Context: an optimization exercise on an open-source flow, tuned for small area. The choices shown serve that exercise and are no tape-out recipe. Where RTL was checked, it was by simulation tests only, not by an equivalence proof against the original. Some runs may be left out. An edit can pass the tests and still lose a function that they never use. For run 5, only the layout was checked, not whether the RTL still works. Power figures rest on the tool's default switching activity, not on a simulated workload.

$ cat flow/run.sh
#!/bin/bash
# synth_recipe.tcl (not shown) runs the flow's synth.tcl, then flattens the netlist and writes it again
# the make line also repeats each setting of config.mk as NAME=value (left out here)
make -C /OpenROAD-flow-scripts/flow DESIGN_CONFIG=/design/flow/config.mk WORK_HOME=/design/flow/orfs CLKGATE_MAP_FILE= SYNTH_SCRIPT=/design/flow/synth_recipe.tcl finish
$ cat flow/design.v
`timescale  1ns/1ps
module Regfile #(
   parameter  XLEN = 32
)(
   input              clk       ,
   input              resetz    ,
   input       [4:0]  rs1_addr  ,
   input       [4:0]  rs2_addr  ,
   input       [4:0]  rd_addr   ,
   input  [XLEN-1:0]  rd_wdata  ,
   output [XLEN-1:0]  rs1_data_o,
   output [XLEN-1:0]  rs2_data_o
);
reg              phase;
reg  [31:1]      valid;
wire [XLEN-1:0]  wdata_x = rd_wdata ^ {XLEN{phase}};
wire [31:1] we;
wire [31:1] we_n;
wire [31:1] sel1;
wire [31:1] sel2;
genvar k, b;
generate
   for (k = 1; k < 32; k = k + 1) begin : g_dec
      assign we[k]   = (rd_addr == k);
      assign we_n[k] = ~we[k];
      assign sel1[k] = (rs1_addr == k) & valid[k];
      assign sel2[k] = (rs2_addr == k) & valid[k];
   end
endgenerate
always @(posedge clk or negedge resetz) begin
   if (~resetz) begin
      phase <= 1'b0;
      valid <= 31'd0;
   end else begin
      phase <= ~phase;
      valid <= valid | we;
   end
end
wire [XLEN-1:0] q [1:31];
generate
   for (k = 1; k < 32; k = k + 1) begin : g_reg
      reg  [XLEN-1:0] r;
      wire [XLEN-1:0] d;
      for (b = 0; b < XLEN; b = b + 1) begin : g_bit
         rf_o22ai u_hold (
            .a1(we_n[k]), .a2(wdata_x[b]), .b1(we[k]), .b2(r[b]), .y(d[b])
         );
      end
      always @(posedge clk) r <= d;
      assign q[k] = r;
   end
endgenerate
wire ph1 = phase & (|sel1);
wire ph2 = phase & (|sel2);
generate
   for (b = 0; b < XLEN; b = b + 1) begin : g_rd
      wire [31:1] col;
      for (k = 1; k < 32; k = k + 1) begin : g_col
         assign col[k] = q[k][b];
      end
      rf_rdbit u_rd1 (.sel(sel1), .d(col), .ph(ph1), .y(rs1_data_o[b]));
      rf_rdbit u_rd2 (.sel(sel2), .d(col), .ph(ph2), .y(rs2_data_o[b]));
   end
endgenerate
endmodule
module rf_rdbit (
   input  [31:1] sel,
   input  [31:1] d,
   input         ph,
   output        y
);
wire [9:0] n;    
wire       t31n;
wire [2:0] m;    
wire       z;
genvar i;
generate
   for (i = 0; i < 10; i = i + 1) begin : g_l1
      rf_a222oi u (
         .a1(sel[3*i+1]), .a2(d[3*i+1]),
         .b1(sel[3*i+2]), .b2(d[3*i+2]),
         .c1(sel[3*i+3]), .c2(d[3*i+3]),
         .y(n[i])
      );
   end
endgenerate
rf_nand2 u_t31 (.a(sel[31]), .b(d[31]), .y(t31n));
rf_nand4 u_m0 (.a(n[0]), .b(n[1]), .c(n[2]), .d(n[3]), .y(m[0]));
rf_nand4 u_m1 (.a(n[4]), .b(n[5]), .c(n[6]), .d(n[7]), .y(m[1]));
rf_nand3 u_m2 (.a(n[8]), .b(n[9]), .c(t31n), .y(m[2]));
rf_nor3  u_z  (.a(m[0]), .b(m[1]), .c(m[2]), .y(z));
rf_xnor2 u_y  (.a(z), .b(ph), .y(y));
endmodule
module rf_o22ai (input a1, input a2, input b1, input b2, output y);
assign y = ~((a1 | a2) & (b1 | b2));
endmodule
module rf_a222oi (input a1, input a2, input b1, input b2, input c1, input c2,
                  output y);
assign y = ~((a1 & a2) | (b1 & b2) | (c1 & c2));
endmodule
module rf_nand2 (input a, input b, output y);
assign y = ~(a & b);
endmodule
module rf_nand3 (input a, input b, input c, output y);
assign y = ~(a & b & c);
endmodule
module rf_nand4 (input a, input b, input c, input d, output y);
assign y = ~(a & b & c & d);
endmodule
module rf_nor3 (input a, input b, input c, output y);
assign y = ~(a | b | c);
endmodule
module rf_xnor2 (input a, input b, output y);
assign y = ~(a ^ b);
endmodule
$ cat flow/config.mk
export PLATFORM = sky130hd
export DESIGN_NAME = Regfile
export DESIGN_NICKNAME = Regfile
export VERILOG_FILES = /design/flow/design.v
export SDC_FILE = /design/flow/constraint.sdc
export NUM_CORES = 4
export LEC_CHECK = 0
export CAP_MARGIN = 20
export CORE_MARGIN = 2
export CORE_UTILIZATION = 40
export SETUP_SLACK_MARGIN = 0.2
export SLEW_MARGIN = 20
export SYNTH_HIERARCHICAL = 1
$ cat flow/constraint.sdc
create_clock -name core_clock -period 6.0 [get_ports {clk}]
set_input_delay 1.2000 -clock core_clock [delete_from_list [all_inputs] [get_ports {clk}]]
set_output_delay 1.2000 -clock core_clock [all_outputs]
set_load 0.01 [all_outputs]
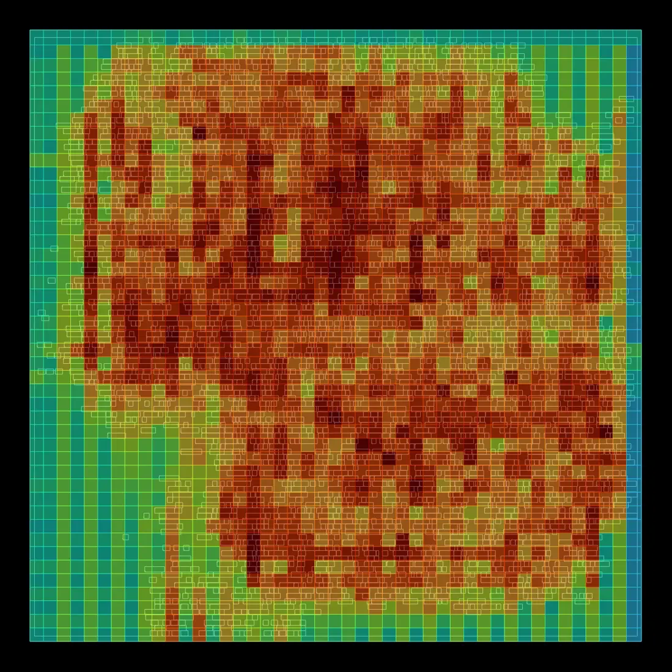
*Routing congestion map, run 1*
routed length per instance: 37.1 um
GR Util met3: 12.6%

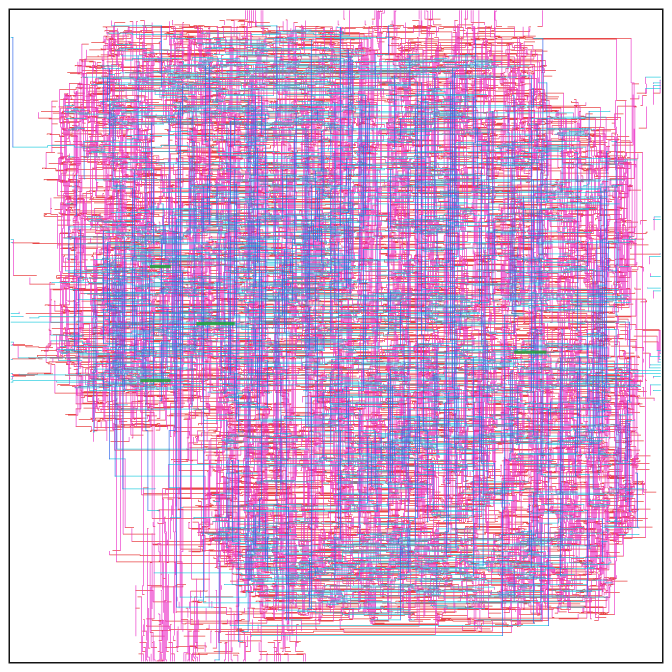
*Metal layers overlaid, run 1*
- blue: metal 4 (wire length 15,600 um)
- magenta: metal 2 (wire length 77.8 mm)
- cyan: metal 3 (wire length 31.2 mm)
- red: metal 1 (wire length 67.8 mm)
- green: metal 5 (wire length 51.8 um)
Total Wirelength: 192,000 um
via count: 40,500

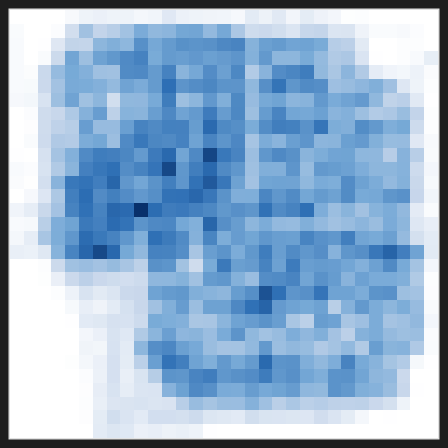
*Routed metal per tile, run 1*
31 x 31 tiles, from white (low) to dark blue (high), scaled to the fullest tile. Values are wire area over tile area, all layers added.
- fullest tile: 1.0
- tiles over half the peak: 37%
- emptiest ninth of the die: south-west
- densest ninth of the die: centre
- nearly empty tiles: 14%
- mean over tiles: 0.37
total track usage: 37.4%

==> impl_results.md, run 1 <==
- Status: finished clean
- CTS clk-pin slew, worst paths: 0.06 ns
- Cells after Synth: 3,346
- Final setup margin: 0.197 ns
- Clk Latency, worst-skew pair: 0.71 ns
- Worst path cell trace: clkdlybuf4s50_1 -> buf_4 -> nor2b_1 -> and3_2 -> buf_4 -> a222oi_1 -> nand4_1 -> nor3_2 -> xnor2_1 -> clkdlybuf4s50_1
- Final Instance Area: 47,800 sq um
- Initial DRC count: 9,891
- Vias in the first global route: 37,700
- Flop2flop setup slack: 3.28 ns
- Row Count: 112
- Port Buffer Count: 112
- Cts hold-fix bufs: 0
- Reg2Reg Depth: 4
- DR vias/cell: 7.82
- Clock root cell: clkbuf_16
- Pins Over Slew Limit: 0
- RSZ-0062 raised after global routing: no
- Post-route ant nets: 0
- CP arrival: 4.60 ns
- Final non-filler cell total: 5,183
- Final Cycle Share: 96.7%
- Pleak: 17.5 nW
- Hold_sp: g_reg[14].r[12]$_DFF_P_
- Synth warn: 7
- Worst r2r src: phase$_DFF_PN0_
- Register bit total from synthesis: 1,024
- Syn_nets: 3,395
- Pwr dens: 434 nW/um^2
- Worst Setup End Kind: output pin
- Hold Path Cell Cnt: 1
- Die span in x: 311 um
- Crit path max fanout: 32
- Max Clk Rate: 0.172 GHz
- FF-to-FF End: g_reg[19].r[2]$_DFF_P_
- Minimum clock period: 5.80 ns
- Clock Path Buffers: 3
- Max cap viols: 0
- Predominant post-synthesis flop cell: dfxtp_1
- Skew final: 0.0342 ns
- Initial Utilization: 40.4%
[run 1: report_power, final]
part,switching (mW),internal [mW]
Clock,2.90,4.15
Sequential,1.42,8.64
Combinational,1.84,1.80
[run 1: through the flow]
| step | TNS (ns) | util, % |
|---|---|---|
| 2_1_floorplan | 0 | - |
| 3_3_place_gp | -0.532 | 46.8 |
| 3_5_place_dp | -0.625 | 46.8 |
| 4_1_cts | 0 | 50.9 |
| 5_1_grt | 0 | 51.1 |
| 6_report | 0 | 51.1 |
[run 1: layout by cell type (no fill, tap or decap), drive strengths merged, types with 3 or more instances in the layout]
master,n
o22ai,992
dfxtp,992
a222oi,640
buf,295
clkbuf,142
nand4,128
clkdlybuf4s50,105
nand2,92
nand3,73
nor3,69
xnor2,64
and3,60
inv,38
xor2,32
dfrtp,32
clkinv,24
nand2b,22
nor2,19
bufinv,15
nor2b,12
or2,11
nor3b,8
and2,7
nor4,6
a22oi,5
clkinvlp,5
a21oi,4
diode,3
a221oi,3
dlygate4sd2,3
dlymetal6s2s,3
[run 1: Yosys stat by module (local to each module, per instance), excerpt]
module | area, sq um | times used
Regfile | 22600 | 1
rf_nor3 | 10.0 | 64
rf_xnor2 | 8.76 | 64
rf_nand4 | 6.26 | 128
rf_nand3 | 5.00 | 64
rf_o22ai | 6.26 | 992
rf_nand2 | 3.75 | 64
rf_a222oi | 10.0 | 640
[run 1: Yosys cell counts (3+ instances only)]
master / number / share of area, %
and3_1: 52 / 0.86
and2_1: 5 / 0.083
xnor2_1: 64 / 1.5
nand4_1: 128 / 2.1
nor2_1: 16 / 0.16
nor3_1: 5 / 0.066
inv_1: 33 / 0.33
nand2b_1: 22 / 0.36
dfrtp_1: 32 / 2.1
xor2_1: 32 / 0.74
nor2b_1: 12 / 0.20
a22oi_1: 5 / 0.099
nand3_1: 73 / 0.97
clkbuf_1: 13 / 0.13
nor4_1: 6 / 0.099
nor3b_1: 7 / 0.14
a21oi_1: 4 / 0.053
and3_2: 7 / 0.14
nor3_2: 64 / 1.7
nand2_1: 92 / 0.91
a222oi_1: 640 / 17
dfxtp_1: 992 / 53
buf_6: 3 / 0.089
a221oi_1: 3 / 0.070
or2_2: 11 / 0.18
o22ai_1: 992 / 16
[run 1: sequential cells by signal, summed over array words and instances (netlist names)]
name and cells:
valid 31, phase 1, g.r 992
[run 1: kinds of logic (layout without fill, tap and decap cells)]
group	count (synthesis)	count (layout)	share of synthesized area, %
mux	5	5	0.172
buf+inv	53	630	0.679
flops	1024	1024	54.7
compound gates	1655	1655	33.9
xor+xnor	96	96	2.23
simple gates	513	516	8.32
other cells	0	3	0
[run 1: timing repair]
item                       in CTS  in global routing
pin swaps                       4                 12
gates resized for setup        15                 15
setup endpoints to repair      64                 42
buffers inserted                5                  1
gates cloned                    3                  1
[run 1: worst max path at each step]
stage                           start              to  slack [ns]  cells after the start
after detailed placement  rs1_addr[0]  rs1_data_o[20]       -0.19                     11
after global routing      rs1_addr[4]  rs1_data_o[18]        0.20                     12
final                     rs1_addr[3]  rs1_data_o[17]        0.20                     10
after global placement    rs1_addr[0]  rs1_data_o[20]       -0.20                     11
after floorplan           rs2_addr[4]   rs2_data_o[0]        0.43                      7
after CTS                 rs2_addr[2]  rs2_data_o[13]        0.20                     10
[run 1: final cells by class]
| class | instances | area (sq um) |
|---|---|---|
| fill | 8422 | 45700 |
| multi-input combinational | 2272 | 17700 |
| timing repair buffer | 407 | 4010 |
| tap | 1254 | 1570 |
| inverter | 33 | 124 |
| clock buffer | 141 | 2990 |
| antenna | 3 | 7.51 |
| clock inverter | 49 | 697 |
| sequential | 1024 | 20700 |
[run 1: layer usage]
layer / GRT usage (%) / vias up / wire length (um)
li1: - / 16300 / -
met1: 47.9 / 19400 / 67800
met2: 53.0 / 3903 / 77800
met3: 12.6 / 832 / 31200
met4: 25.6 / 8 / 15600
met5: 0 / - / 51
[run 1: critical path, delay by kind of cell]
family / cells / cell delay (ns)
compound gates: 1 / 0.48
xor+xnor: 1 / 0.16
buf+inv: 4 / 1.49
simple gates: 4 / 1.25
## Run 2: what changed since run 1
--- a/flow/design.v
+++ b/flow/design.v
@@ -88,8 +88,8 @@
 rf_nand4 u_m0 (.a(n[0]), .b(n[1]), .c(n[2]), .d(n[3]), .y(m[0]));
 rf_nand4 u_m1 (.a(n[4]), .b(n[5]), .c(n[6]), .d(n[7]), .y(m[1]));
 rf_nand3 u_m2 (.a(n[8]), .b(n[9]), .c(t31n), .y(m[2]));
-rf_nor3  u_z  (.a(m[0]), .b(m[1]), .c(m[2]), .y(z));
-rf_xnor2 u_y  (.a(z), .b(ph), .y(y));
+rf_or3   u_z  (.a(m[0]), .b(m[1]), .c(m[2]), .y(z));
+rf_xor2  u_y  (.a(z), .b(ph), .y(y));
 endmodule
 module rf_o22ai (input a1, input a2, input b1, input b2, output y);
 assign y = ~((a1 | a2) & (b1 | b2));
@@ -107,9 +107,9 @@
 module rf_nand4 (input a, input b, input c, input d, output y);
 assign y = ~(a & b & c & d);
 endmodule
-module rf_nor3 (input a, input b, input c, output y);
-assign y = ~(a | b | c);
+module rf_or3 (input a, input b, input c, output y);
+assign y = a | b | c;
 endmodule
-module rf_xnor2 (input a, input b, output y);
-assign y = ~(a ^ b);
+module rf_xor2 (input a, input b, output y);
+assign y = a ^ b;
 endmodule
==> flow/flow/run.sh (new file) <==
#!/bin/bash
# The standard flow, with three changes to how the layout is made:
# - the port buffers are buf_2 cells rather than the delay cells ORFS picks;
# - CTS uses clkbuf_8 and inserts no dummy loads;
# The full output of make goes to flow_make.log in this folder (ORFS keeps each
# step's own log under orfs/logs).
set -euo pipefail
bash standard.sh \
  BUFFER_PORTS_ARGS="-buffer_cell sky130_fd_sc_hd__buf_2" \
  CTS_ARGS="-sink_clustering_enable -repair_clock_nets -dont_use_dummy_load -buf_list sky130_fd_sc_hd__clkbuf_8" \
  finish > flow_make.log 2>&1
==> flow/standard.sh (new file) <==
#!/bin/bash
# synth_recipe.tcl (not shown) runs the flow's synth.tcl, then flattens the netlist and writes it again
# the make line also repeats each setting of config.mk as NAME=value (left out here)
make -C /OpenROAD-flow-scripts/flow DESIGN_CONFIG=/design/flow/config.mk WORK_HOME=/design/flow/orfs CLKGATE_MAP_FILE= SYNTH_SCRIPT=/design/flow/synth_recipe.tcl "${@:-finish}"
--- a/flow/config.mk
+++ b/flow/config.mk
@@ -7,7 +7,8 @@
 export LEC_CHECK = 0
 export CAP_MARGIN = 20
 export CORE_MARGIN = 2
-export CORE_UTILIZATION = 40
-export SETUP_SLACK_MARGIN = 0.2
+export CORE_UTILIZATION = 60
+export PLACE_DENSITY = 0.72
+export SETUP_SLACK_MARGIN = 0.05
 export SLEW_MARGIN = 20
 export SYNTH_HIERARCHICAL = 1
removed: flow/run.sh
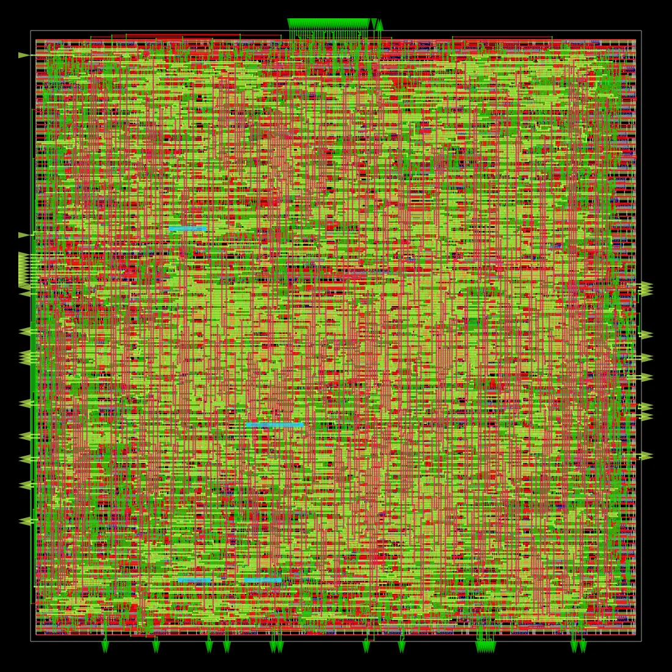
*Routing view, run 2*
via count: 42,200
total track usage: 54.9%
met3 wire length: 35,500 um
top sig layer: met5

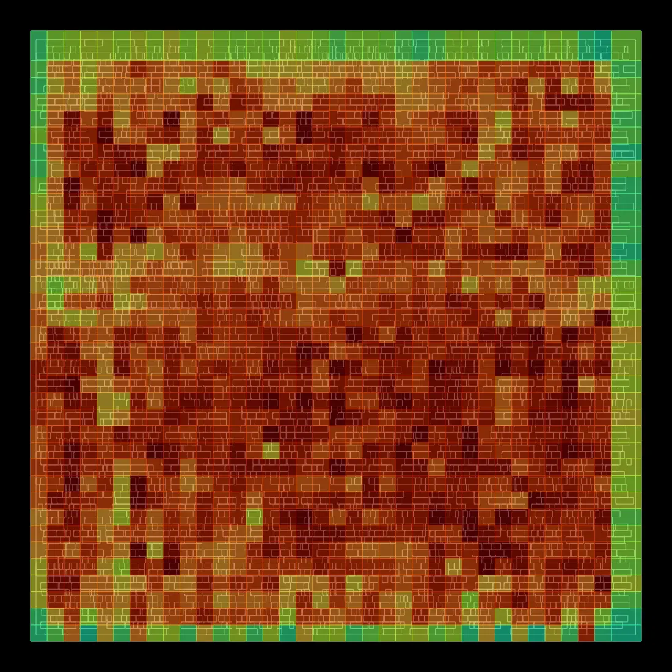
*Routing congestion map, run 2*
GR Util met3: 25.4%
post-layout util: 69.7%
grt peak-use layer: met2
routed length per instance: 39.7 um
GR Layer Usage met2: 74.0%

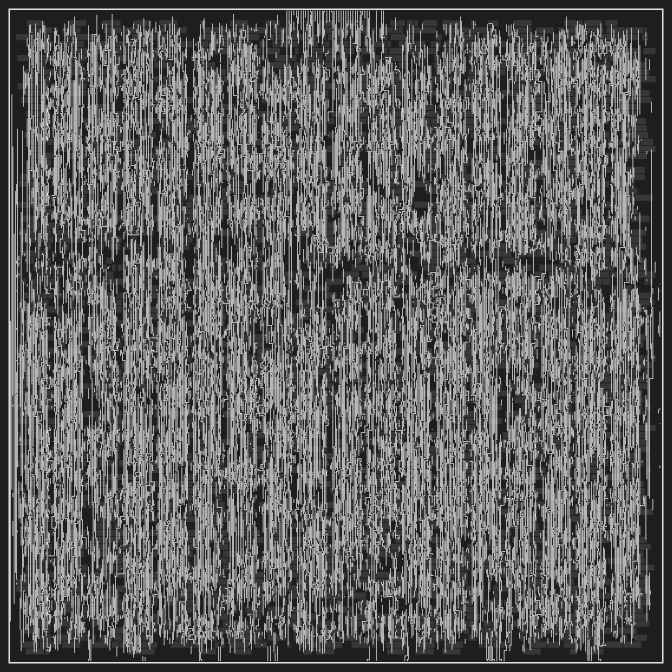
*Metal 2, run 2*
- longest straight run: 154 um
- share of all routed wire: 38%
- main direction: vertical
Total Wirelength: 184,000 um

==> run 2 against run 1 <==
- clock skew grew 0.036 ns
- critical path depth shrank 1
- die area shrank 33%
- area after synthesis shrank 0.64%
- final area shrank 10%
- register-to-register slack gained 0.62 ns
- worst hold slack lost 0.00074 ns
- sequential share of layout area grew 4.8 points
- global-route usage grew 18 points
- sequential power is essentially flat
- clock power shrank 31%
- synthesized cell count is the same
- critical path type unchanged
- highest routed layer unchanged
==> impl_results.md, run 2 <==
- Final non-filler cell total: 4,627 (was 5,183)
- Max cap viols: 0 (unchanged)
- Pins Over Slew Limit: 0 (unchanged)
- Cells after Synth: 3,346 (unchanged)
- Register bit total from synthesis: 1,024 (unchanged)
- Port Buffer Count: 112 (unchanged)
- Clock Path Buffers: 3 (unchanged)
- Pleak: 16.3 nW (was 17.5 nW)
- Post-synth top cells: dfxtp_1 (992), o22ai_1 (992), a222oi_1 (640) (unchanged)
- Syn_nets: 3,395 (unchanged)
- Synth area leaders: dfxtp_1 (53%), a222oi_1 (17%), o22ai_1 (17%), xor2_1 (2.2%), dfrtp_1 (2.1%) (was dfxtp_1 (53%), a222oi_1 (17%), o22ai_1 (16%), dfrtp_1 (2.1%), nand4_1 (2.1%))
- Synth Area in Compound Gates: 34.1% (was 33.9%)
- Biggest register: g.r (unchanged)
- Flop2flop setup slack: 3.90 ns (was 3.28 ns)
- Crit path max fanout: 33 (was 32)
- Initial DRC count: 11,900 (was 9,891)
- Post-Synth Adder-Cell Area: 0% (unchanged)
- Crit path capture: rs1_data_o[17] (unchanged)
- CP arrival: 4.47 ns (was 4.60 ns)
- CP Launch Point: rs1_addr[0] (was rs1_addr[3])
- Fill cell count: 4,729 (was 8,422)
- Largest area contributor in the netlist: dfxtp_1 (unchanged)
- Minimum clock period: 5.67 ns (was 5.80 ns)
- Max reg flops: 992 (unchanged)
- FF-to-FF End: g_reg[27].r[31]$_DFF_P_ (was g_reg[19].r[2]$_DFF_P_)
- Worst r2r src: phase$_DFF_PN0_ (unchanged)
- CTS clk-pin slew, worst paths: 0.05 ns (was 0.06 ns)
- Total congestion overflow: 0 (unchanged)
- Worst path cell trace: buf_2 -> nor2b_1 -> and3_4 -> or4_1 -> a211o_1 -> o31a_2 -> buf_4 -> xor2_1 -> buf_2 (was clkdlybuf4s50_1 -> buf_4 -> nor2b_1 -> and3_2 -> buf_4 -> a222oi_1 -> nand4_1 -> nor3_2 -> xnor2_1 -> clkdlybuf4s50_1)
- Postcts setup bufs: 0 (was 5)
- Final TNS setup: 0 ns (unchanged)
- # resized after CTS: 0 (was 15)
- Mux contribution to synthesized area: 0.173% (was 0.172%)
- Die span in x: 254 um (was 311 um)
- XOR/XNOR Fraction of Synth Area: 2.24% (was 2.23%)
- Initial Utilization: 60.8% (was 40.4%)
- First-pass GRT wire length: 261,000 um (was 269,000 um)
- Largest regs: g.r (992), valid (31), phase (1) (unchanged)
- Clk Latency, worst-skew pair: 0.84 ns (was 0.71 ns)
- Row Count: 91 (was 112)
- RSZ-0062 raised after global routing: no (unchanged)
- Status: finished clean (unchanged)
- Hold_sp: g_reg[20].r[15]$_DFF_P_ (was g_reg[14].r[12]$_DFF_P_)
- Vias in the first global route: 40,600 (was 37,700)
- Final Cycle Share: 94.5% (was 96.7%)
- Clock root cell: clkbuf_8 (was clkbuf_16)
- Synth warn: 7 (unchanged)
-- run 2: cell types whose count changed in the layout (fill, tap and decap cells not counted), moves of 60 or more --
cell             delta
buf_2             +111
buf_4              -73
clkbuf_16         -107
clkbuf_8          +138
clkdlybuf4s50_1   -105
nor3_2             -61
or3_1              +64
xnor2_1            -60
xor2_1             +64
-- run 2: where the power goes --
part	total (mW)	leakage [nW]	internal (mW)	switching (mW)
Clock	4.86	1.14	2.33	2.52
Combinational	2.96	6.41	1.31	1.65
Sequential	10.1	8.73	8.64	1.49
-- run 2: cells by family after synthesis --
family	Yosys count
buf+inv	53
simple gates	513
xor+xnor	96
mux	5
flops	1024
compound gates	1655
-- run 2: routing by layer --
metal | global-route usage (%) | up-vias | part of all wire (%)
li1 | - | 16100 | -
met3 | 25.4 | 1508 | 19
met4 | 46.0 | 8 | 11
met5 | 0.463 | - | 0.033
met1 | 66.0 | 19600 | 32
met2 | 74.0 | 4959 | 38
-- run 2: area by class of cell --
cell class	count	area, sq um	share of cell area, %
multi-input cells	2269	17000	39.4
flip-flops and latches	1024	20700	48.0
inverters	33	124	0.288
repair buffers	290	1980	4.61
diodes	15	37.5	0.0873
clock buffers	159	2190	5.09
well taps	837	1050	2.43
-- run 2: worst min-delay path by stage --
stage	to	slack (ns)	cells past startpoint
2_1_floorplan	valid[4]$_DFF_PN0_	0.44	1
3_3_place_gp	g_reg[29].r[28]$_DFF_P_	0.45	1
3_5_place_dp	g_reg[19].r[20]$_DFF_P_	0.46	1
4_1_cts	g_reg[2].r[7]$_DFF_P_	0.47	1
5_1_grt	g_reg[22].r[2]$_DFF_P_	0.48	1
6_report	g_reg[20].r[15]$_DFF_P_	0.47	1
-- run 2: worst max-delay path, delay by kind of cell --
family | cells | cell delay, ns
xor gates and xnor gates | 1 | 0.20
buffers and inverters | 3 | 0.78
AOI/OAI and AO/OA | 2 | 0.77
and+or+nand+nor | 3 | 1.47
-- run 2: metrics by stage --
stage	instance area (sq um)	setup WS [ns]
finish	43000	0.332
global route	43000	0.316
CTS	43000	0.565
detailed placement	40800	0.572
global placement	40700	0.705
floorplan	37500	0.478
-- run 2: Yosys stat by module (local to each module, per instance), a selection --
| module | flip-flops and latches | times used |
|---|---|---|
| rf_or3 | 0 | 64 |
| rf_nand3 | 0 | 64 |
| Regfile | 1024 | 1 |
| rf_xor2 | 0 | 64 |
| rf_o22ai | 0 | 992 |
| rf_nand2 | 0 | 64 |
| rf_nand4 | 0 | 128 |
| rf_a222oi | 0 | 640 |
## Run 3: what changed since run 2
==> flow/flow/run.sh (replaced) <==
#!/bin/bash
# The standard flow (bash standard.sh), with two changes to how the layout is
# made:
# - the port buffers are buf_1 cells rather than the delay cells ORFS picks
#   (the resizer still upsizes them where timing needs it);
# - CTS builds its tree from clkbuf_8 with clusters of at most 14 sinks
#   and 60 um, and inserts no dummy loads.
# The full output of make goes to flow_make.log in this folder; ORFS keeps
# each step's own log under orfs/logs.
set -euo pipefail
bash standard.sh \
  BUFFER_PORTS_ARGS="-buffer_cell sky130_fd_sc_hd__buf_1" \
  CTS_ARGS="-sink_clustering_enable -repair_clock_nets -dont_use_dummy_load -buf_list sky130_fd_sc_hd__clkbuf_8 -sink_clustering_size 14 -sink_clustering_max_diameter 60" \
  finish > flow_make.log 2>&1
==> flow/config.mk (replaced) <==
export PLATFORM = sky130hd
export DESIGN_NAME = Regfile
export DESIGN_NICKNAME = Regfile
export VERILOG_FILES = /design/flow/design.v
export SDC_FILE = /design/flow/constraint.sdc
export NUM_CORES = 4
export LEC_CHECK = 0
export CAP_MARGIN = 5
export CORE_MARGIN = 2
export CORE_UTILIZATION = 55
export PLACE_DENSITY = 0.68
export SETUP_SLACK_MARGIN = 0.05
export SLEW_MARGIN = 5
export SYNTH_HIERARCHICAL = 1
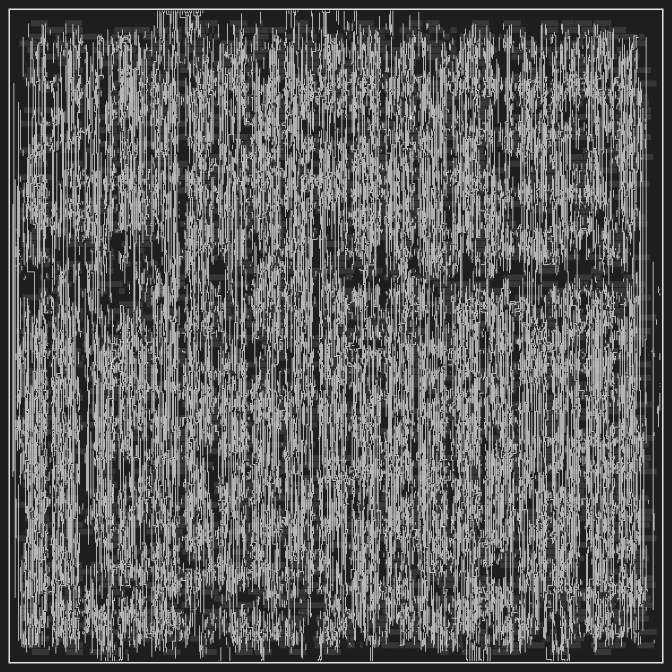
*Metal 2, run 3*
- share of all routed wire: 39%
- longest straight run: 170 um
- wire length on this layer: 73.9 mm
via count: 41,500
Total Wirelength: 188,000 um
GR Layer Usage met2: 69.8%

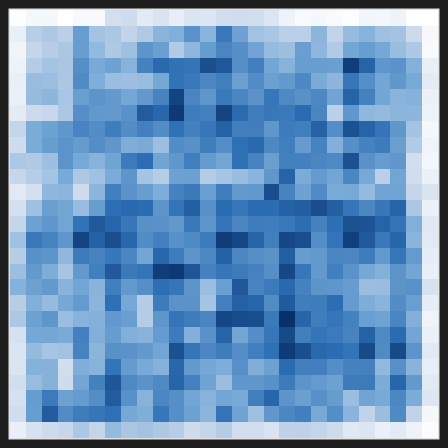
*Routed metal per tile, run 3*
27 x 27 tiles, from white (low) to dark blue (high), scaled to the fullest tile. Values are wire area over tile area, all layers added.
- fullest tile: 0.96
- densest ninth of the die: centre
- mean over tiles: 0.51
- nearly empty tiles: 0.70%
- tiles over half the peak: 64%
total track usage: 50.9%
routed length per instance: 40.8 um

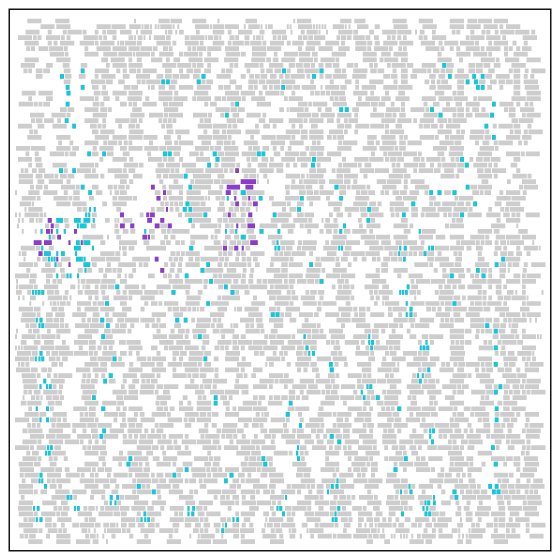
*Gate families picked out, run 3*
- cyan: NAND gates (cells 317; most used nand4_1; where all over the die)
- purple: NOR gates (cells 47; most used nor2b_1)
final non-filler cell total: 4,595
fraction of area in multi-input gates: 40.3%

==> run 3 against run 2 <==
- the layout now fails its checks (capacitance limit, slew limit)
- clock-buffer cell count is 74 lower
- area after synthesis stayed put
- sequential cell count stayed put
- sequential power hardly changed
- critical path type unchanged
- critical path depth is 1 lower
- utilization is 7.3 points lower
- clock skew is 0.024 ns lower
- via count is 1.7% lower
- largest power group unchanged
- sequential share of layout area is 1.1 points higher
==> impl_results.md, run 3 <==
- Vias in the first global route: 40,000 (was 40,600)
- XOR/XNOR Fraction of Synth Area: 2.24% (unchanged)
- Pwr dens: 394 nW/um^2 (was 417 nW/um^2)
- Die span in x: 265 um (was 254 um)
- Pleak: 15.5 nW (was 16.3 nW)
- Biggest register: g.r (unchanged)
- Hold Path Sink: g_reg[29].r[16]$_DFF_P_ (was g_reg[20].r[15]$_DFF_P_)
- Register bit total from synthesis: 1,024 (unchanged)
- FF-to-FF End: g_reg[27].r[31]$_DFF_P_ (unchanged)
- Storage element area: 20,700 sq um (unchanged)
- Max cap viols: 1 (was 0)
- Met1 Use GR: 62.1% (was 66.0%)
- Postcts setup bufs: 0 (unchanged)
- Max Clk Rate: 0.172 GHz (was 0.176 GHz)
- Cts hold-fix bufs: 0 (unchanged)
- Footprint of the multi-input gates: 17,000 sq um (unchanged)
- Post-Synth Simple-Gate Area: 7.73% (unchanged)
- DR vias/cell: 9.02 (was 9.11)
- Worst r2r src: phase$_DFF_PN0_ (unchanged)
- Status: complete, but fails checks (was finished clean)
- Syn_nets: 3,395 (unchanged)
- Crit-path leading delay family: simple AND/OR/NAND/NOR gates (unchanged)
- Synth Area in Compound Gates: 34.1% (unchanged)
- GR Util met3: 22.3% (was 25.4%)
- # resized after CTS: 0 (unchanged)
- Commonest cells after routing, fill and taps aside: o22ai_1 (992), dfxtp_1 (992), a222oi_1 (640) (unchanged)
- Grt peak-use layer: met2 (unchanged)
- Crit path max fanout: 18 (was 33)
- CP Buf/Inv Count: 2 (was 3)
- Initial Utilization: 55.7% (was 60.8%)
- Largest family of logic cells by synthesized area: compound AO/OA/AOI/OAI gates (unchanged)
- Hold Path Cell Cnt: 1 (unchanged)
- Pins Over Slew Limit: 22 (was 0)
- SO Faults: capacitance limit, slew limit
- Largest regs: g.r (992), valid (31), phase (1) (unchanged)
- Port Buffer Count: 112 (unchanged)
- Clock root cell: clkbuf_8 (unchanged)
- CTS clk-pin slew, worst paths: 0.07 ns (was 0.05 ns)
- Flop2flop setup slack: 3.68 ns (was 3.90 ns)
- RSZ-0062 raised after global routing: no (unchanged)
- Reg2Reg Depth: 4 (was 3)
- Cells after Synth: 3,346 (unchanged)
- Clk Latency, worst-skew pair: 0.76 ns (was 0.84 ns)
- Fill cell count: 5,498 (was 4,729)
-- run 3: report_power, final --
group	leakage (nW)	internal [mW]	switching (mW)
sequential	8.73	8.62	1.50
clock	0.611	1.27	2.29
combinational	6.17	1.24	1.66
total	15.5	11.1	5.46
-- run 3: kinds of logic (layout without fill, tap and decap cells) --
logic type | after synthesis | after routing
xor+xnor | 96 | 96
other cells | 0 | 14
mux | 5 | 5
simple gates | 513 | 513
flops | 1024 | 1024
buf+inv | 53 | 415
compound gates | 1655 | 1655
-- run 3: layout make-up --
type	instances	share of cell area (%)
flip-flops and latches	1024	49.1
multi-input cells	2269	40.3
well taps	873	2.60
repair buffers	297	4.81
clock buffers	85	2.78
inverters	33	0.294
diodes	14	0.0833
-- run 3: worst register-to-register path: stages (launching register included) --
cell and delay (ns):
dfrtp_4 0.57, buf_4 0.74, xor2_2 0.22, buf_4 0.43
o22ai_1 0.25
-- run 3: Yosys stat by module (local to each module, per instance), a selection --
module / copies in the design / cells inside / cell area, sq um / flip-flops and latches
rf_nand3: 64 / 1 / 5.00 / 0
rf_o22ai: 992 / 1 / 6.26 / 0
rf_nand4: 128 / 1 / 6.26 / 0
Regfile: 1 / 1330 / 22600 / 1024
rf_or3: 64 / 1 / 6.26 / 0
rf_a222oi: 640 / 1 / 10.0 / 0
rf_nand2: 64 / 1 / 3.75 / 0
rf_xor2: 64 / 1 / 8.76 / 0
-- run 3: layer usage --
layer | vias to the layer above | share of wire [%]
li1 | 15900 | -
met1 | 19600 | 33
met5 | - | 0.026
met2 | 4693 | 39
met4 | 8 | 9.6
met3 | 1273 | 18
-- run 3: worst max path at each step --
stage	startpoint	slack, ns	depth (start not counted)	endpoint
6_report	rs1_addr[2]	0.19	8	rs1_data_o[16]
3_5_place_dp	rs1_addr[2]	0.46	9	rs1_data_o[4]
4_1_cts	rs1_addr[2]	0.45	9	rs1_data_o[4]
2_1_floorplan	rs2_addr[4]	0.48	7	rs2_data_o[0]
3_3_place_gp	rs1_addr[2]	0.46	9	rs1_data_o[4]
5_1_grt	rs1_addr[2]	0.25	9	rs1_data_o[12]
-- run 3: metrics by stage --
step                      utilization, %  worst slack (ns)  total power [mW]  instance area (sq um)  hold WS (ns)
after floorplan                        -             0.478              11.6                  37500         0.440
final                               62.4             0.191              16.6                  42100         0.476
after global placement              60.6             0.462              12.7                  40900         0.448
after detailed placement            60.6             0.463              12.9                  40900         0.458
after global routing                62.4             0.253              17.1                  42100         0.491
after CTS                           62.4             0.452              16.3                  42000         0.478
## Run 4: what changed since run 3
==> flow/flow/run.sh (replaced) <==
#!/bin/bash
# The standard flow (bash standard.sh), with two changes to how the layout is
# made:
# - the port buffers are buf_1 cells rather than the delay cells ORFS picks
#   (the resizer still upsizes them where timing needs it);
# - CTS builds its tree from clkbuf_8 with clusters of at most 16 sinks
#   and 60 um, and inserts no dummy loads.
# The full output of make goes to flow_make.log in this folder; ORFS keeps
# each step's own log under orfs/logs.
set -euo pipefail
bash standard.sh \
  BUFFER_PORTS_ARGS="-buffer_cell sky130_fd_sc_hd__buf_1" \
  CTS_ARGS="-sink_clustering_enable -repair_clock_nets -dont_use_dummy_load -buf_list sky130_fd_sc_hd__clkbuf_8 -sink_clustering_size 16 -sink_clustering_max_diameter 60" \
  finish > flow_make.log 2>&1
--- a/flow/config.mk
+++ b/flow/config.mk
@@ -5,10 +5,10 @@
 export SDC_FILE = /design/flow/constraint.sdc
 export NUM_CORES = 4
 export LEC_CHECK = 0
-export CAP_MARGIN = 5
+export CAP_MARGIN = 20
 export CORE_MARGIN = 2
 export CORE_UTILIZATION = 55
 export PLACE_DENSITY = 0.68
 export SETUP_SLACK_MARGIN = 0.05
-export SLEW_MARGIN = 5
+export SLEW_MARGIN = 20
 export SYNTH_HIERARCHICAL = 1
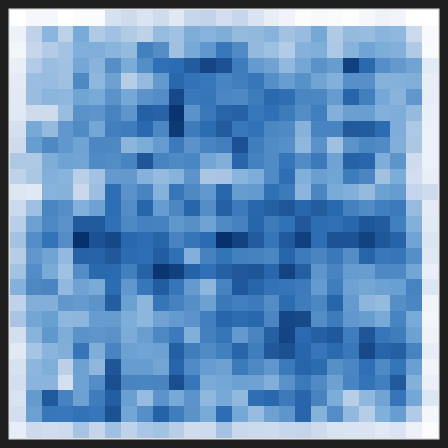
*Routed metal per tile, run 4*
27 x 27 tiles, from white (low) to dark blue (high), scaled to the fullest tile. Values are wire area over tile area, all layers added.
- fullest tile: 0.94
- tiles over half the peak: 64%
- nearly empty tiles: 1.0%
- densest ninth of the die: centre
routed length per instance: 41.0 um
total track usage: 50.7%

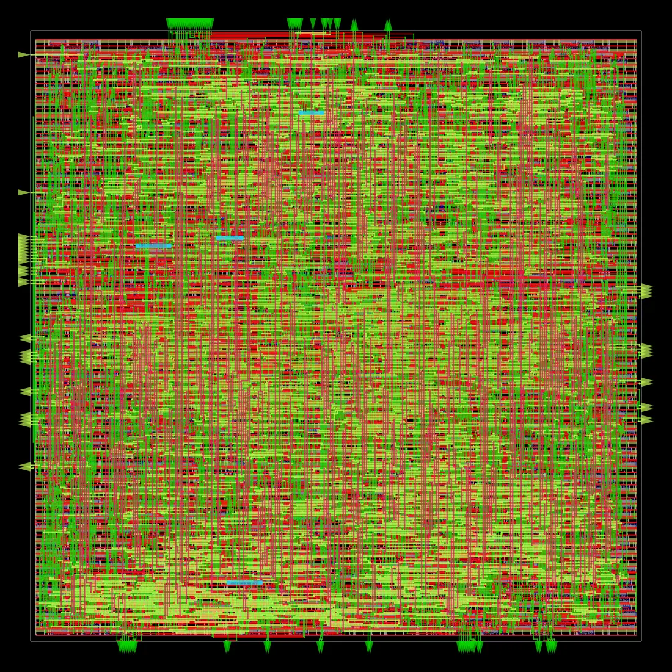
*Routing view, run 4*
Metal-1 WL: 62,000 um
met2 wire length: 73,700 um
met3 wire length: 33,900 um

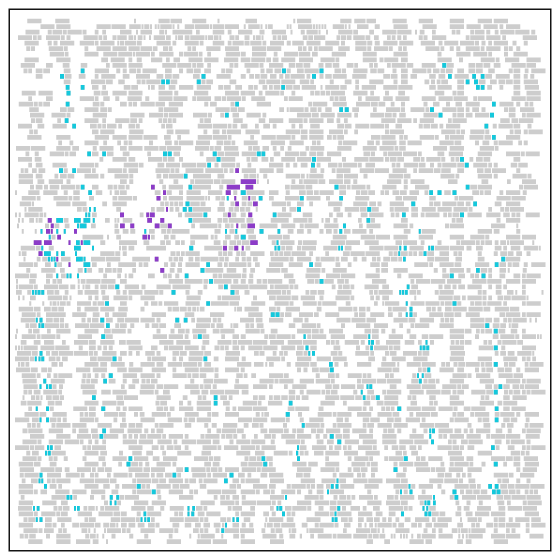
*Gate families picked out, run 4*
- cyan: NAND gates (cells 317; most used nand4_1; where all over the die)
- purple: NOR gates (cells 47; most used nor2b_1)
final non-filler cell total: 4,586
fraction of area in multi-input gates: 40.4%

==> run 4 against run 3 <==
- first-iteration DRC count decreased by 3.9%
- worst hold slack better by 0.00098 ns
- via count fell by 0.67%
- sequential cell count unchanged
- the run now finishes clean
- largest power group unchanged
- area after synthesis is the same
- global-route usage decreased by 0.12 points
- non-clock buffer count up 2
- final area is 0.14% lower
- total power shrank 1.0%
- critical path depth is 1 higher
- sequential power hardly changed
- worst setup slack got worse by 0.020 ns
==> impl_results.md, run 4 <==
- Status: finished clean (was complete, but fails checks)
- Pleak: 15.5 nW (about the same)
- Cts hold-fix bufs: 0 (unchanged)
- Footprint of the multi-input gates: 17,000 sq um (about the same)
- Initial DRC count: 11,400 (was 11,900)
- Pins Over Slew Limit: 0 (was 22)
- Minimum clock period: 5.83 ns (was 5.81 ns)
- Vias in the first global route: 39,900 (was 40,000)
- Postcts setup bufs: 0 (unchanged)
- Row Count: 95 (unchanged)
- Post-synth top area share: 52.9% (unchanged)
- Crit path max fanout: 18 (unchanged)
- RSZ-0062 raised after global routing: no (unchanged)
- Final Instance Area: 42,000 sq um (was 42,100 sq um)
- Switching share of power: 32.9% (about the same)
- Clock root cell: clkbuf_8 (unchanged)
- Max reg flops: 992 (unchanged)
- P_int: 11.0 mW (was 11.1 mW)
- Die span in x: 265 um (unchanged)
- Synth warn: 7 (unchanged)
- CTS clk-pin slew, worst paths: 0.08 ns (was 0.07 ns)
- DR vias/cell: 8.98 (was 9.02)
- Worst Setup End Kind: output pin (unchanged)
- Commonest cells after routing, fill and taps aside: o22ai_1 (992), dfxtp_1 (992), a222oi_1 (640) (unchanged)
- Syn_nets: 3,395 (unchanged)
- # resized after CTS: 0 (unchanged)
- Sequential share of power: 61.6% (was 61.0%)
- Biggest register: g.r (unchanged)
- CP arrival: 4.63 ns (was 4.61 ns)
- Fill cell count: 5,487 (was 5,498)
- Cells after Synth: 3,346 (unchanged)
- Initial Utilization: 55.7% (unchanged)
- Clk Latency, worst-skew pair: 0.77 ns (was 0.76 ns)
- Synth area leaders: dfxtp_1 (53%), a222oi_1 (17%), o22ai_1 (17%), xor2_1 (2.2%), dfrtp_1 (2.1%) (unchanged)
- Largest area contributor in the netlist: dfxtp_1 (unchanged)
- Skew final: 0.0667 ns (was 0.0470 ns)
- Final TNS setup: 0 ns (unchanged)
- Storage element area: 20,700 sq um (unchanged)
- Via count: 41,200 (was 41,500)
- Total Wirelength: 188,000 um (about the same)
- CP required: 4.80 ns (about the same)
- Post-synth top cells: dfxtp_1 (992), o22ai_1 (992), a222oi_1 (640) (unchanged)
- Max Clk Rate: 0.172 GHz (about the same)
- Port Buffer Count: 112 (unchanged)
- Post-route ant nets: 0 (unchanged)
- Max cap viols: 0 (was 1)
- Top sig layer: met5 (unchanged)
- Clk pwr share: 20.6% (was 21.5%)
- Total congestion overflow: 0 (unchanged)
- Pwr dens: 391 nW/um^2 (was 394 nW/um^2)
- Register bit total from synthesis: 1,024 (unchanged)
- Final Cycle Share: 97.2% (was 96.8%)
- Clock Path Buffers: 3 (unchanged)
- Predominant post-synthesis flop cell: dfxtp_1 (unchanged)
- Net Switching: 5.40 mW (was 5.46 mW)
run 4: changes by cell type in the layout (fill, tap and decap cells not counted):
cell,before,now
diode_2,14,11
inv_1,32,30
buf_16,0,2
clkbuf_8,85,77
and3_1,44,41
clkinv_1,0,1
inv_2,1,2
and3_2,15,18
run 4: cell type report:
class                   count  share of cell area (%)
flip-flops and latches   1024                    49.2
multi-input cells        2269                    40.4
repair buffers            299                    4.95
well taps                 873                    2.60
clock buffers              77                    2.52
inverters                  33                   0.295
diodes                     11                  0.0655
run 4: final timing paths:
check                                            start                       to  slack [ns]  cells past startpoint
worst max-delay path                       rs1_addr[2]            rs1_data_o[7]        0.17                      9
worst min-delay path            g_reg[3].r[11]$_DFF_P_   g_reg[3].r[11]$_DFF_P_        0.48                      1
worst max register to register         phase$_DFF_PN0_  g_reg[27].r[31]$_DFF_P_        3.67                      4
worst min register to register  g_reg[3].r[11]$_DFF_P_   g_reg[3].r[11]$_DFF_P_        0.48                      1
max in group asynchronous                       resetz          phase$_DFF_PN0_        4.73                      1
min in group asynchronous                       resetz      valid[25]$_DFF_PN0_        0.58                      1
run 4: metrics by stage:
step	setup slack [ns]	std cells	total power [mW]	hold slack, ns	util (%)
after floorplan	0.478	3346	11.6	0.440	-
after global placement	0.462	4496	12.7	0.448	60.6
after detailed placement	0.463	4496	12.9	0.458	60.6
after CTS	0.452	4573	16.1	0.478	62.2
after global routing	0.153	4581	16.9	0.489	62.3
final	0.171	4586	16.4	0.477	62.3
run 4: metal layers:
metal / vias to the layer above / global-route usage (%)
met3: 1288 / 22.6
met1: 19400 / 61.6
met4: 8 / 39.7
li1: 15900 / -
met5: - / 0.762
met2: 4632 / 69.6
run 4: modules after synthesis, one instance, submodules excluded, a selection:
module	flops+latches	cells
rf_a222oi	0	1
rf_nand4	0	1
rf_nand3	0	1
rf_nand2	0	1
rf_xor2	0	1
Regfile	1024	1330
rf_or3	0	1
rf_o22ai	0	1
run 4: power groups by stage:
stage	clock [mW]	sequential (mW)	combinational, mW
floorplan	0	9.75	1.82
global placement	0	10.0	2.64
detailed placement	0	10.1	2.78
CTS	3.35	10.0	2.77
global route	3.59	10.3	3.04
finish	3.39	10.1	2.91
run 4: critical path, stage by stage:
cell and delay [ns]:
buf_1 0.53, nor3_1 0.15, and3_1 0.58, buf_4 0.39
a222oi_1 0.29, nand4_1 0.58, or3_1 0.58, xor2_1 0.14
buf_1 0.18
run 4: kinds of logic after synthesis:
| family | synth area share (%) |
|---|---|
| simple gates | 7.73 |
| compound gates | 34.1 |
| mux | 0.173 |
| buf+inv | 0.684 |
| flops | 55.1 |
| xor+xnor | 2.24 |
==> run 5: a larger rewrite; changed files in full <==
removed: flow/flow/run.sh
removed: flow/standard.sh
==> flow/design.v <==
`timescale  1ns/1ps
module Regfile #(
   parameter  XLEN = 32
)(
   input              clk       ,
   input              resetz    ,
   input       [4:0]  rs1_addr  ,
   input       [4:0]  rs2_addr  ,
   input       [4:0]  rd_addr   ,
   input  [XLEN-1:0]  rd_wdata  ,
   output [XLEN-1:0]  rs1_data_o,
   output [XLEN-1:0]  rs2_data_o
);
wire [XLEN-1:0] r1_n ,r2_n ,r3_n ,r4_n ,r5_n;
wire [XLEN-1:0] r6_n ,r7_n ,r8_n ,r9_n ,r10_n;
wire [XLEN-1:0] r11_n,r12_n,r13_n,r14_n,r15_n;
wire [XLEN-1:0] r16_n,r17_n,r18_n,r19_n,r20_n;
wire [XLEN-1:0] r21_n,r22_n,r23_n,r24_n,r25_n;
wire [XLEN-1:0] r26_n,r27_n,r28_n,r29_n,r30_n;
wire [XLEN-1:0] r31_n;
reg [XLEN-1:0] r1 ,r2 ,r3 ,r4 ,r5 ;
reg [XLEN-1:0] r6 ,r7 ,r8 ,r9 ,r10;
reg [XLEN-1:0] r11,r12,r13,r14,r15;
reg [XLEN-1:0] r16,r17,r18,r19,r20;
reg [XLEN-1:0] r21,r22,r23,r24,r25;
reg [XLEN-1:0] r26,r27,r28,r29,r30;
reg [XLEN-1:0] r31;
reg [XLEN-1:0] rs1_rdata;
reg [XLEN-1:0] rs2_rdata;
always@(posedge clk or negedge resetz)begin
   if(~resetz)begin
      r1   <= 'd0;  r16 <= 'd0;  r31 <= 'd0; 
      r2   <= 'd0;  r17 <= 'd0;
      r3   <= 'd0;  r18 <= 'd0;
      r4   <= 'd0;  r19 <= 'd0;
      r5   <= 'd0;  r20 <= 'd0;
      r6   <= 'd0;  r21 <= 'd0;
      r7   <= 'd0;  r22 <= 'd0;
      r8   <= 'd0;  r23 <= 'd0;
      r9   <= 'd0;  r24 <= 'd0;
      r10  <= 'd0;  r25 <= 'd0;
      r11  <= 'd0;  r26 <= 'd0;
      r12  <= 'd0;  r27 <= 'd0;
      r13  <= 'd0;  r28 <= 'd0;
      r14  <= 'd0;  r29 <= 'd0;
      r15  <= 'd0;  r30 <= 'd0;
   end
   else begin
      r1   <= r1_n;   r16 <= r16_n;  r31 <= r31_n; 
      r2   <= r2_n;   r17 <= r17_n;
      r3   <= r3_n;   r18 <= r18_n;
      r4   <= r4_n;   r19 <= r19_n;
      r5   <= r5_n;   r20 <= r20_n;
      r6   <= r6_n;   r21 <= r21_n;
      r7   <= r7_n;   r22 <= r22_n;
      r8   <= r8_n;   r23 <= r23_n;
      r9   <= r9_n;   r24 <= r24_n;
      r10  <= r10_n;  r25 <= r25_n;
      r11  <= r11_n;  r26 <= r26_n;
      r12  <= r12_n;  r27 <= r27_n;
      r13  <= r13_n;  r28 <= r28_n;
      r14  <= r14_n;  r29 <= r29_n;
      r15  <= r15_n;  r30 <= r30_n;
   end
end
assign r1_n  = (rd_addr == 5'd1 ) ? rd_wdata : r1 ;
assign r2_n  = (rd_addr == 5'd2 ) ? rd_wdata : r2 ;
assign r3_n  = (rd_addr == 5'd3 ) ? rd_wdata : r3 ;
assign r4_n  = (rd_addr == 5'd4 ) ? rd_wdata : r4 ;
assign r5_n  = (rd_addr == 5'd5 ) ? rd_wdata : r5 ;
assign r6_n  = (rd_addr == 5'd6 ) ? rd_wdata : r6 ;
assign r7_n  = (rd_addr == 5'd7 ) ? rd_wdata : r7 ;
assign r8_n  = (rd_addr == 5'd8 ) ? rd_wdata : r8 ;
assign r9_n  = (rd_addr == 5'd9 ) ? rd_wdata : r9 ;
assign r10_n = (rd_addr == 5'd10) ? rd_wdata : r10;
assign r11_n = (rd_addr == 5'd11) ? rd_wdata : r11;
assign r12_n = (rd_addr == 5'd12) ? rd_wdata : r12;
assign r13_n = (rd_addr == 5'd13) ? rd_wdata : r13;
assign r14_n = (rd_addr == 5'd14) ? rd_wdata : r14;
assign r15_n = (rd_addr == 5'd15) ? rd_wdata : r15;
assign r16_n = (rd_addr == 5'd16) ? rd_wdata : r16;
assign r17_n = (rd_addr == 5'd17) ? rd_wdata : r17;
assign r18_n = (rd_addr == 5'd18) ? rd_wdata : r18;
assign r19_n = (rd_addr == 5'd19) ? rd_wdata : r19;
assign r20_n = (rd_addr == 5'd20) ? rd_wdata : r20;
assign r21_n = (rd_addr == 5'd21) ? rd_wdata : r21;
assign r22_n = (rd_addr == 5'd22) ? rd_wdata : r22;
assign r23_n = (rd_addr == 5'd23) ? rd_wdata : r23;
assign r24_n = (rd_addr == 5'd24) ? rd_wdata : r24;
assign r25_n = (rd_addr == 5'd25) ? rd_wdata : r25;
assign r26_n = (rd_addr == 5'd26) ? rd_wdata : r26;
assign r27_n = (rd_addr == 5'd27) ? rd_wdata : r27;
assign r28_n = (rd_addr == 5'd28) ? rd_wdata : r28;
assign r29_n = (rd_addr == 5'd29) ? rd_wdata : r29;
assign r30_n = (rd_addr == 5'd30) ? rd_wdata : r30;
assign r31_n = (rd_addr == 5'd31) ? rd_wdata : r31;
always@(*)begin
   case(rs1_addr[4:0])
   5'd0 : rs1_rdata ='d0 ;
   5'd1 : rs1_rdata = r1 ;
   5'd2 : rs1_rdata = r2 ;
   5'd3 : rs1_rdata = r3 ;
   5'd4 : rs1_rdata = r4 ;   
   5'd5 : rs1_rdata = r5 ;
   5'd6 : rs1_rdata = r6 ;
   5'd7 : rs1_rdata = r7 ;
   5'd8 : rs1_rdata = r8 ;
   5'd9 : rs1_rdata = r9 ;
   5'd10: rs1_rdata = r10;
   5'd11: rs1_rdata = r11;
   5'd12: rs1_rdata = r12;
   5'd13: rs1_rdata = r13;
   5'd14: rs1_rdata = r14;
   5'd15: rs1_rdata = r15;
   5'd16: rs1_rdata = r16;
   5'd17: rs1_rdata = r17;
   5'd18: rs1_rdata = r18;
   5'd19: rs1_rdata = r19;
   5'd20: rs1_rdata = r20;
   5'd21: rs1_rdata = r21;
   5'd22: rs1_rdata = r22;
   5'd23: rs1_rdata = r23;
   5'd24: rs1_rdata = r24;
   5'd25: rs1_rdata = r25;
   5'd26: rs1_rdata = r26;
   5'd27: rs1_rdata = r27;
   5'd28: rs1_rdata = r28;
   5'd29: rs1_rdata = r29;
   5'd30: rs1_rdata = r30;
   5'd31: rs1_rdata = r31;
   default:begin
      rs1_rdata = 'd0;
   end
   endcase
end
always@(*)begin
   case(rs2_addr[4:0])
   5'd0 : rs2_rdata ='d0 ;
   5'd1 : rs2_rdata = r1 ;
   5'd2 : rs2_rdata = r2 ;
   5'd3 : rs2_rdata = r3 ;
   5'd4 : rs2_rdata = r4 ;   
   5'd5 : rs2_rdata = r5 ;
   5'd6 : rs2_rdata = r6 ;
   5'd7 : rs2_rdata = r7 ;
   5'd8 : rs2_rdata = r8 ;
   5'd9 : rs2_rdata = r9 ;
   5'd10: rs2_rdata = r10;
   5'd11: rs2_rdata = r11;
   5'd12: rs2_rdata = r12;
   5'd13: rs2_rdata = r13;
   5'd14: rs2_rdata = r14;
   5'd15: rs2_rdata = r15;
   5'd16: rs2_rdata = r16;
   5'd17: rs2_rdata = r17;
   5'd18: rs2_rdata = r18;
   5'd19: rs2_rdata = r19;
   5'd20: rs2_rdata = r20;
   5'd21: rs2_rdata = r21;
   5'd22: rs2_rdata = r22;
   5'd23: rs2_rdata = r23;
   5'd24: rs2_rdata = r24;
   5'd25: rs2_rdata = r25;
   5'd26: rs2_rdata = r26;
   5'd27: rs2_rdata = r27;
   5'd28: rs2_rdata = r28;
   5'd29: rs2_rdata = r29;
   5'd30: rs2_rdata = r30;
   5'd31: rs2_rdata = r31;
   default:begin
      rs2_rdata = 'd0;
   end
   endcase   
end
assign rs1_data_o = rs1_rdata;
assign rs2_data_o = rs2_rdata;    
endmodule
==> flow/run.sh <==
#!/bin/bash
# synth_recipe.tcl (not shown) runs the flow's synth.tcl, then flattens the netlist and writes it again
# the make line also repeats each setting of config.mk as NAME=value (left out here)
make -C /OpenROAD-flow-scripts/flow DESIGN_CONFIG=/design/flow/config.mk WORK_HOME=/design/flow/orfs CLKGATE_MAP_FILE= SYNTH_SCRIPT=/design/flow/synth_recipe.tcl finish
==> flow/config.mk <==
export PLATFORM = sky130hd
export DESIGN_NAME = Regfile
export DESIGN_NICKNAME = Regfile
export VERILOG_FILES = /design/flow/design.v
export SDC_FILE = /design/flow/constraint.sdc
export NUM_CORES = 4
export LEC_CHECK = 0
export CAP_MARGIN = 20
export CORE_MARGIN = 2
export CORE_UTILIZATION = 40
export SETUP_SLACK_MARGIN = 0.2
export SLEW_MARGIN = 20
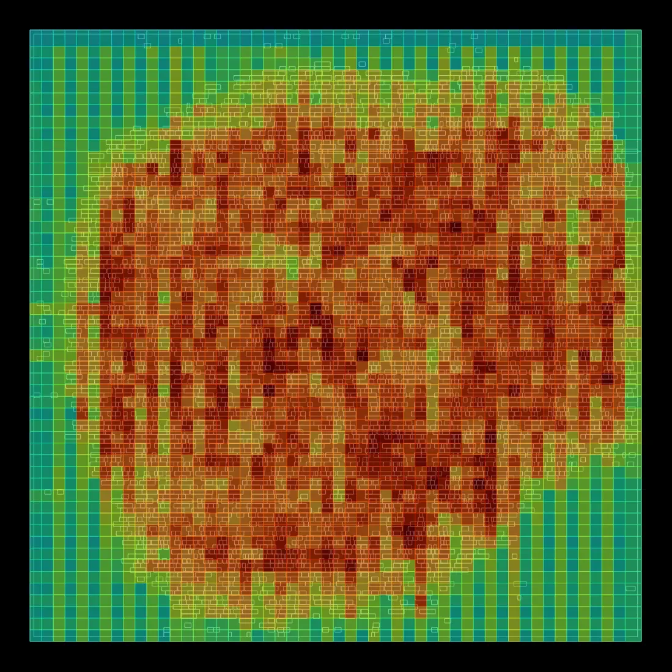
*Routing congestion map, run 5*
GR Util met3: 10.7%
GR Layer Usage met2: 50.6%

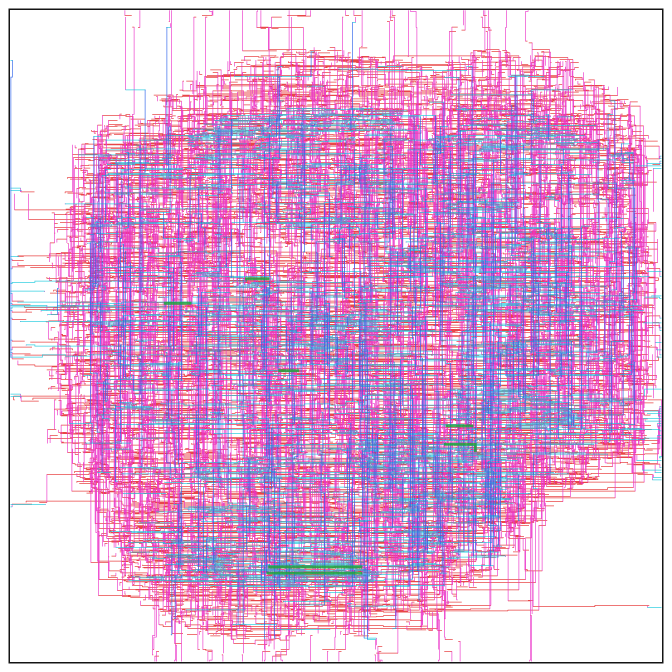
*Metal layers overlaid, run 5*
- magenta: metal 2 (wire length 98.2 mm)
- cyan: metal 3 (wire length 29.9 mm)
- blue: metal 4 (wire length 16,500 um)
- green: metal 5 (wire length 172 um)
- red: metal 1 (wire length 85.6 mm)
routed length per instance: 37.8 um
via count: 43,600

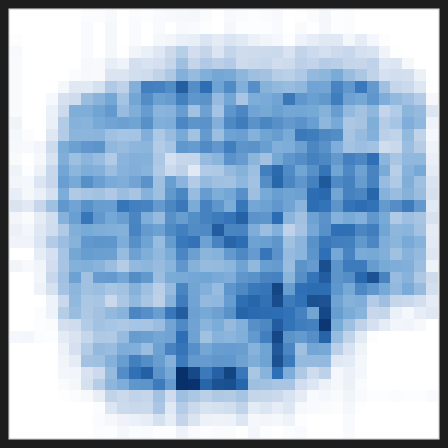
*Routed metal per tile, run 5*
36 x 36 tiles, from white (low) to dark blue (high), scaled to the fullest tile. Values are wire area over tile area, all layers added.
- mean over tiles: 0.32
- nearly empty tiles: 18%
- tiles over half the peak: 31%
- fullest tile: 0.95
Total Wirelength: 230,000 um
total track usage: 34.4%

==> run 5 against run 4 <==
- still clean
- wire length increased by 23%
- cell count increased by 33%
- largest power group unchanged
- non-clock buffer count increased by 41
- final area increased by 40%
- worst hold slack got worse by 0.054 ns
- register-to-register slack improved by 1.5 ns
- sequential cell count decreased by 32
- total power increased by 24%
==> impl_results.md, run 5 <==
- Combinational share of power: 16.1% (was 17.7%)
- Register bit total from synthesis: 992 (was 1,024)
- Sink Count: 992 (was 1,024)
- DR vias/cell: 7.15 (was 8.98)
- Ratio of cells with drive above 1 in the final layout: 34.3% (was 9.67%)
- Initial Utilization: 40.2% (was 55.7%)
- Minimum clock period: 5.85 ns (was 5.83 ns)
- Die Ht: 362 um (was 265 um)
- Initial DRC count: 7,538 (was 11,400)
- Worst path cell trace: clkdlybuf4s50_1 -> and2_4 -> and2_2 -> a22oi_1 -> nand3_1 -> or4_1 -> clkdlybuf4s50_1 (was buf_1 -> nor3_1 -> and3_1 -> buf_4 -> a222oi_1 -> nand4_1 -> or3_1 -> xor2_1 -> buf_1)
- Total congestion overflow: 0 (unchanged)
- Post-synth top area share: 48.6% (was 52.9%)
- Worst Setup End Kind: output pin (unchanged)
- DRC Markers: 0 (unchanged)
- Synth warn: 1 (was 7)
- Hold Path Class: in2async (was reg2reg)
- Sequential share of the synthesized area: 48.6% (was 55.1%)
- Footprint of the multi-input gates: 24,700 sq um (was 17,000 sq um)
- Crit-path leading delay family: simple AND/OR/NAND/NOR gates (unchanged)
- Row Count: 131 (was 95)
- Cts hold-fix bufs: 0 (unchanged)
- Port Buffer Count: 112 (unchanged)
- Gpl congestion: 0.963 (was 0.974)
- Storage element area: 24,800 sq um (was 20,700 sq um)
- Largest area contributor in the netlist: dfrtp_1 (was dfxtp_1)
- RSZ-0062 raised after global routing: yes (was no)
- CP peak stage delay: 0.89 ns (was 0.58 ns)
- Distinct cells, synth: 55 (was 52)
- Clk pwr share: 36.2% (was 20.6%)
- Max VDD drop: 0.287 mV (was 0.245 mV)
- I/O pins: 113 (unchanged)
- Max Clk Rate: 0.171 GHz (was 0.172 GHz)
- Pleak: 26.0 nW (was 15.5 nW)
- Most common cell in the netlist: dfrtp_1
- Largest net degree at the start of global routing: 153 (was 35)
- Setup violators final: 0 (unchanged)
- Slew @ Worst Pin: 1.19 ns (was 1.28 ns)
- Layout area overhead: 15.3% (was 12.0%)
- H-Tree Depth: 3 (unchanged)
- Crit path max fanout: 21 (was 18)
- Worst Setup Start Kind: primary input (unchanged)
- Clock root cell: clkbuf_16 (was clkbuf_8)
- Most common cell after layout, fill and taps aside: dfrtp_1
- TritonCTS clock tree: built (unchanged)
- Mapped cell area: 51,100 sq um (was 37,500 sq um)
- TritonCTS buffer count: 109 (was 77)
- Max_slew headroom: 20.5% (was 14.7%)
- Status: finished clean (unchanged)
- Pwr Total: 20.3 mW (was 16.4 mW)
- Number of synthesized flops with an enable pin: 0 (unchanged)
- Post-route ant nets: 0 (unchanged)
- Core area: 127,000 sq um (was 67,400 sq um)
- Final hold vios: 0 (unchanged)
- Switching share of power: 29.3% (was 32.9%)
- P_int: 14.4 mW (was 11.0 mW)
- Fin nets: 4,392 (was 3,753)
- CP dominant cell by count: clkdlybuf4s50_1 (was buf_1)
- Skew final: 0 ns (was 0.0667 ns)
- Sequential share of power: 47.8% (was 61.6%)
- Fill cell count: 11,600 (was 5,487)
- Syn_nets: 4,430 (was 3,395)
- Synth area leaders: dfrtp_1 (49%), mux2_2 (22%), a22oi_1 (5.9%), and3_1 (4.9%), nand3_1 (3.3%) (was dfxtp_1 (53%), a222oi_1 (17%), o22ai_1 (17%), xor2_1 (2.2%), dfrtp_1 (2.1%))
- Crit Path Class: in2out (unchanged)
- CP arrival: 4.65 ns (was 4.63 ns)
- Clock Path Buffers: 3 (unchanged)
- Final TNS setup: 0 ns (unchanged)
- Net Switching: 5.96 mW (was 5.40 mW)
- Die Area: 131,000 sq um (was 70,300 sq um)
- Clk Latency, worst-skew pair: 0.74 ns (was 0.77 ns)
- Cells after Synth: 4,381 (was 3,346)
- First-pass GRT wire length: 323,000 um (was 265,000 um)
- Post-synth top cells: dfrtp_1 (992), mux2_2 (983), a22oi_1 (405) (was dfxtp_1 (992), o22ai_1 (992), a222oi_1 (640))
- CP required: 4.80 ns (about the same)
- DRT Pass-1 Iters: 7 (was 17)
- Pins Over Slew Limit: 0 (unchanged)
- Syn avg cell area: 11.7 sq um (was 11.2 sq um)
- Vias in the first global route: 42,500 (was 39,900)
- Commonest cells after routing, fill and taps aside: dfrtp_1 (992), mux2_2 (983), a22oi_1 (405) (was o22ai_1 (992), dfxtp_1 (992), a222oi_1 (640))
- Die span in x: 362 um (was 265 um)
- CP Buf/Inv Count: 2 (was 3)
- Post-synth ARST share: 100% (was 3.13%)
- CTS clk-pin slew, worst paths: 0.07 ns (was 0.08 ns)
- Pwr dens: 345 nW/um^2 (was 391 nW/um^2)
- Initial antenna violation count: 15 (was 13)
- Final Cycle Share: 97.5% (was 97.2%)
- Max cap viols: 0 (unchanged)
- Dpl hpwl: 138,000 um (was 108,000 um)
- Crit-path slowest cell: and2_2 (was and3_1)
- Predominant post-synthesis flop cell: dfrtp_1 (was dfxtp_1)
[run 5: cell count changes in the layout (fill, tap and decap cells not counted), moves of 95 or more]
| cell | before | now |
|---|---|---|
| o22ai_1 | 992 | 2 |
| a222oi_1 | 640 | 14 |
| dfxtp_1 | 992 | 0 |
| clkdlybuf4s50_1 | 0 | 96 |
| a2111oi_0 | 0 | 102 |
| buf_1 | 111 | 0 |
| dfrtp_1 | 31 | 992 |
| a32oi_1 | 0 | 95 |
| mux2_2 | 2 | 983 |
| nand3_1 | 64 | 338 |
| and3_1 | 41 | 400 |
| clkbuf_16 | 0 | 112 |
| a22oi_1 | 5 | 405 |
[run 5: area by class of cell]
type,instances,share of cell area (%)
antenna,8,0.0340
clock buffer,151,5.36
clock inverter,48,1.18
timing repair buffer,340,5.80
multi-input combinational,2898,42.0
inverter,2,0.0127
sequential,992,42.1
tap,1662,3.53
[run 5: metal layers]
metal  routed length (um)  track usage [%]  vias to the layer above  part of all wire (%)
met1                85600             44.2                    22300                    37
met2                98200             50.6                     3552                    43
met4                16500             20.7                       14                   7.2
met3                29900             10.7                      958                    13
li1                     -                -                    16800                     -
met5                  171            0.296                        -                 0.074
[run 5: cell families (layout without fill, tap and decap cells)]
kind of cell | count (synthesis) | after routing | share of synthesized area [%]
DFF | 992 | 992 | 48.6
and+or+nand+nor | 1123 | 1124 | 12.7
AOI/OAI and AO/OA | 740 | 740 | 12.1
other | 0 | 8 | 0
muxes | 1034 | 1034 | 22.7
buffers and inverters | 492 | 541 | 3.95
[run 5: worst paths after layout]
check	from	end	slack [ns]	depth (start not counted)
max	rs2_addr[3]	rs2_data_o[31]	0.15	7
min	resetz	r8[29]$_DFFE_PN0N_	0.42	1
max reg2reg	r14[17]$_DFFE_PN0N_	r14[17]$_DFFE_PN0N_	5.13	1
min reg2reg	r9[23]$_DFFE_PN0N_	r9[23]$_DFFE_PN0N_	0.52	1
max in group asynchronous	resetz	r21[24]$_DFFE_PN0N_	4.25	2
min in group core_clock	r9[23]$_DFFE_PN0N_	r9[23]$_DFFE_PN0N_	0.52	1
[run 5: power by group through the flow]
stage	clock network, mW	registers (mW)	logic (mW)
after floorplan	0	9.17	2.11
after global placement	0	9.68	3.14
after detailed placement	0	9.71	3.22
after CTS	7.35	9.60	3.23
after global routing	7.64	9.83	3.47
final	7.35	9.70	3.27
[run 5: stage by stage]
step / cell area, sq um / hold slack (ns) / setup WS (ns) / util [%] / std cells
detailed placement: 55000 / 0.506 / 0.121 / 43.2 / 5887
global route: 58900 / 0.436 / 0.162 / 46.3 / 6096
CTS: 58900 / 0.423 / 0.208 / 46.3 / 6089
global placement: 55000 / 0.500 / 0.136 / 43.2 / 5887
finish: 58900 / 0.423 / 0.148 / 46.3 / 6101
floorplan: 51100 / 0.478 / 1.91 / - / 4381
[run 5: what timing repair did]
item                                    in CTS  in global routing
setup buffers                                2                  4
cloned                                       1                  0
pin swaps                                    2                  0
gates resized for setup                      5                 15
endpoints found under the setup margin      23                 27

## Gallery

Routing view.
shot_01.png
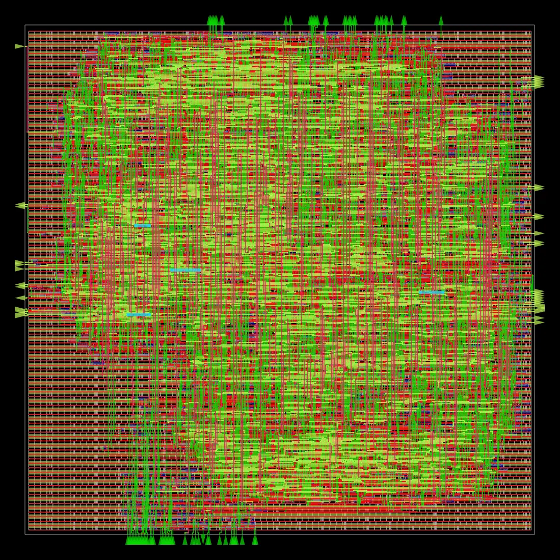
shot_02.png
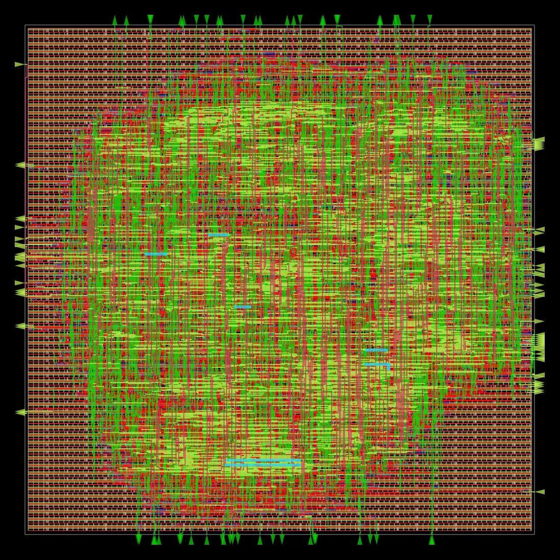
shot_03.png
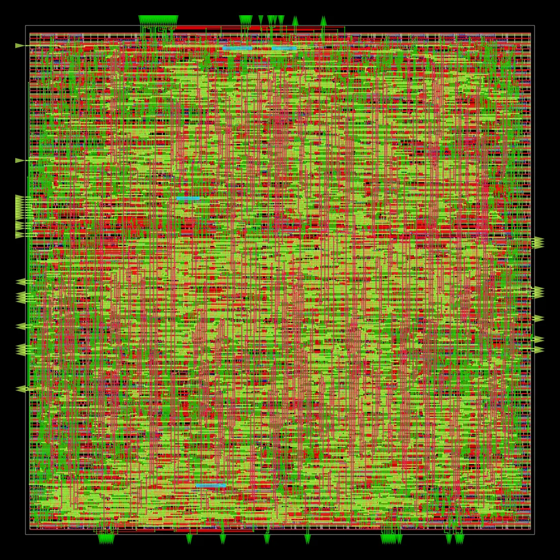
shot_03.png -> run 3
shot_02.png -> run 5
shot_01.png -> run 1
- highest track usage: shot_03.png
- most wire: shot_02.png


## Gallery

Metal layers overlaid.
image #1
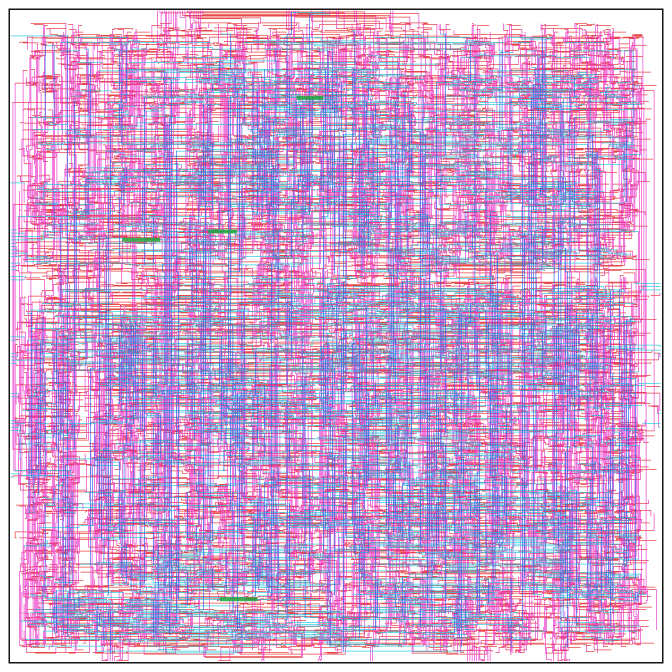
image #2
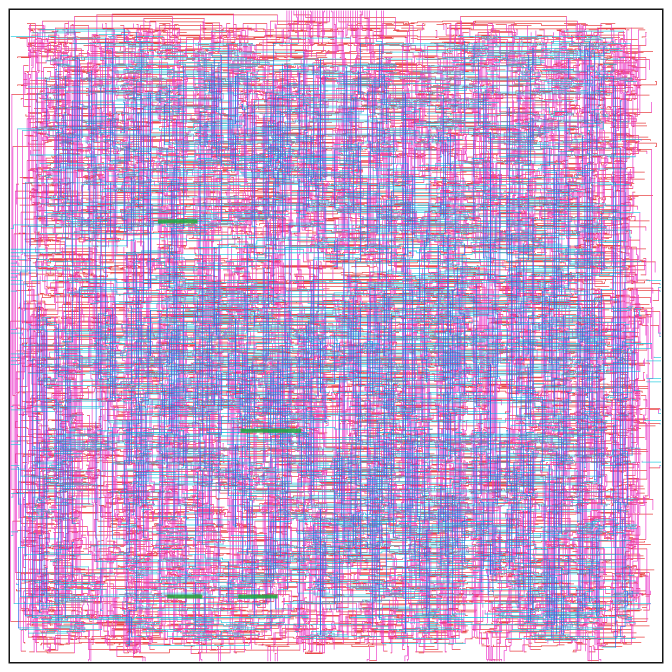
- image #1 = run 4
- image #2 = run 2

afterwards: timing with drivers on the ports:
No port has a modelled driver above. Below, the same layouts with a new extraction and two added sets of constraints. Step 1 sets driving cells, clkbuf_16 on the clock port and buf_2 on the other inputs (assumed; they add their load-dependent delay and slew). Step 2, shift: input delay + t, output delay - t, t = (earliest + latest rising clock arrival at the registers) / 2. This alone moves slack from input paths to output paths. Three values: ideal, step 1, step 2; two values: the first two.
run	shift t [ns]	setup WS [ns]	worst hold slack (ns)	slew at the worst register clock pin (ns)
run 1	0.770	0.197 / 0.174 / 0.174	0.474 / 0.474 / 0.474	0.07 / 0.07
run 2	0.870	0.332 / 0.225 / 0.225	0.473 / 0.473 / 0.473	0.07 / 0.07
run 3	0.803	0.191 / 0.059 / 0.059	0.476 / 0.476 / 0.476	0.10 / 0.10
run 4	0.791	0.171 / 0.062 / 0.062	0.477 / 0.477 / 0.477	0.11 / 0.11
run 5	0.803	0.148 / -0.003 / -0.003	0.423 / 0.400 / 0.517	0.07 / 0.07
With both steps, setup timing fails in run 5, where it was met with ideal ports. The setup slack of run 5, which loses most, moves by -0.151 ns with the drivers and by -0.151 ns with both steps.
